What follows belongs to an exercise in optimizing a design on an open flow for small area, a short achievable clock period and few clock cycles; a production flow would make more cautious choices. Where RTL was checked, it was by simulation tests only, not by an equivalence proof against the original. The series may have gaps, and a smaller design here may also do less where the tests do not look. Function not checked in run 4: the RTL went through the layout flow alone. Power is estimated from default activity; no workload was simulated.

<file path="flow/config.mk">
export PLATFORM = sky130hd
export DESIGN_NAME = mips_cpu
export DESIGN_NICKNAME = mips_cpu
export VERILOG_FILES = /design/flow/design.v
export SDC_FILE = /design/flow/constraint.sdc
export NUM_CORES = 4
export LEC_CHECK = 0
export CAP_MARGIN = 20
export CELL_PAD_IN_SITES_DETAIL_PLACEMENT = 1
export CELL_PAD_IN_SITES_GLOBAL_PLACEMENT = 2
export CORE_MARGIN = 2
export CORE_UTILIZATION = 35
export PLACE_DENSITY = 0.55
export SLEW_MARGIN = 20
</file>
<file path="flow/run.sh">
#!/bin/bash
# synth_recipe.tcl (not shown) runs the flow's synth.tcl, then flattens the netlist and writes it again
# the make line also repeats each setting of config.mk as NAME=value (left out here)
make -C /OpenROAD-flow-scripts/flow DESIGN_CONFIG=/design/flow/config.mk WORK_HOME=/design/flow/orfs CLKGATE_MAP_FILE= SYNTH_SCRIPT=/design/flow/synth_recipe.tcl finish
</file>
<file path="flow/design.v">
module mips_cpu
  (
    input clk,
    input rst,
    output [31:0] imem_addr,
    input [31:0] imem_data,
    output [31:0] dmem_addr,
    output [31:0] dmem_wdata,
    output dmem_we,
    output dmem_re,
    input [31:0] dmem_rdata
  );
  reg [31:0] pc;
  reg        x_wb, x_ld, x_st, x_bc, x_bne, x_pred;
  reg        x_add, x_sub, x_and, x_or, x_nor, x_xor, x_sll, x_srl, x_sra;
  reg [4:0]  x_rd;
  reg [31:0] x_a, x_b, x_sd, x_alt;
  reg        m_wb, m_ld, m_st;
  reg [4:0]  m_rd;
  reg [31:0] m_res, m_sd;
  reg [31:0] rf [1:31];
  reg [31:1] rv;
  assign dmem_addr  = m_res;
  assign dmem_wdata = m_sd;
  assign dmem_we    = m_st;
  assign dmem_re    = m_ld;
  wire [31:0] m_val = m_ld ? dmem_rdata : m_res;
  integer k;
  always @(posedge clk) begin
    for (k = 1; k < 32; k = k + 1)
      if (m_wb && m_rd == k) rf[k] <= m_val;
  end
  always @(posedge clk or posedge rst) begin
    if (rst) rv <= 31'b0;
    else for (k = 1; k < 32; k = k + 1)
      if (m_wb && m_rd == k) rv[k] <= 1'b1;
  end
  wire [31:0] add_b   = x_b ^ {32{x_sub}};
  wire [31:0] sum     = x_a + add_b + {31'b0, x_sub};
  wire        big     = |x_b[31:5];
  wire [4:0]  sh      = x_b[4:0];
  wire [31:0] shl     = x_a << sh;
  wire [31:0] shr     = $signed({x_sra & x_a[31], x_a}) >>> sh;
  wire [31:0] fill    = {32{x_sra & x_a[31]}};
  wire [31:0] alu_out =
      ({32{x_add | x_sub}} & sum) |
      ({32{x_and}} & (x_a & x_b)) |
      ({32{x_or}}  & (x_a | x_b)) |
      ({32{x_nor}} & ~(x_a | x_b)) |
      ({32{x_xor}} & (x_a ^ x_b)) |
      ({32{x_sll & ~big}} & shl) |
      ({32{(x_srl | x_sra) & ~big}} & shr) |
      ({32{big}} & fill);
  wire eq      = (x_a == x_b);
  wire taken   = eq ^ x_bne;
  wire mispred = x_bc & (taken ^ x_pred);
  assign imem_addr = pc;
  wire [31:0] ir = imem_data;
  wire [5:0]  op = ir[31:26];
  wire [4:0]  rs = ir[25:21];
  wire [4:0]  rt = ir[20:16];
  wire [4:0]  rdr = ir[15:11];
  wire [15:0] imm = ir[15:0];
  wire o_add  = op == 6'd1;
  wire o_sub  = op == 6'd3;
  wire o_and  = op == 6'd5;
  wire o_or   = op == 6'd6;
  wire o_nor  = op == 6'd7;
  wire o_xor  = op == 6'd8;
  wire o_sll  = op == 6'd9 || op == 6'd10;
  wire o_sra  = op == 6'd11;
  wire o_srl  = op == 6'd12;
  wire o_addi = op == 6'd32;
  wire o_subi = op == 6'd33;
  wire o_ld   = op == 6'd36;
  wire o_st   = op == 6'd37;
  wire o_bez  = op == 6'd40;
  wire o_bne  = op == 6'd41;
  wire o_jmp  = op == 6'd42;
  wire is_r   = o_add | o_sub | o_and | o_or | o_nor | o_xor | o_sll | o_sra | o_srl;
  wire use_rt = is_r | o_bne | o_st;
  wire [4:0] dst = is_r ? rdr : rt;
  wire wb    = (is_r | o_addi | o_subi | o_ld) && dst != 5'd0;
  wire stall = x_ld && x_wb && (x_rd == rs || (use_rt && x_rd == rt));
  reg [31:0] rf_rs, rf_rt;
  integer j;
  always @(*) begin
    rf_rs = 32'b0;
    rf_rt = 32'b0;
    for (j = 1; j < 32; j = j + 1) begin
      rf_rs = rf_rs | ({32{rs == j && rv[j]}} & rf[j]);
      rf_rt = rf_rt | ({32{rt == j && rv[j]}} & rf[j]);
    end
  end
  wire hx_rs = x_wb && x_rd == rs;
  wire hx_rt = x_wb && x_rd == rt;
  wire hm_rs = m_wb && m_rd == rs;
  wire hm_rt = m_wb && m_rd == rt;
  wire [31:0] m_rs = hm_rs ? m_val : rf_rs;
  wire [31:0] m_rt = hm_rt ? m_val : rf_rt;
  wire [31:0] v_rs = hx_rs ? alu_out : m_rs;
  wire [31:0] v_rt = hx_rt ? alu_out : m_rt;
  wire [31:0] simm = {{16{imm[15]}}, imm};
  wire [31:0] ival = (o_ld | o_st) ? simm - 32'd1024 : simm;
  wire [31:0] bval = (is_r | o_bne) ? v_rt : o_bez ? 32'b0 : ival;
  wire [31:0] pc4  = pc + 32'd4;
  wire [31:0] tgt  = pc4 + {simm[29:0], 2'b00};
  wire        bc   = o_bez | o_bne;
  wire        pred = o_jmp | o_bne | (o_bez & imm[15]);
  always @(posedge clk or posedge rst) begin
    if (rst) begin
      pc <= 32'b0;
      x_wb <= 1'b0; x_ld <= 1'b0; x_st <= 1'b0; x_bc <= 1'b0;
      m_wb <= 1'b0; m_ld <= 1'b0; m_st <= 1'b0;
    end else begin
      m_wb <= x_wb; m_ld <= x_ld; m_st <= x_st;
      if (mispred) begin
        pc <= x_alt;
      end else if (!stall) begin
        pc <= pred ? tgt : pc4;
      end
      if (mispred || stall) begin
        x_wb <= 1'b0; x_ld <= 1'b0; x_st <= 1'b0; x_bc <= 1'b0;
      end else begin
        x_wb <= wb; x_ld <= o_ld; x_st <= o_st; x_bc <= bc;
      end
    end
  end
  always @(posedge clk) begin
    m_rd  <= x_rd;
    m_res <= alu_out;
    m_sd  <= x_sd;
    x_rd  <= dst;
    x_a   <= v_rs;
    x_b   <= bval;
    x_sd  <= v_rt;
    x_alt <= pred ? pc4 : tgt;
    x_bne <= o_bne;
    x_pred <= pred;
    x_add <= o_add | o_addi | o_ld | o_st;
    x_sub <= o_sub | o_subi;
    x_and <= o_and;
    x_or  <= o_or;
    x_nor <= o_nor;
    x_xor <= o_xor;
    x_sll <= o_sll;
    x_srl <= o_srl;
    x_sra <= o_sra;
  end
endmodule
</file>
<file path="flow/constraint.sdc">
create_clock -name core_clock -period 10.0 [get_ports {clk}]
set_input_delay 2.0000 -clock core_clock [delete_from_list [all_inputs] [get_ports {clk}]]
set_output_delay 2.0000 -clock core_clock [all_outputs]
set_load 0.01 [all_outputs]
</file>
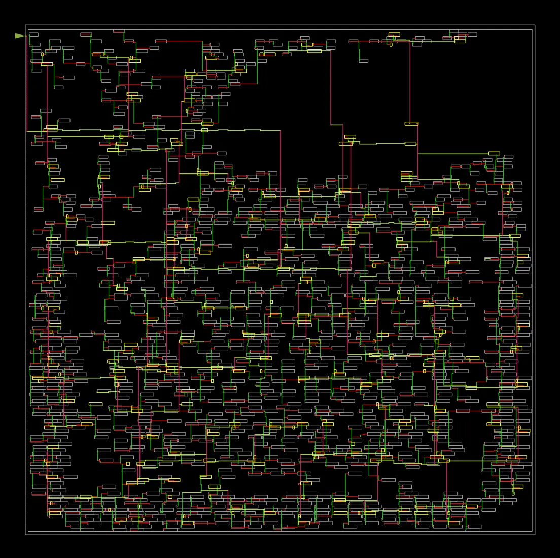
Fig. 1. Clock nets (run 1).
clock sink total: 1275
worst skew pair latency: 830 ps
TritonCTS buffer count: 148
skew final: 36.62 ps
clock buf count: 181

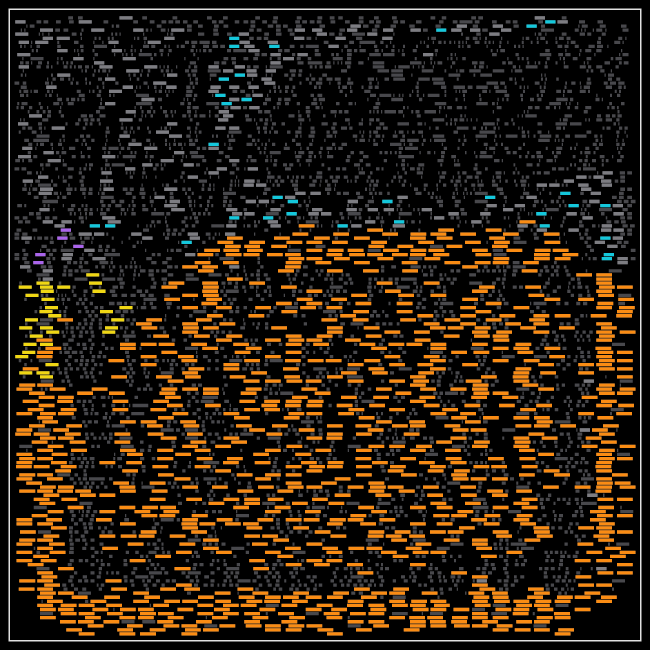
Fig. 2. Sequential cells colored by netlist name (run 1).
(1.5 px per µm) Other sequential cells in the stronger gray, the rest of the logic in the fainter gray.
legend:
  x_rd:
    color: purple
    sequential_cells: 5
  rv:
    color: yellow
    sequential_cells: 31
    where: left middle
  x_sd:
    color: cyan
    sequential_cells: 32
  rf:
    color: orange
    sequential_cells: 992
seq pwr: 6.41 mW
Seq area share: 50.75%
Core Util, Final: 41.10%
Seq. cell area: 35810 µm²

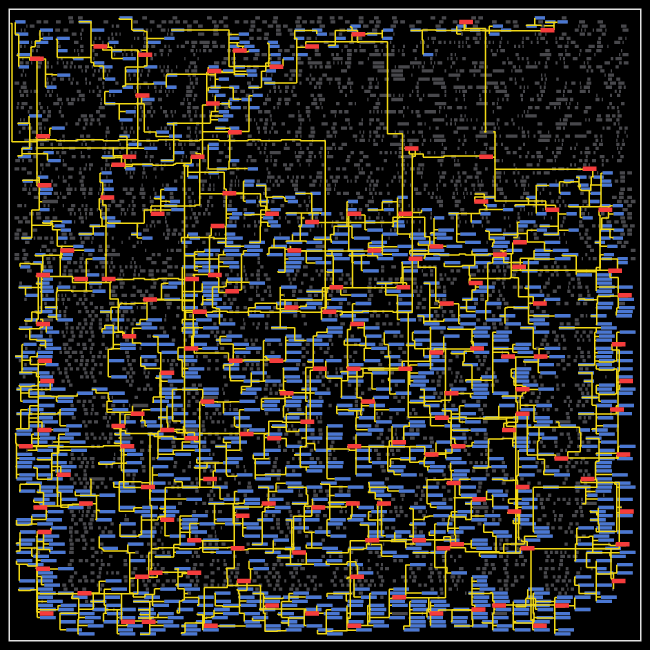
Fig. 3. Routed clock nets over the placement (run 1).
(1.5 px per µm)
legend:
  cells driving clock nets:
    color: red
    count: 148
  clock wires:
    color: yellow
    length: 18200 µm
  flip-flops:
    color: blue
    count: 1275
routed clock nets: 149
P_clk: 5.70 mW
Clock power frac: 38.5%

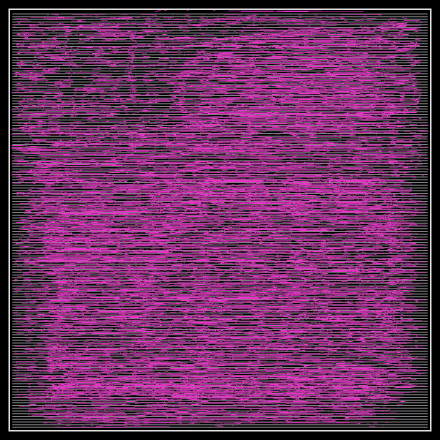
Fig. 4. The metal 1 layer (run 1).
(1 px per µm) Supply wires on this layer in gray.
wire length on this layer: 140 mm
main direction: horizontal
nets with wire on the layer: 4980
met1 Usage GRT: 52.00%
routed wire length: 343700 µm
vias: 52.10k

==> results.yml, run 1 <==
outcome:
  status: "no timing/DRC/antenna violations"
layout:
  seq_cells: 1275
  multiInputGateArea_um2: 23180
  diodes: 6
  clkCellAreaFrac_pct: 7.143
  final_cell_mix: "edfxtp_1 (992), a22oi_1 (484), a22o_1 (241), a221oi_1 (237), nor2_1 (231)"
  largest_class: "registers"
  largest_reg_flops: 992
cts:
  hold_buffers: 0
  post_cts_buffers: 0
  cts_resized: 0
floorplanning:
  boundaryPins: 164
  rows: 152
  tap_cells: 2310
worst_setup_path:
  startpoint_type: "primary input"
  path_cells: "clkdlybuf4s50_1 > nor2b_1 > and3_2 > buf_4 > buf_4 > a22oi_1 > nand4_1 > nor3_1 > a21oi_1 > nor2_1 > a21oi_1 > a22o_1"
  setup.worst_path.start: "imem_data[19]"
  reg2reg_depth: 12
  crit_path_max_fanout: 14
pwr:
  power-top-group: "sequential cells"
  p_switching_mw: 4.438
  powerComb_mw: 2.70
flow_run:
  drv_cap: 0
grt:
  grt_first_pass_wirelength_um: 457800
  grt_use_met3_pct: 9.074
  grt-busiest-layer: "met2"
  antenna_found_initial: 6
logic_synthesis:
  yosysSeqAreaShare_pct: 59.09
  yosysTopAreaCellShare_pct: 49.16
  ys_async_sr_fraction_pct: 5.490
  yosysTopAreaCell: "edfxtp_1"
  synth-simple-area-share_pct: 8.900
  yosys-mux-area-fraction_pct: 4.037
  synth.avg_cell_area_um2: 12.30
  synthFlopType: "edfxtp_1"
drt:
  m1WireLength_um: 139900
  ant_nets: 0
  wl_met3_um: 35860
worst_hold_path:
  hold_depth: 0
  min-delay-start: "x_sd[22]"
timing:
  fin_crit_ps: 5574
Testbench counts for the RTL of run 1, summed over its fixed seeds: cycles 51,695.
==> run 2: a larger rewrite; changed files in full <==
==> flow/design.v <==
module ks_add #(parameter N = 32, parameter L = 6)
  (
    input  [N-1:0] a,
    input  [N-1:0] b,
    input          cin,
    output [N-1:0] s,
    output         cout
  );
  wire [N:0] g0 = {a & b, cin};
  wire [N:0] p0 = {a ^ b, 1'b0};
  wire [N:0] g [0:L];
  wire [N:0] p [0:L];
  assign g[0] = g0;
  assign p[0] = p0;
  genvar l, i;
  generate
    for (l = 0; l < L; l = l + 1) begin : lvl
      for (i = 0; i <= N; i = i + 1) begin : bt
        if (i >= (1 << l)) begin : op
          assign g[l+1][i] = g[l][i] | (p[l][i] & g[l][i - (1 << l)]);
          assign p[l+1][i] = p[l][i] & p[l][i - (1 << l)];
        end else begin : pass
          assign g[l+1][i] = g[l][i];
          assign p[l+1][i] = p[l][i];
        end
      end
    end
  endgenerate
  assign s    = p0[N:1] ^ g[L][N-1:0];
  assign cout = g[L][N];
endmodule
module mips_cpu
  (
    input clk,
    input rst,
    output [31:0] imem_addr,
    input [31:0] imem_data,
    output [31:0] dmem_addr,
    output [31:0] dmem_wdata,
    output dmem_we,
    output dmem_re,
    input [31:0] dmem_rdata
  );
  reg [31:2] pc;
  reg        x_wb, x_ld, x_st, x_bc, x_bne, x_pred;
  reg        x_add, x_sub, x_and, x_or, x_nor, x_xor, x_sll, x_srl, x_sra;
  reg [4:0]  x_rd;
  reg [31:0] x_a, x_b, x_sd;
  reg [31:2] x_alt;
  reg        m_wb, m_ld, m_st;
  reg [4:0]  m_rd;
  reg [31:0] m_res, m_sd;
  reg [31:0] rf [1:31];
  reg [31:1] rv;
  assign dmem_addr  = m_res;
  assign dmem_wdata = m_sd;
  assign dmem_we    = m_st;
  assign dmem_re    = m_ld;
  wire [31:0] m_val = m_ld ? dmem_rdata : m_res;
  integer k;
  always @(posedge clk) begin
    for (k = 1; k < 32; k = k + 1)
      if (m_wb && m_rd == k) rf[k] <= m_val;
  end
  always @(posedge clk or posedge rst) begin
    if (rst) rv <= 31'b0;
    else for (k = 1; k < 32; k = k + 1)
      if (m_wb && m_rd == k) rv[k] <= 1'b1;
  end
  wire [31:0] add_b   = x_b ^ {32{x_sub}};
  wire [31:0] sum;
  wire        sum_co;
  ks_add #(.N(32), .L(6)) alu_add (.a(x_a), .b(add_b), .cin(x_sub), .s(sum), .cout(sum_co));
  wire        big     = |x_b[31:5];
  wire [4:0]  sh      = x_b[4:0];
  wire [31:0] shl     = x_a << sh;
  wire [31:0] shr     = $signed({x_sra & x_a[31], x_a}) >>> sh;
  wire [31:0] fill    = {32{x_sra & x_a[31]}};
  wire [31:0] alu_out =
      ({32{x_add | x_sub}} & sum) |
      ({32{x_and}} & (x_a & x_b)) |
      ({32{x_or}}  & (x_a | x_b)) |
      ({32{x_nor}} & ~(x_a | x_b)) |
      ({32{x_xor}} & (x_a ^ x_b)) |
      ({32{x_sll & ~big}} & shl) |
      ({32{(x_srl | x_sra) & ~big}} & shr) |
      ({32{big}} & fill);
  wire eq      = (x_a == x_b);
  wire taken   = eq ^ x_bne;
  wire mispred = x_bc & (taken ^ x_pred);
  assign imem_addr = {pc, 2'b00};
  wire [31:0] ir = imem_data;
  wire [5:0]  op = ir[31:26];
  wire [4:0]  rs = ir[25:21];
  wire [4:0]  rt = ir[20:16];
  wire [4:0]  rdr = ir[15:11];
  wire [15:0] imm = ir[15:0];
  wire o_add  = op == 6'd1;
  wire o_sub  = op == 6'd3;
  wire o_and  = op == 6'd5;
  wire o_or   = op == 6'd6;
  wire o_nor  = op == 6'd7;
  wire o_xor  = op == 6'd8;
  wire o_sll  = op == 6'd9 || op == 6'd10;
  wire o_sra  = op == 6'd11;
  wire o_srl  = op == 6'd12;
  wire o_addi = op == 6'd32;
  wire o_subi = op == 6'd33;
  wire o_ld   = op == 6'd36;
  wire o_st   = op == 6'd37;
  wire o_bez  = op == 6'd40;
  wire o_bne  = op == 6'd41;
  wire o_jmp  = op == 6'd42;
  wire is_r   = o_add | o_sub | o_and | o_or | o_nor | o_xor | o_sll | o_sra | o_srl;
  wire use_rt = is_r | o_bne | o_st;
  wire [4:0] dst = is_r ? rdr : rt;
  wire wb    = (is_r | o_addi | o_subi | o_ld) && dst != 5'd0;
  wire stall = x_ld && x_wb && (x_rd == rs || (use_rt && x_rd == rt));
  reg [31:0] rf_rs, rf_rt;
  integer j;
  always @(*) begin
    rf_rs = 32'b0;
    rf_rt = 32'b0;
    for (j = 1; j < 32; j = j + 1) begin
      rf_rs = rf_rs | ({32{rs == j && rv[j]}} & rf[j]);
      rf_rt = rf_rt | ({32{rt == j && rv[j]}} & rf[j]);
    end
  end
  wire hx_rs = x_wb && x_rd == rs;
  wire hx_rt = x_wb && x_rd == rt;
  wire hm_rs = m_wb && m_rd == rs && !hx_rs;
  wire hm_rt = m_wb && m_rd == rt && !hx_rt;
  wire [31:0] v_rs = ({32{hx_rs}} & alu_out) | ({32{hm_rs}} & m_val) |
                     ({32{!hx_rs && !hm_rs}} & rf_rs);
  wire [31:0] v_rt = ({32{hx_rt}} & alu_out) | ({32{hm_rt}} & m_val) |
                     ({32{!hx_rt && !hm_rt}} & rf_rt);
  wire [31:0] simm = {{16{imm[15]}}, imm};
  wire [31:0] ival = (o_ld | o_st) ? simm - 32'd1024 : simm;
  wire        b_reg = is_r | o_bne;
  wire        b_imm = !(is_r | o_bne | o_bez);
  wire [31:0] bval = ({32{b_reg}} & v_rt) | ({32{b_imm}} & ival);
  wire [31:2] pc4    = pc + 30'd1;
  wire [16:0] lo;
  ks_add #(.N(16), .L(5)) tgt_add (.a(pc[17:2]), .b(imm), .cin(1'b1), .s(lo[15:0]), .cout(lo[16]));
  wire [31:18] hi    = pc[31:18];
  wire [31:18] hi_p1 = hi + 14'd1;
  wire [31:18] hi_m1 = hi - 14'd1;
  wire [31:18] thi   = imm[15] ? (lo[16] ? hi : hi_m1) : (lo[16] ? hi_p1 : hi);
  wire [31:2] tgt    = {thi, lo[15:0]};
  wire        bc   = o_bez | o_bne;
  wire        pred = o_jmp | o_bne | (o_bez & imm[15]);
  always @(posedge clk or posedge rst) begin
    if (rst) begin
      pc <= 30'b0;
      x_wb <= 1'b0; x_ld <= 1'b0; x_st <= 1'b0; x_bc <= 1'b0;
      m_wb <= 1'b0; m_ld <= 1'b0; m_st <= 1'b0;
    end else begin
      m_wb <= x_wb; m_ld <= x_ld; m_st <= x_st;
      if (pred && !stall && !mispred)
        pc <= tgt;
      else if (mispred)
        pc <= x_alt;
      else if (!stall)
        pc <= pc4;
      if (mispred || stall) begin
        x_wb <= 1'b0; x_ld <= 1'b0; x_st <= 1'b0; x_bc <= 1'b0;
      end else begin
        x_wb <= wb; x_ld <= o_ld; x_st <= o_st; x_bc <= bc;
      end
    end
  end
  always @(posedge clk) begin
    m_rd  <= x_rd;
    m_res <= alu_out;
    m_sd  <= x_sd;
    x_rd  <= dst;
    x_a   <= v_rs;
    x_b   <= bval;
    x_sd  <= v_rt;
    x_alt <= pred ? pc4 : tgt;
    x_bne <= o_bne;
    x_pred <= pred;
    x_add <= o_add | o_addi | o_ld | o_st;
    x_sub <= o_sub | o_subi;
    x_and <= o_and;
    x_or  <= o_or;
    x_nor <= o_nor;
    x_xor <= o_xor;
    x_sll <= o_sll;
    x_srl <= o_srl;
    x_sra <= o_sra;
  end
endmodule
==> flow/config.mk <==
export PLATFORM = sky130hd
export DESIGN_NAME = mips_cpu
export DESIGN_NICKNAME = mips_cpu
export VERILOG_FILES = /design/flow/design.v
export SDC_FILE = /design/flow/constraint.sdc
export NUM_CORES = 4
export LEC_CHECK = 0
export CAP_MARGIN = 20
export CELL_PAD_IN_SITES_DETAIL_PLACEMENT = 1
export CELL_PAD_IN_SITES_GLOBAL_PLACEMENT = 2
export CORE_MARGIN = 2
export CORE_UTILIZATION = 35
export PLACE_DENSITY = 0.55
export SETUP_SLACK_MARGIN = 5
export SLEW_MARGIN = 20
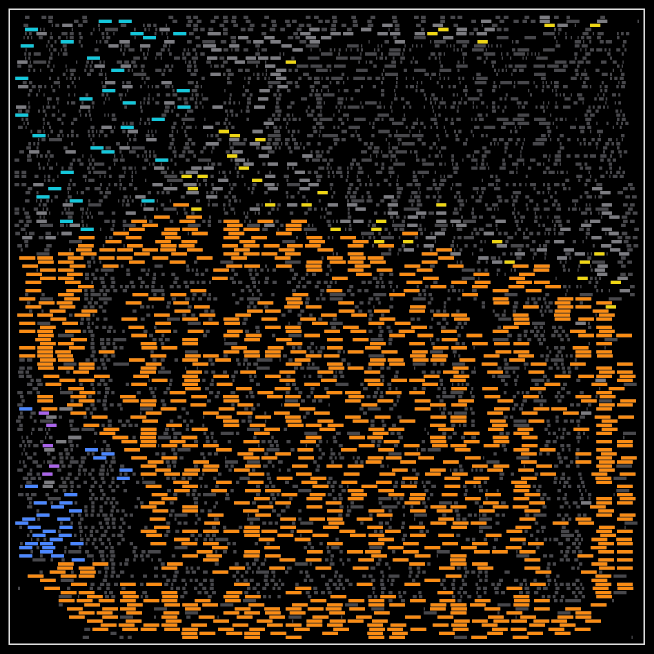
Fig. 5. Sequential cells colored by netlist name (run 2).
(1.5 px per µm) Other sequential cells in the stronger gray, the rest of the logic in the fainter gray.
legend:
  rv:
    color: blue
    sequential_cells: 31
    where: bottom left
  rf:
    color: orange
    sequential_cells: 992
  x_sd:
    color: yellow
    sequential_cells: 32
  pc:
    color: cyan
    sequential_cells: 30
    where: top left
  x_rd:
    color: purple
    sequential_cells: 5
seq pwr: 6.42 mW
Core Util, Final: 40.82%
Seq area share: 50.36%
Seq. cell area: 35730 µm²

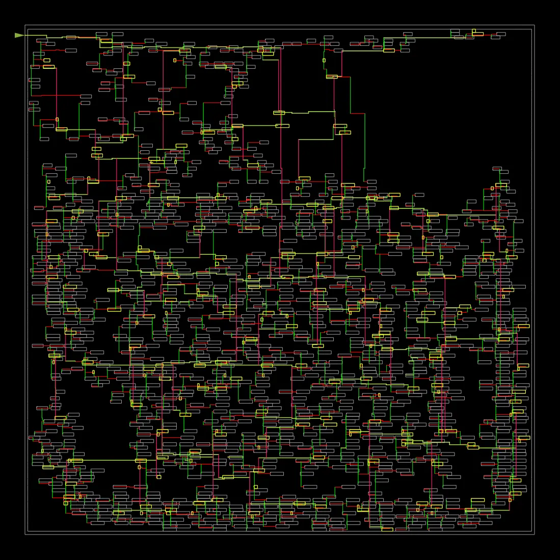
Fig. 6. Clock nets (run 2).
TritonCTS buffer count: 145
skew final: 50.56 ps

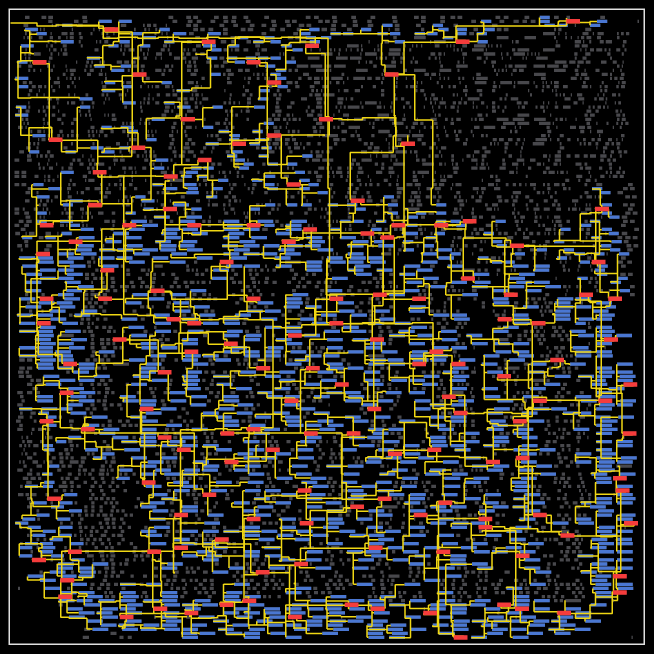
Fig. 7. Routed clock nets over the placement (run 2).
(1.5 px per µm)
legend:
  clock wires:
    color: yellow
    length: 18400 µm
  flip-flops:
    color: blue
    count: 1271
  cells driving clock nets:
    color: red
    count: 145
routed clock nets: 146

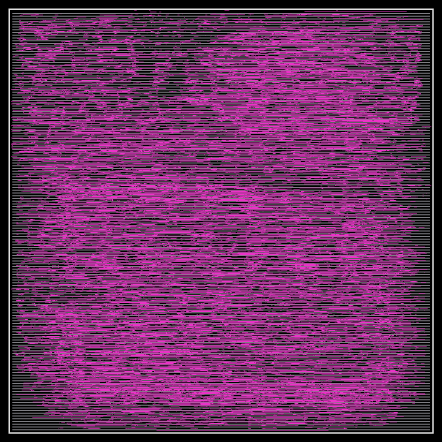
Fig. 8. The metal 1 layer (run 2).
(1 px per µm) Supply wires on this layer in gray.
wire length on this layer: 144 mm
main direction: horizontal
share of all routed wire: 41%
nets with wire on the layer: 4936
met1 Usage GRT: 53.41%
routed wire length: 354300 µm
vias: 53.47k

==> results.yml, run 2 <==
outcome:
  status: "no timing/DRC/antenna violations"
worst_setup_path:
  path_cells: "dlygate4sd2_1 > nor2b_1 > and3_2 > buf_4 > buf_4 > a22o_1 > a221oi_1 > nand4_1 > nor3_1 > nor3_1 > or3_1 > a21o_1"
  crit_path_max_fanout: 16
  end_kind: "flip-flop"
  reg2reg_depth: 12
  cp.arrival_ps: 5890
  setup.worst_path.start: "imem_data[19]"
  worst-path-buf-inv: 3
  setup.worst_path.class: "in -> reg"
  startpoint_type: "primary input"
  cp_top_family: "simple AND/OR/NAND/NOR gates"
layout:
  regMostFlops: "rf"
  diodes: 6
  nFillCells: 18265
  clkCellAreaFrac_pct: 6.804
  seq_cells: 1271
  final_cell_mix: "edfxtp_1 (992), a22oi_1 (326), a221oi_1 (322), a22o_1 (312), nor2_1 (208)"
  nMultiInputCombCells: 3143
  largest_class: "registers"
  clockBufferCount: 184
  finalNonFillerCells: 7486
  largest_reg_flops: 992
  multiInputGateArea_um2: 23920
logic_synthesis:
  yosysSeqAreaShare_pct: 58.30
  yosys-mux-area-fraction_pct: 4.792
  yosysTopAreaCellShare_pct: 48.63
  yosysTopAreaCell: "edfxtp_1"
  synth-simple-area-share_pct: 8.966
  synth.avg_cell_area_um2: 12.35
  synthFlopType: "edfxtp_1"
  ys_async_sr_fraction_pct: 5.350
grt:
  antenna_found_initial: 19
  grt-busiest-layer: "met2"
  first_global_vias: 51433
  grt_first_pass_wirelength_um: 468900
  grt_use_met3_pct: 10.58
drt:
  drc_errors: 0
  wl_per_cell_um: 47.33
  drt_iter0_markers: 9726
  wl_met3_um: 41290
  m1WireLength_um: 144000
pwr:
  p_switching_mw: 4.385
  p_clk_mw: 5.55
  total_power_mw: 14.48
  power-top-group: "sequential cells"
  pwr-share-clk_pct: 38.3
  powerComb_mw: 2.51
cts:
  clock_latency_ps: 850
  clock_sinks: 1271
  cts_resized: 23
  hold_buffers: 0
timing:
  fin_crit_ps: 5132
flow_run:
  drv_cap: 0
floorplanning:
  core_um2: 173800
  rows: 153
  tap_cells: 2325
worst_hold_path:
  hold_depth: 0
  min-delay-start: "x_sd[20]"
Testbench counts for the RTL of run 2, summed over its fixed seeds: cycles 51,695.
--- run 3 (diff from run 2) ---
--- a/flow/design.v
+++ b/flow/design.v
@@ -29,6 +29,37 @@
   assign s    = p0[N:1] ^ g[L][N-1:0];
   assign cout = g[L][N];
 endmodule
+module sk_add #(parameter N = 32, parameter L = 6)
+  (
+    input  [N-1:0] a,
+    input  [N-1:0] b,
+    input          cin,
+    output [N-1:0] s,
+    output         cout
+  );
+  wire [N:0] g0 = {a & b, cin};
+  wire [N:0] p0 = {a ^ b, 1'b0};
+  wire [N:0] g [0:L];
+  wire [N:0] p [0:L];
+  assign g[0] = g0;
+  assign p[0] = p0;
+  genvar l, i;
+  generate
+    for (l = 0; l < L; l = l + 1) begin : lvl
+      for (i = 0; i <= N; i = i + 1) begin : bt
+        if ((i >> l) % 2 == 1) begin : op
+          assign g[l+1][i] = g[l][i] | (p[l][i] & g[l][((i >> l) << l) - 1]);
+          assign p[l+1][i] = p[l][i] & p[l][((i >> l) << l) - 1];
+        end else begin : pass
+          assign g[l+1][i] = g[l][i];
+          assign p[l+1][i] = p[l][i];
+        end
+      end
+    end
+  endgenerate
+  assign s    = p0[N:1] ^ g[L][N-1:0];
+  assign cout = g[L][N];
+endmodule
 module mips_cpu
   (
     input clk,
@@ -42,11 +73,12 @@
     input [31:0] dmem_rdata
   );
   reg [31:2] pc;
-  reg        x_wb, x_ld, x_st, x_bc, x_bne, x_pred;
+  reg        x_wb, x_ld, x_st, x_bc, x_bne, x_pred, x_fsd;
   reg        x_add, x_sub, x_and, x_or, x_nor, x_xor, x_sll, x_srl, x_sra;
   reg [4:0]  x_rd;
-  reg [31:0] x_a, x_b, x_sd;
-  reg [31:2] x_alt;
+  reg [31:0] x_a, x_b;
+  reg [31:0] x_c;
+  wire [31:2] x_alt = x_c[31:2];
   reg        m_wb, m_ld, m_st;
   reg [4:0]  m_rd;
   reg [31:0] m_res, m_sd;
@@ -73,8 +105,14 @@
   ks_add #(.N(32), .L(6)) alu_add (.a(x_a), .b(add_b), .cin(x_sub), .s(sum), .cout(sum_co));
   wire        big     = |x_b[31:5];
   wire [4:0]  sh      = x_b[4:0];
-  wire [31:0] shl     = x_a << sh;
-  wire [31:0] shr     = $signed({x_sra & x_a[31], x_a}) >>> sh;
+  function [31:0] rev32(input [31:0] v);
+    integer n;
+    for (n = 0; n < 32; n = n + 1) rev32[n] = v[31 - n];
+  endfunction
+  wire [31:0] sh_in   = x_sll ? rev32(x_a) : x_a;
+  wire [31:0] sh_out  = $signed({x_sra & x_a[31], sh_in}) >>> sh;
+  wire [31:0] shl     = rev32(sh_out);
+  wire [31:0] shr     = sh_out;
   wire [31:0] fill    = {32{x_sra & x_a[31]}};
   wire [31:0] alu_out =
       ({32{x_add | x_sub}} & sum) |
@@ -115,7 +153,8 @@
   wire use_rt = is_r | o_bne | o_st;
   wire [4:0] dst = is_r ? rdr : rt;
   wire wb    = (is_r | o_addi | o_subi | o_ld) && dst != 5'd0;
-  wire stall = x_ld && x_wb && (x_rd == rs || (use_rt && x_rd == rt));
+  wire ld_rt = x_ld && x_wb && x_rd == rt;
+  wire stall = x_ld && x_wb && (x_rd == rs || (use_rt && !o_st && x_rd == rt));
   reg [31:0] rf_rs, rf_rt;
   integer j;
   always @(*) begin
@@ -172,13 +211,13 @@
   always @(posedge clk) begin
     m_rd  <= x_rd;
     m_res <= alu_out;
-    m_sd  <= x_sd;
+    m_sd  <= x_fsd ? dmem_rdata : x_c;
     x_rd  <= dst;
     x_a   <= v_rs;
     x_b   <= bval;
-    x_sd  <= v_rt;
-    x_alt <= pred ? pc4 : tgt;
+    x_c   <= ({32{bc}} & {pred ? pc4 : tgt, 2'b00}) | ({32{!bc}} & v_rt);
     x_bne <= o_bne;
+    x_fsd <= o_st && ld_rt;
     x_pred <= pred;
     x_add <= o_add | o_addi | o_ld | o_st;
     x_sub <= o_sub | o_subi;
--- a/flow/config.mk
+++ b/flow/config.mk
@@ -9,7 +9,9 @@
 export CELL_PAD_IN_SITES_DETAIL_PLACEMENT = 1
 export CELL_PAD_IN_SITES_GLOBAL_PLACEMENT = 2
 export CORE_MARGIN = 2
-export CORE_UTILIZATION = 35
+export CORE_UTILIZATION = 38
+export CTS_CLUSTER_DIAMETER = 70
+export CTS_CLUSTER_SIZE = 25
 export PLACE_DENSITY = 0.55
 export SETUP_SLACK_MARGIN = 5
 export SLEW_MARGIN = 20
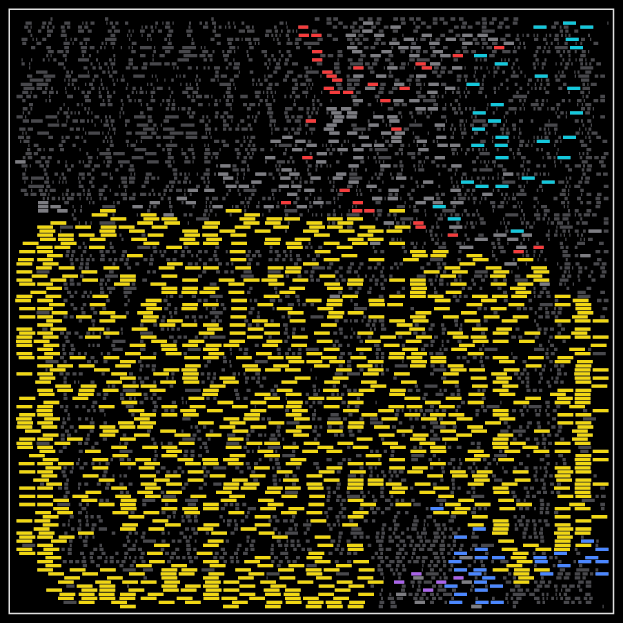
Fig. 9. Sequential cells colored by netlist name (run 3).
(1.5 px per µm) Other sequential cells in the stronger gray, the rest of the logic in the fainter gray.
legend:
  rv:
    color: blue
    sequential_cells: 31
    where: bottom right
  rf:
    color: yellow
    sequential_cells: 992
  pc:
    color: cyan
    sequential_cells: 30
    where: top right
  x_rd:
    color: purple
    sequential_cells: 5
  m_res:
    color: red
    sequential_cells: 32
    where: top middle
not colored: 152
seq pwr: 6.25 mW
Seq. cell area: 35140 µm²
Core Util, Final: 43.82%
Seq area share: 51.17%

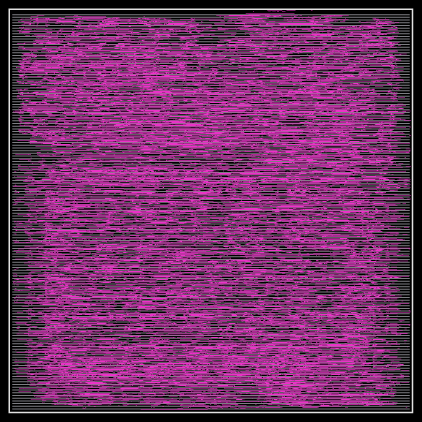
Fig. 10. The metal 1 layer (run 3).
(1 px per µm) Supply wires on this layer in gray.
wire length on this layer: 140 mm
share of all routed wire: 40%
longest straight run: 138 µm
main direction: horizontal
nets with wire on the layer: 4842
routed wire length: 352100 µm
vias: 53.24k
met1 Usage GRT: 59.12%

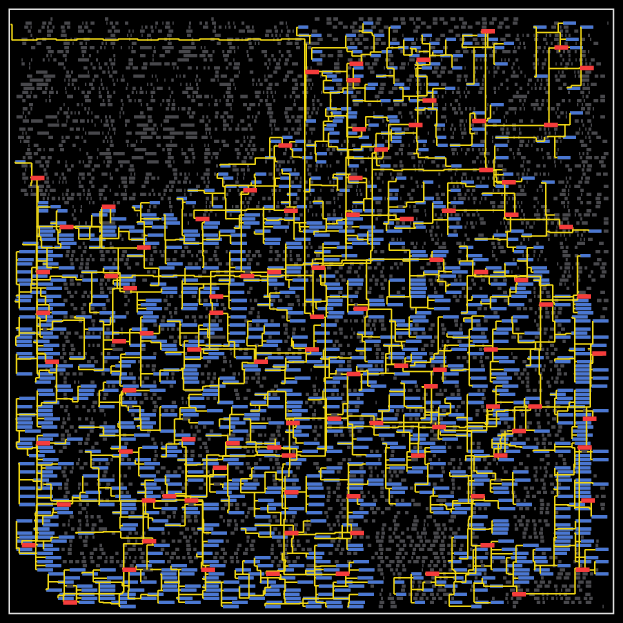
Fig. 11. Routed clock nets over the placement (run 3).
(1.5 px per µm)
legend:
  flip-flops:
    color: blue
    count: 1242
  clock wires:
    color: yellow
    length: 15700 µm
  cells driving clock nets:
    color: red
    count: 97
flops lie: spread over the die
P_clk: 4.39 mW
skew final: 59.40 ps

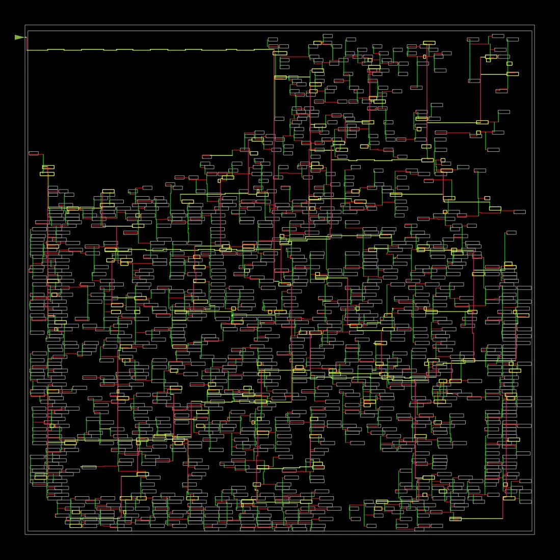
Fig. 12. Clock nets (run 3).
clock buf count: 101
clock sink total: 1242
flip-flop and latch count: 1242
worst skew pair latency: 780 ps
TritonCTS buffer count: 97

==> results.yml, run 3 <==
pwr:
  power-top-group: "sequential cells"
  powerComb_mw: 2.56
  p_switching_mw: 4.402
  pwr-share-clk_pct: 33.3
  total_power_mw: 13.20
layout:
  diodes: 10
  clkCellAreaFrac_pct: 5.199
  finalNonFillerCells: 7086
  multiInputGateArea_um2: 23850
  largest_class: "registers"
  nFillCells: 16168
  largest_reg_flops: 992
  nMultiInputCombCells: 3137
  final_cell_mix: "edfxtp_1 (992), a22oi_1 (393), a22o_1 (284), a221oi_1 (282), nand2_1 (228)"
  regMostFlops: "rf"
logic_synthesis:
  yosysSeqAreaShare_pct: 58.44
  yosysTopAreaCell: "edfxtp_1"
  yosys-mux-area-fraction_pct: 4.525
  synth_common_cells: "edfxtp_1 (992), a22oi_1 (393), clkbuf_1 (349)"
  synth-simple-area-share_pct: 8.912
  synth_fa_ha_area_share_pct: 2.414
  ys_async_sr_fraction_pct: 5.475
grt:
  grt_use_met3_pct: 11.53
  antenna_found_initial: 23
  grt-busiest-layer: "met2"
  first_global_vias: 49911
  grt_first_pass_wirelength_um: 464500
worst_hold_path:
  min-delay-start: "x_ld"
drt:
  wl_per_cell_um: 49.70
  m1WireLength_um: 140100
  drt_iter0_markers: 9890
  wl_met3_um: 44460
  drc_errors: 0
worst_setup_path:
  worst-path-buf-inv: 2
  cp_top_family: "simple AND/OR/NAND/NOR gates"
  path_cells: "dlygate4sd2_1 > and3b_1 > and3_2 > buf_4 > a22o_1 > a221oi_1 > nand4_1 > nor3_2 > a211oi_1 > a21oi_1 > o21ai_0"
  setup.worst_path.class: "in -> reg"
  cp.arrival_ps: 5740
  crit_path_max_fanout: 19
  startpoint_type: "primary input"
  setup.worst_path.start: "imem_data[18]"
  reg2reg_depth: 13
timing:
  fin_crit_ps: 5088
floorplanning:
  tap_cells: 2058
  core_um2: 156800
  boundaryPins: 164
  rows: 145
outcome:
  status: "no timing/DRC/antenna violations"
cts:
  post_cts_buffers: 2
  hold_buffers: 0
flow_run:
  drv_cap: 0
Testbench counts for the RTL of run 3, summed over its fixed seeds: cycles 51,450.
==> run 4: a larger rewrite; changed files in full <==
==> flow/design.v <==
module Adder
  (
    input [31:0] PC_in,
    output [31:0] PC_out
  );
  assign PC_out = PC_in + 4;
endmodule
module Adder32
  (
    input [31:0] inp1,inp2,
    output [31:0] result
  );
	wire[31:0] shifted_inp2;
	assign shifted_inp2 = inp2 << 2;
  assign result = inp1 + shifted_inp2;
endmodule  
module Alu (
            input [31:0] first,
            input [31:0] second,
            input [3:0] control,
            output reg [31:0] out
            );
        always @ (*) begin
          case (control)
            4'b0000 : out <= first + second ;
            4'b0010 : out <= first - second ;
            4'b0100 : out <= first & second ;
            4'b0101 : out <= first | second ;
            4'b0110 : out <= ~(first | second) ;
            4'b0111 : out <= first ^ second ;
            4'b1000 : out <= first << second ;
            4'b1001 : out <= $signed($signed(first) >>> second) ;
            4'b1010 : out <= first >> second ;
				default : out <= 32'b0;
          endcase
        end
endmodule  
module Address_Mapping
  (
    input[31: 0] in,
    output[31:0] out
  );
  assign out = in - 32'b00000000000000000000010000000000;
endmodule
module Condition_Check
  (
    input[1:0] Branch_Type,
    input[31:0] Val1,
    input[31:0] Val2,
    output reg Br_taken
  );
  always @(*) begin
    case (Branch_Type)
      2'b01: Br_taken = (Val1 == Val2) ? 1'b1 : 1'b0;
      2'b10: Br_taken = (Val1 != Val2) ? 1'b1 : 1'b0;
      2'b11: Br_taken = 1'b1;
      default: Br_taken = 1'b0;
    endcase
  end
endmodule
module Control_Unit(
    input[5:0] Op_Code,
    output [3:0] Alu_Command, output mem_read,mem_write,
    output [1:0] branch_type,
    output wb_enable,is_immediate,
    output is_two_source
  );
  assign Alu_Command = (Op_Code == 6'b000000) ?  4'b0000 : 
                       (Op_Code == 6'b000001) ?  4'b0000 : 
                       (Op_Code == 6'b000011) ?  4'b0010 : 
                       (Op_Code == 6'b000101) ?  4'b0100 : 
                       (Op_Code == 6'b000110) ?  4'b0101 : 
                       (Op_Code == 6'b000111) ?  4'b0110 : 
                       (Op_Code == 6'b001000) ?  4'b0111 : 
                       (Op_Code == 6'b001001) ?  4'b1000 : 
                       (Op_Code == 6'b001010) ?  4'b1000 : 
                       (Op_Code == 6'b001011) ?  4'b1001 : 
                       (Op_Code == 6'b001100) ?  4'b1010 : 
                       (Op_Code == 6'b100000) ?  4'b0000 : 
                       (Op_Code == 6'b100001) ?  4'b0010 : 
                       (Op_Code == 6'b100100) ?  4'b0000 : 
                       (Op_Code == 6'b100101) ?  4'b0000 : 
                       (Op_Code == 6'b101000) ?  4'b0000 : 
                       (Op_Code == 6'b101001) ?  4'b0000 : 
                       (Op_Code == 6'b101010) ?  4'b0000 : 
                       4'b0000;
  assign wb_enable =   (Op_Code == 6'b000000) ?  1'b1 : 
                       (Op_Code == 6'b000001) ?  1'b1 : 
                       (Op_Code == 6'b000011) ?  1'b1 : 
                       (Op_Code == 6'b000101) ?  1'b1 : 
                       (Op_Code == 6'b000110) ?  1'b1 : 
                       (Op_Code == 6'b000111) ?  1'b1 : 
                       (Op_Code == 6'b001000) ?  1'b1 : 
                       (Op_Code == 6'b001001) ?  1'b1 : 
                       (Op_Code == 6'b001010) ?  1'b1 : 
                       (Op_Code == 6'b001011) ?  1'b1 : 
                       (Op_Code == 6'b001100) ?  1'b1 : 
                       (Op_Code == 6'b100000) ?  1'b1 : 
                       (Op_Code == 6'b100001) ?  1'b1 : 
                       (Op_Code == 6'b100100) ?  1'b1 : 
                       1'b0;
  assign is_immediate =  (Op_Code == 6'b100000) ?  1'b1 : 
                         (Op_Code == 6'b100001) ?  1'b1 : 
                         (Op_Code == 6'b100100) ?  1'b1 : 
                         (Op_Code == 6'b100101) ?  1'b1 : 
                         (Op_Code == 6'b101000) ?  1'b1 : 
                         (Op_Code == 6'b101001) ?  1'b1 : 
                         (Op_Code == 6'b101010) ?  1'b1 : 
                         1'b0;
  assign mem_read = (Op_Code == 6'b100100) ? 1'b1: 1'b0; 
  assign mem_write = (Op_Code == 6'b100101) ? 1'b1: 1'b0; 
  assign branch_type = (Op_Code == 6'b101000) ?  2'b01 : 
                       (Op_Code == 6'b101001) ?  2'b10 : 
                       (Op_Code == 6'b101010) ?  2'b11 : 
                       2'b00;
  assign is_two_source = (Op_Code == 6'b100101) ? 1'b1 :
                         (Op_Code == 6'b101001) ? 1'b1 :
                         (Op_Code == 6'b000001) ?  1'b1 : 
                         (Op_Code == 6'b000011) ?  1'b1 : 
                         (Op_Code == 6'b000101) ?  1'b1 : 
                         (Op_Code == 6'b000110) ?  1'b1 : 
                         (Op_Code == 6'b000111) ?  1'b1 : 
                         (Op_Code == 6'b001000) ?  1'b1 : 
                         (Op_Code == 6'b001001) ?  1'b1 : 
                         (Op_Code == 6'b001010) ?  1'b1 : 
                         (Op_Code == 6'b001011) ?  1'b1 : 
                         (Op_Code == 6'b001100) ?  1'b1 : 
                         1'b0;
  endmodule
module EX_Stage
  (
    input clk,
    input rst,
    input [3:0] EXE_CMD,
    input [31:0] val1,
    input [31:0] val2,
    input [31:0] val_src2,
    input [31:0] PC_in,
    input [1:0] Br_type,
    input WB_EN,
    input MEM_Write,
    input MEM_Read,
    input [4:0] dest,
    input [31:0] ALU_result_in_Mem,
    input [31:0] Write_Value,
    input[1:0] val1_sel,
    input[1:0] val2_sel,
    input[1:0] ST_val_sel,
    input is_two_source_in,
    output reg [31:0] PC,
    output [31:0] ALU_result,
    output [31:0] Br_Addr,
    output Br_taken,
    output [4:0] dest_out,
    output [31:0] val_src2_out,
    output WB_EN_out,
    output MEM_Write_out,
    output MEM_Read_out
  );
  wire[31:0] val1_alu;
  wire[31:0] val2_alu;
  assign WB_EN_out = WB_EN;
  assign MEM_Write_out = MEM_Write;
  assign MEM_Read_out = MEM_Read;
  assign dest_out = dest;
  Alu alu (.first(val1_alu), .second(val2_alu), .control(EXE_CMD), .out(ALU_result));
  Adder32 addr32(.inp1(PC_in), .inp2(val2), .result(Br_Addr));
  Condition_Check condition_check ( .Branch_Type(Br_type), .Val1(val1_alu), .Val2(val_src2_out), .Br_taken(Br_taken));
  Mux_3to1 mux1(.sel(val1_sel), .inp1(val1), .inp2(ALU_result_in_Mem), .inp3(Write_Value), .out(val1_alu));
  Mux_3to1 mux2(.sel(val2_sel), .inp1(val2), .inp2(ALU_result_in_Mem), .inp3(Write_Value), .out(val2_alu));
  Mux_3to1 mux3(.sel(ST_val_sel), .inp1(val_src2), .inp2(ALU_result_in_Mem), .inp3(Write_Value), .out(val_src2_out));
  always @(posedge clk, posedge rst)
    begin
      if(rst)
        begin
          PC <= 32'b0;
        end
      else
        begin
          PC <= PC_in;
        end
    end
endmodule
module EX_Stage_reg
  (
    input clk,
    input rst,
    input WB_en_in,
    input MEM_R_EN_in,
    input MEM_W_EN_in,
    input [31:0] PC_in,
    input [31:0] ALU_result_in,
    input [31:0] ST_val_in,
    input [4:0] Dest_in,
    output reg WB_en,
    output reg MEM_R_EN,
    output reg  MEM_W_EN,
    output reg [31:0] PC,
    output reg [31:0] ALU_result,
    output reg [31:0] ST_val,
    output reg [4:0] Dest
  );
  always @(posedge clk, posedge rst)
    begin
      if(rst)
        begin
        WB_en <= 1'b0;
        MEM_R_EN <= 1'b0;
        MEM_W_EN <= 1'b0;
        PC <= 32'b0;
        ALU_result <= 32'b0;
        ST_val <= 1'b0;
        Dest <= 5'b0;
      end
      else
        begin
          WB_en <= WB_en_in;
          MEM_R_EN <= MEM_R_EN_in;
          MEM_W_EN <= MEM_W_EN_in;
          PC <= PC_in;
          ALU_result <= ALU_result_in;
          ST_val <= ST_val_in;
          Dest <= Dest_in;
        end
    end
endmodule
module Forwarding_Unit (
                        input[4:0] src1_EXE,
                        input[4:0] src2_EXE,
                        input[4:0] ST_src_EXE,
                        input[4:0] dest_MEM,
                        input[4:0] dest_WB,
                        input WB_EN_MEM,
                        input WB_EN_WB,
                        input is_two_source,
                        output[1:0] val1_sel,
                        output[1:0] val2_sel,
                        output[1:0] ST_val_sel
                       );
    assign val1_sel = (WB_EN_MEM && src1_EXE == dest_MEM && dest_MEM != 5'b0) ? 2'b01 :
                      (WB_EN_WB && src1_EXE == dest_WB && dest_WB != 5'b0) ? 2'b10 :
                      2'b00;
    assign val2_sel = (is_two_source == 1'b1 && WB_EN_MEM && src2_EXE == dest_MEM && dest_MEM != 5'b0) ? 2'b01 :
                      (is_two_source == 1'b1 && WB_EN_WB && src2_EXE == dest_WB && dest_WB != 5'b0) ? 2'b10 :
                      2'b00;
    assign ST_val_sel = (is_two_source == 1'b1 && WB_EN_MEM && ST_src_EXE == dest_MEM && dest_MEM != 5'b0) ? 2'b01 :
                        (is_two_source == 1'b1 && WB_EN_WB && ST_src_EXE == dest_WB && dest_WB != 5'b0) ? 2'b10 :
                         2'b00;
endmodule
module HazardUnit_with_ForwardUnit (
                    input [4:0] Src1, Src2,
                    input [4:0] Exe_dst,
                    input is_two_source,
                    input Mem_R_EN,
                    output Hazard_detected_signal
                   );
    assign  Hazard_detected_signal =  (is_two_source == 1'b1 && Mem_R_EN == 1'b1 && (Src1 == Exe_dst || Src2 == Exe_dst)) ? 1'b1 :
                                      (is_two_source == 1'b0 && Mem_R_EN == 1'b1 && Src1 == Exe_dst) ? 1'b1 :
                                      1'b0;
endmodule  
module ID_Stage
  (
    input clk,
    input rst,
    input Freeze,
    input [31:0] PC_in,
    input [31:0]Instruction,
    input [31:0] write_val,
    input [4:0] Dest_in,
    input WB_enable_in,
    output WB_enable,
    output [1:0]Branch_type,
    output [3:0] Ex_cmd,
    output [31:0] Mux_1_res,
    output [4:0] Destination,
    output [31:0] Reg1,Reg2,
    output Mem_read,Mem_write,
    output [31:0] PC_out,
    output [4:0] src1,
    output [4:0] src2,
    output is_two_source
  );
  wire Is_imm;
  wire [5:0] Src1,Src2;
  wire [15:0] Immediate;
  wire [31:0] Reg2_tmp;
  wire [31:0] Extended;
  wire [8:0] Input_Controller_Signals;
  wire [8:0] Output_Controller_Signals;
  wire temp_WB_enable;
  wire temp_Mem_read;
  wire temp_Mem_write;
  wire [1:0] temp_Branch_type;
  wire [3:0] temp_Ex_cmd;
  assign PC_out = PC_in;
  assign Reg2_tmp = Reg2;
  assign Input_Controller_Signals = {temp_WB_enable, temp_Mem_read, temp_Mem_write, temp_Branch_type, temp_Ex_cmd};
  assign Ex_cmd = Output_Controller_Signals [3:0];
  assign Branch_type = Output_Controller_Signals [5:4];
  assign Mem_write = Output_Controller_Signals [6];
  assign Mem_read = Output_Controller_Signals [7];
  assign WB_enable = Output_Controller_Signals [8];
  assign src1 = Instruction[25:21];
  assign src2 = (Is_imm) ? 5'b0 : Instruction[20:16];
  Control_Unit control_unit(.Op_Code(Instruction[31:26]), .Alu_Command(temp_Ex_cmd),
                            .mem_read(temp_Mem_read), .mem_write(temp_Mem_write), .branch_type(temp_Branch_type), .wb_enable(temp_WB_enable), .is_immediate(Is_imm), .is_two_source(is_two_source));
  Sign_Extend sign_extend(.in(Instruction[15:0]), .out(Extended));
  Registers_File register_file(.clk(clk), .rst(rst), .src1(Instruction[25:21]),
                              .src2(Instruction[20:16]), .dest(Dest_in), . Write_Val(write_val),
                              .Write_EN(WB_enable_in), .reg1(Reg1), .reg2(Reg2));
  Mux32 mux1(.is_immediate(Is_imm), .inp1(Reg2_tmp), .inp2(Extended), .out(Mux_1_res));
  Mux5 mux2(.is_immediate(Is_imm), .inp1(Instruction[15:11]), .inp2(Instruction[20:16]), .out(Destination));
  Mux9 mux3(.sel(Freeze), .inp1(Input_Controller_Signals), .inp2(9'b0), .out(Output_Controller_Signals));
endmodule
module ID_Stage_reg
  (
    input clk,
    input rst,
    input[31:0] PC_in,
    input WB_enable,
    input [3:0] Ex_cmd,
    input [1:0] Branch_type,
    input MEM_Write,MEM_Read,
    input [31:0] Reg1,Reg2,
    input [31:0] Mux1_res,
    input [4:0] Destination,
    input flush,
    input [4:0] src1_in,
    input [4:0] src2_in,
    input is_two_source_in,
    output reg[31:0] PC_out,
    output reg write_back_enable,
    (* fsm_encoding = "none" *) output reg [3:0] ex_cmd,
    (* fsm_encoding = "none" *) output reg [1:0] branch_type,
    output reg mem_write,mem_Read,
    output reg [31:0] val1,reg2,
    output reg [31:0] val2,
    output reg [4:0] dst,
    output reg [4:0] src1,
    output reg [4:0] src2,
    output reg is_two_source
  );
  always @(posedge clk, posedge rst)
    begin
      if(rst)
        begin
          PC_out <= 32'b0;
          write_back_enable <= 1'b0;
          ex_cmd <= 4'b0;
          branch_type <= 2'b0;
          mem_write <= 1'b0;
          mem_Read <= 1'b0;
          val1 <= 32'b0;
          val2 <= 32'b0;
          reg2 <= 32'b0;
          dst  <= 5'b0;
          is_two_source <= 1'b0;
          src1 <= 5'b0;
          src2 <= 5'b0;
      end
		else if(flush)begin
			    PC_out <= 32'b0;
          write_back_enable <= 1'b0;
          ex_cmd <= 4'b0;
          branch_type <= 2'b0;
          mem_write <= 1'b0;
          mem_Read <= 1'b0;
          val1 <= 32'b0;
          val2 <= 32'b0;
          reg2 <= 32'b0;
          dst  <= 5'b0;
          is_two_source <= 1'b0;
          src1 <= 5'b0;
          src2 <= 5'b0;
			end
      else
        begin
          write_back_enable <= WB_enable;
          ex_cmd <= Ex_cmd;
          branch_type <= Branch_type;
          mem_write <= MEM_Write;
          mem_Read <= MEM_Read;
          val1 <= Reg1;
          val2 <= Mux1_res;
          reg2 <= Reg2;
          dst  <= Destination;
          PC_out <= PC_in;
          is_two_source <= is_two_source_in;
          src1 <= src1_in;
          src2 <= src2_in;
        end
    end
endmodule
module IF_Stage
  (
    input clk,
    input rst,
    input Freeze,
    input Br_taken,
    input[31:0] Branch_Address,
    output[31:0] PC,
    output[31:0] Instruction3,
    output[31:0] imem_addr,
    input[31:0] imem_data
  );
  wire[31:0] mux_out;
  wire [31:0] PC_out, Adder_out;
  Mux32 m(Br_taken, Adder_out, Branch_Address, mux_out);
  Adder Adder(PC_out, Adder_out);
  PC PC2(clk, rst, Freeze, mux_out, PC_out);
  assign imem_addr = PC_out;
  assign Instruction3 = imem_data;
  assign PC = Adder_out;
endmodule
module IF_Stage_reg
  (
    input clk,
    input rst,
    input Freeze,
    input[31:0] PC_in,
    input[31:0] Instruction_in,
    input flush,
    output reg[31:0] PC,
    output reg[31:0] Instruction
  );
  always @(posedge clk, posedge rst)
    begin
      if(rst)
			   begin
            PC <= 32'b0;
            Instruction <= 32'b0;
			   end
      else if (Freeze == 1'b0)
    		if(flush)
            begin
    			     PC <= 32'b0;
               Instruction <= 32'b0;
    			  end
      else
        begin
            PC <= PC_in;
            Instruction <= Instruction_in;
        end
    end
endmodule
module Mem_Stage
  (
    input clk,
    input rst,
    input[31:0] PC_in,
    input WB_en_in,
    input MEM_R_EN_in,
    input MEM_W_EN_in,
    input [31:0] ALU_result_in,
    input [31:0] ST_val_in,
    input [4:0] Dest_in,
    output WB_en,
    output reg [31:0] PC,
    output MEM_R_EN,
    output [31:0] ALU_result,
    output [31:0] MEM_read_value,
    output [4:0] Dest,
    output [31:0] dmem_addr,
    output [31:0] dmem_wdata,
    output dmem_we,
    output dmem_re,
    input [31:0] dmem_rdata
  );
    wire [31:0] adr;
    assign WB_en = WB_en_in;
    assign ALU_result = ALU_result_in;
    assign MEM_R_EN = MEM_R_EN_in;
    assign Dest = Dest_in;
    assign dmem_addr = adr;
    assign dmem_wdata = ST_val_in;
    assign dmem_we = MEM_W_EN_in;
    assign dmem_re = MEM_R_EN_in;
    assign MEM_read_value = MEM_R_EN_in ? dmem_rdata : 32'b0;
    Address_Mapping address_mapping (.in(ALU_result_in), .out(adr));
  always @(posedge clk, posedge rst)
    begin
      if(rst)
        begin
          PC <= 32'b0;
      end
      else
        begin
          PC <= PC_in;
        end
    end
endmodule
module Mem_Stage_reg
  (
    input clk,
    input rst,
    input[31:0] PC_in,
    input WB_en_in,
    input MEM_R_EN_in,
    input[31:0] ALU_result_in,
    input[31:0] Mem_read_value_in,
    input[4:0] Dest_in,
    output reg [31:0] PC,
    output reg WB_en,
    output reg MEM_R_EN,
    output reg[31:0] ALU_result,
    output reg[31:0] Mem_read_value,
    output reg[4:0] Dest
  );
  always @(posedge clk, posedge rst)
    begin
      if(rst)
        begin
          PC <= 32'b0;
          WB_en <= 1'b0;
          MEM_R_EN <= 1'b0;
          ALU_result <= 32'b0;
          Mem_read_value <= 32'b0;
          Dest <= 5'b0;
      end
      else
        begin
          PC <= PC_in;
          WB_en <= WB_en_in;
          MEM_R_EN <= MEM_R_EN_in;
          ALU_result <= ALU_result_in;
          Mem_read_value <= Mem_read_value_in;
          Dest <= Dest_in;
        end
    end
endmodule
module PC
  (
    input clk,
    input rst,
    input Freeze,
    input [31:0] PC_in,
    output reg [31:0] PC_out
  );
  always @(posedge clk, posedge rst)  begin
      if (rst)
        PC_out <= 32'b0;
      else if (Freeze == 1'b0)
        PC_out <= PC_in;
    end
endmodule
module Registers_File
  (
    input clk,
    input rst,
    input[4:0] src1,
    input[4:0] src2,
    input[4:0] dest,
    input[31:0] Write_Val,
    input Write_EN,
    output[31:0] reg1,
    output[31:0] reg2
   );
  reg[31:0] registers[31:0];
	integer i;
  always @(negedge clk, posedge rst) begin
	 if(rst)begin
		for(i = 0; i < 32; i = i + 1) begin
			registers[i] <= 32'b0;
		end
	 end
    else if (dest !=5'd0 && Write_EN) begin
      registers[dest] <= Write_Val;
    end
  end
    assign reg1 = registers[src1];
    assign reg2 = registers[src2];
endmodule
module WB_Stage
  (
    input clk,
    input rst,
    input WB_en_in,
    input MEM_R_EN,
    input[31:0] ALU_result,
    input[31:0] Mem_read_value,
    input[4:0] Dest_in,
    input[31:0] PC_in,
    output  WB_en,
    output[31:0]  Write_Value,
    output[4:0] Dest,
    output reg[31:0] PC
  );
  Mux32 mux4(MEM_R_EN, ALU_result, Mem_read_value, Write_Value);
  assign Dest = Dest_in;
  assign WB_en = WB_en_in;
  always @(posedge clk, posedge rst)
    begin
      if(rst)
        begin
          PC <= 32'b0;
        end
      else
        begin
          PC <= PC_in;
        end
    end
endmodule
module Mux32
  (
    input is_immediate,
    input [31:0] inp1,inp2,
    output [31:0] out
  );
  assign out = (is_immediate)?(inp2):(inp1);
endmodule
module Mux5
  (
    input is_immediate,
    input [4:0] inp1,inp2,
    output [4:0] out
  );
  assign out = (is_immediate)?(inp2):(inp1);
endmodule
module Mux9
  (
    input sel,
    input [9:0] inp1, inp2,
    output [9:0] out
  );
  assign out = (sel) ? (inp2) : (inp1);
endmodule
module Mux_3to1
  (
    input[1:0] sel,
    input[31:0] inp1, inp2, inp3,
    output[31:0] out
  );
  assign out = (sel == 2'b01) ? inp2 :
               (sel == 2'b10) ? inp3 :
               inp1;
endmodule
module Sign_Extend(
  input [15:0] in,
  output [31:0] out
);
  assign out = (in[15])?({16'b1111111111111111,in}):({16'b0000000000000000,in});
endmodule
module mips_cpu
  (
    input clk,
    input rst,
    output [31:0] imem_addr,
    input [31:0] imem_data,
    output [31:0] dmem_addr,
    output [31:0] dmem_wdata,
    output dmem_we,
    output dmem_re,
    input [31:0] dmem_rdata
  );
wire [31:0] PC;
wire [31:0] Instruction;
wire [31:0] PC1;
wire [31:0] Instruction1;
wire WB_enable;
wire [3:0] Ex_cmd;
wire [31:0] Mux_1_res;
wire [4:0] Destination;
wire [31:0] Reg1;
wire [31:0] Reg2;
wire Mem_read;
wire Mem_write;
wire [31:0] PC2;
wire [31:0] PC3;
wire write_back_enable_id_reg_out;
wire [3:0] ex_cmd_id_reg_out;
wire [1:0] branch_type_id_reg_out;
wire mem_write_id_reg_out;
wire mem_Read_id_reg_out;
wire [31:0] val1_id_reg_out;
wire [31:0] reg2_id_reg_out;
wire [31:0] val2_id_reg_out;
wire [4:0] dst_id_reg_out;
wire [31:0] PC4;
wire [31:0] ALU_result1;
wire [31:0] Br_Addr;
wire Br_taken;
wire [4:0] dest_out;
wire [31:0] val_src2_out;
wire WB_EN_out;
wire MEM_Write_out;
wire MEM_Read_out;
wire WB_EN_out2;
wire MEM_Write_out2;
wire MEM_Read_out2;
wire [31:0] PC5;
wire [31:0] ALU_result2;
wire [31:0] ST_val;
wire [4:0] Destination2;
wire WB_EN_out3;
wire [31:0] PC6;
wire MEM_Read_out3;
wire [31:0] ALU_result3;
wire [31:0] MEM_read_value;
wire [4:0] Destination3;
wire [31:0] PC7;
wire WB_EN_out4;
wire MEM_Read_out4;
wire [31:0] ALU_result4;
wire [31:0] MEM_read_value2;
wire [4:0] Destination4;
wire WB_EN_out5;
wire [31:0] write_val2;
wire [4:0] Destination5;
wire [31:0] PC8;
wire [1:0] Branch_type;
wire Hazard_detected_signal;
wire is_two_source;
wire[1:0] val1_sel;
wire[1:0] val2_sel;
wire[1:0] ST_val_sel;
wire is_two_source1;
wire is_two_source2;
wire [4:0] src1_1;
wire [4:0] src2_1;
wire [4:0] src1_2;
wire [4:0] src2_2;
IF_Stage u1(
    				.clk(clk),
    				.rst(rst),
            .Freeze(Hazard_detected_signal),
    				.Br_taken(Br_taken),
    				.Branch_Address(Br_Addr),
    				.PC(PC),
    				.Instruction3(Instruction),
            .imem_addr(imem_addr),
            .imem_data(imem_data)
  				);
IF_Stage_reg u2(
								.clk(clk),
								.rst(rst),
                .Freeze(Hazard_detected_signal),
								.PC_in(PC),
								.Instruction_in(Instruction),
                .flush(Br_taken),
								.PC(PC1),
								.Instruction(Instruction1)
								);
ID_Stage u3(
						.clk(clk),
						.rst(rst),
            .Freeze(Hazard_detected_signal),
						.PC_in(PC1),
						.Instruction(Instruction1),
						.write_val(write_val2),
						.Dest_in(Destination4),
						.WB_enable_in(WB_EN_out4),
						.WB_enable(WB_enable),
						.Branch_type(Branch_type),
						.Ex_cmd(Ex_cmd),
						.Mux_1_res(Mux_1_res),
						.Destination(Destination),
						.Reg1(Reg1),
						.Reg2(Reg2),
						.Mem_read(Mem_read),
						.Mem_write(Mem_write),
						.PC_out(PC2),
            .src1(src1_1),
            .src2(src2_1),
            .is_two_source(is_two_source)
						);
ID_Stage_reg u4(
                .clk(clk),
                .rst(rst),
                .PC_in(PC2),
                .WB_enable(WB_enable),
                .Ex_cmd(Ex_cmd),
                .Branch_type(Branch_type),
                .MEM_Write(Mem_write),
                .MEM_Read(Mem_read),
                .Reg1(Reg1),
	 							.Reg2(Reg2),
                .Mux1_res(Mux_1_res),
                .Destination(Destination),
                .flush(Br_taken),
                .src1_in(src1_1),
                .src2_in(src2_1),
                .is_two_source_in(is_two_source),
                .PC_out(PC3),
                .write_back_enable(write_back_enable_id_reg_out),
                .ex_cmd(ex_cmd_id_reg_out),
								.branch_type(branch_type_id_reg_out),
                .mem_write(mem_write_id_reg_out),
                .mem_Read(mem_Read_id_reg_out),
                .val1(val1_id_reg_out),
                .reg2(reg2_id_reg_out),
                .val2(val2_id_reg_out),
								.dst(dst_id_reg_out),
                .src1(src1_2),
                .src2(src2_2),
                .is_two_source(is_two_source2)
                );
EX_Stage u5(
		.clk(clk), .rst(rst),
    .EXE_CMD(ex_cmd_id_reg_out),
    .val1(val1_id_reg_out),
    .val2(val2_id_reg_out),
    .val_src2(reg2_id_reg_out),
    .PC_in(PC3),
    .Br_type(branch_type_id_reg_out),
    .WB_EN(write_back_enable_id_reg_out),
    .MEM_Write(mem_write_id_reg_out),
    .MEM_Read(mem_Read_id_reg_out),
    .dest(dst_id_reg_out),
    .ALU_result_in_Mem(ALU_result3),
    .Write_Value(write_val2),
    .val1_sel(val1_sel),
    .val2_sel(val2_sel),
    .ST_val_sel(ST_val_sel),
    .is_two_source_in(is_two_source2),
    .PC(PC4),
    .ALU_result(ALU_result1),
    .Br_Addr(Br_Addr),
    .Br_taken(Br_taken),
    .dest_out(dest_out),
    .val_src2_out(val_src2_out),
    .WB_EN_out(WB_EN_out),
    .MEM_Write_out(MEM_Write_out),
    .MEM_Read_out(MEM_Read_out)
);
EX_Stage_reg u6(
    .clk(clk),
    .rst(rst),
    .WB_en_in(WB_EN_out),
    .MEM_R_EN_in(MEM_Read_out),
    .MEM_W_EN_in(MEM_Write_out),
    .PC_in(PC4),
    .ALU_result_in(ALU_result1),
    .ST_val_in(val_src2_out),
    .Dest_in(dest_out),
    .WB_en(WB_EN_out2),
    .MEM_R_EN(MEM_Read_out2),
    .MEM_W_EN(MEM_Write_out2),
    .PC(PC5),
    .ALU_result(ALU_result2),
    .ST_val(ST_val),
    .Dest(Destination2)
  );
Mem_Stage u7
	  (
	    .clk(clk),
	    .rst(rst),
	    .PC_in(PC5),
	    .WB_en_in(WB_EN_out2),
	    .MEM_R_EN_in(MEM_Read_out2),
	    .MEM_W_EN_in(MEM_Write_out2),
	    .ALU_result_in(ALU_result2),
	    .ST_val_in(ST_val),
			.Dest_in(Destination2),
	    .WB_en(WB_EN_out3),
	    .PC(PC6),
	    .MEM_R_EN(MEM_Read_out3),
	    .ALU_result(ALU_result3),
	    .MEM_read_value(MEM_read_value),
			.Dest(Destination3),
      .dmem_addr(dmem_addr),
      .dmem_wdata(dmem_wdata),
      .dmem_we(dmem_we),
      .dmem_re(dmem_re),
      .dmem_rdata(dmem_rdata)
	  );
Mem_Stage_reg u8
		(
		  .clk(clk),
		  .rst(rst),
		  .PC_in(PC6),
		  .WB_en_in(WB_EN_out3),
		  .MEM_R_EN_in(MEM_Read_out3),
		  .ALU_result_in(ALU_result3),
		  .Mem_read_value_in(MEM_read_value),
		  .Dest_in(Destination3),
		  .PC(PC7),
		  .WB_en(WB_EN_out4),
		  .MEM_R_EN(MEM_Read_out4),
		  .ALU_result(ALU_result4),
		  .Mem_read_value(MEM_read_value2),
		  .Dest(Destination4)
		);
WB_Stage u9
		  (
		   .clk(clk),
		   .rst(rst),
		   .WB_en_in(WB_EN_out4),
		   .MEM_R_EN(MEM_Read_out4),
		   .ALU_result(ALU_result4),
		   .Mem_read_value(MEM_read_value2),
		   .Dest_in(Destination4),
		   .PC_in(PC7),
		   .WB_en(WB_EN_out5),
		   .Write_Value(write_val2),
		   .Dest(Destination5),
		   .PC(PC8)
		  );
HazardUnit_with_ForwardUnit hazard_with_forward(
                    .Src1(Instruction1[25:21]),
                    .Src2(Instruction1[20:16]),
                    .Exe_dst(dst_id_reg_out),
                    .is_two_source(is_two_source),
                    .Mem_R_EN(mem_Read_id_reg_out),
                    .Hazard_detected_signal(Hazard_detected_signal)
                   );
Forwarding_Unit forwarding_unit
      (
        .src1_EXE(src1_2),
        .src2_EXE(src2_2),
        .ST_src_EXE(dst_id_reg_out),
        .dest_MEM(Destination3),
        .dest_WB(Destination5),
        .WB_EN_MEM(WB_EN_out2),
        .WB_EN_WB(WB_EN_out5),
        .is_two_source(is_two_source2),
        .val1_sel(val1_sel),
        .val2_sel(val2_sel),
        .ST_val_sel(ST_val_sel)
      );
endmodule  
==> flow/config.mk <==
export PLATFORM = sky130hd
export DESIGN_NAME = mips_cpu
export DESIGN_NICKNAME = mips_cpu
export VERILOG_FILES = /design/flow/design.v
export SDC_FILE = /design/flow/constraint.sdc
export NUM_CORES = 4
export LEC_CHECK = 0
export CAP_MARGIN = 20
export CELL_PAD_IN_SITES_DETAIL_PLACEMENT = 1
export CELL_PAD_IN_SITES_GLOBAL_PLACEMENT = 2
export CORE_MARGIN = 2
export CORE_UTILIZATION = 35
export PLACE_DENSITY = 0.55
export SLEW_MARGIN = 20
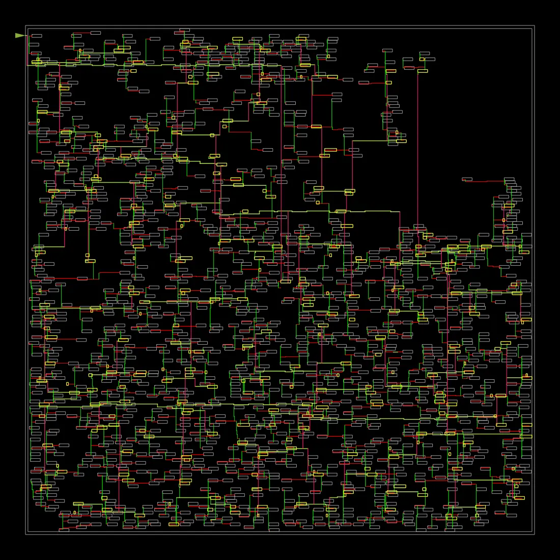
Fig. 13. Clock nets (run 4).
clock buf count: 241
clock sink total: 1416
flip-flop and latch count: 1416
TritonCTS buffer count: 171

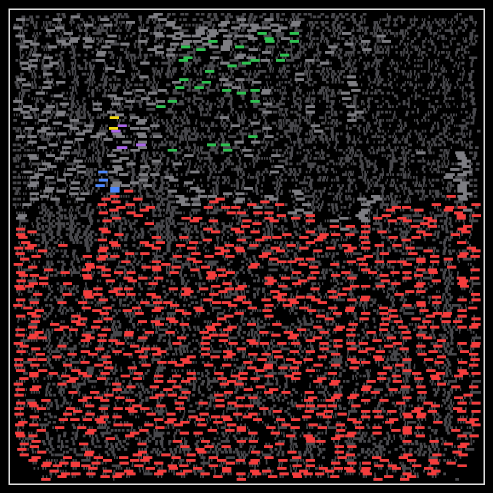
Fig. 14. Sequential cells colored by netlist name (run 4).
(1 px per µm) Other sequential cells in the stronger gray, the rest of the logic in the fainter gray.
legend:
  u4.ex_cmd:
    color: purple
    sequential_cells: 4
    where: top left
  u4.branch_type:
    color: yellow
    sequential_cells: 2
  u3.register_file.registers:
    color: red
    sequential_cells: 1024
  u4.src1:
    color: blue
    sequential_cells: 5
  u8.ALU_result:
    color: green
    sequential_cells: 32
    where: top middle
not colored: 349
Seq. cell area: 35440 µm²
seq pwr: 9.77 mW

==> results.yml, run 4 <==
grt:
  grt_first_pass_wirelength_um: 651700
  first_global_vias: 76791
  grt-busiest-layer: "met2"
  antenna_found_initial: 35
  grt_use_met3_pct: 11.77
  use_met1_pct: 57.12
pwr:
  power-top-group: "sequential cells"
  powerComb_mw: 9.74
  p_switching_mw: 11.40
  total_power_mw: 26.23
  p_clk_mw: 6.72
  pwr-share-clk_pct: 25.6
layout:
  final_cell_mix: "dfrtn_1 (1024), a21oi_1 (919), nor2_1 (888), nand2_1 (742), o21ai_0 (582)"
  clkCellAreaFrac_pct: 6.642
  regMostFlops: "u3.register_file.registers"
  largest_reg_flops: 1024
  finalNonFillerCells: 11487
  multiInputGateArea_um2: 39280
  diodes: 19
  fin_util_pct: 40.87
  seq_share_pct: 39.54
worst_setup_path:
  crit_path_max_fanout: 40
  cp.arrival_ps: 4090
  end_kind: "flip-flop"
  path_cells: "nand2b_1 > nor3b_1 > nand2_4 > buf_4 > nand2_1 > o21ai_0"
  setup.worst_path.start: "u8.Dest[4]"
  setup.worst_path.class: "reg -> reg"
  startpoint_type: "flip-flop"
cts:
  cts_resized: 0
  hold_buffers: 0
outcome:
  status: "no timing/DRC/antenna violations"
drt:
  drc_errors: 0
  vias: 78451
  drt_iter0_markers: 11195
  ant_nets: 0
  m1WireLength_um: 200400
  wl_per_cell_um: 41.56
  wl_um: 477400
  wl_met3_um: 50220
worst_hold_path:
  min-delay-start: "u3.register_file.registers[0][5]"
  hold_depth: 0
timing:
  finClkSkew_ps: 116.9
logic_synthesis:
  synthFlopType: "dfrtn_1"
  synth_common_cells: "dfrtn_1 (1024), nor2_1 (965), a21oi_1 (920)"
  yosysSeqAreaShare_pct: 45.94
  ys_async_sr_fraction_pct: 100.0
  synth-simple-area-share_pct: 14.94
  synth.avg_cell_area_um2: 8.981
  yosys-mux-area-fraction_pct: 2.998
  yosysTopAreaCellShare_pct: 33.22
floorplanning:
  rows: 172
  core_um2: 219300
  tap_cells: 2871
flow_run:
  drv_cap: 0
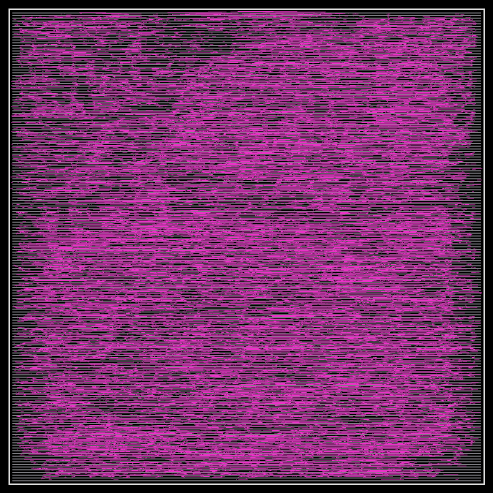
Fig. 15. The metal 1 layer (run 4).
(1 px per µm) Supply wires on this layer in gray.
longest straight run: 148 µm
share of all routed wire: 42%

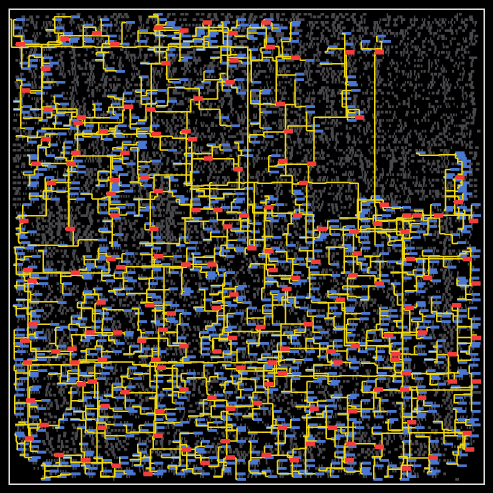
Fig. 16. Routed clock nets over the placement (run 4).
(1 px per µm)
legend:
  cells driving clock nets:
    color: red
    count: 171
  flip-flops:
    color: blue
    count: 1416
  clock wires:
    color: yellow
    length: 22.3 mm
routed clock nets: 172

[separate check: timing with driven ports]
Ports are ideal in the flow. The routed layouts listed here were re-timed in OpenROAD. Step 1 sets driving cells, clkbuf_16 on the clock port and buf_2 on the other inputs (assumed; they add their load-dependent delay and slew). Step 2, shift: input delay + t, output delay - t, t = (earliest + latest rising clock arrival at the registers) / 2. This alone moves slack from input paths to output paths. Three values: ideal, step 1, step 2; two values: the first two.
run	t (ns)	setup WS [ns]	clock arrival spread, ns
run 1	0.899	4.426 / 4.482 / 3.583	0.041 / 0.041
run 2	0.913	4.868 / 4.934 / 4.021	0.054 / 0.054
run 3	0.844	4.912 / 4.988 / 4.144	0.070 / 0.070
After both steps setup and hold are still met in every run listed. The setup slack of run 2, which loses most, moves by +0.066 ns with the drivers and by -0.847 ns with both steps.
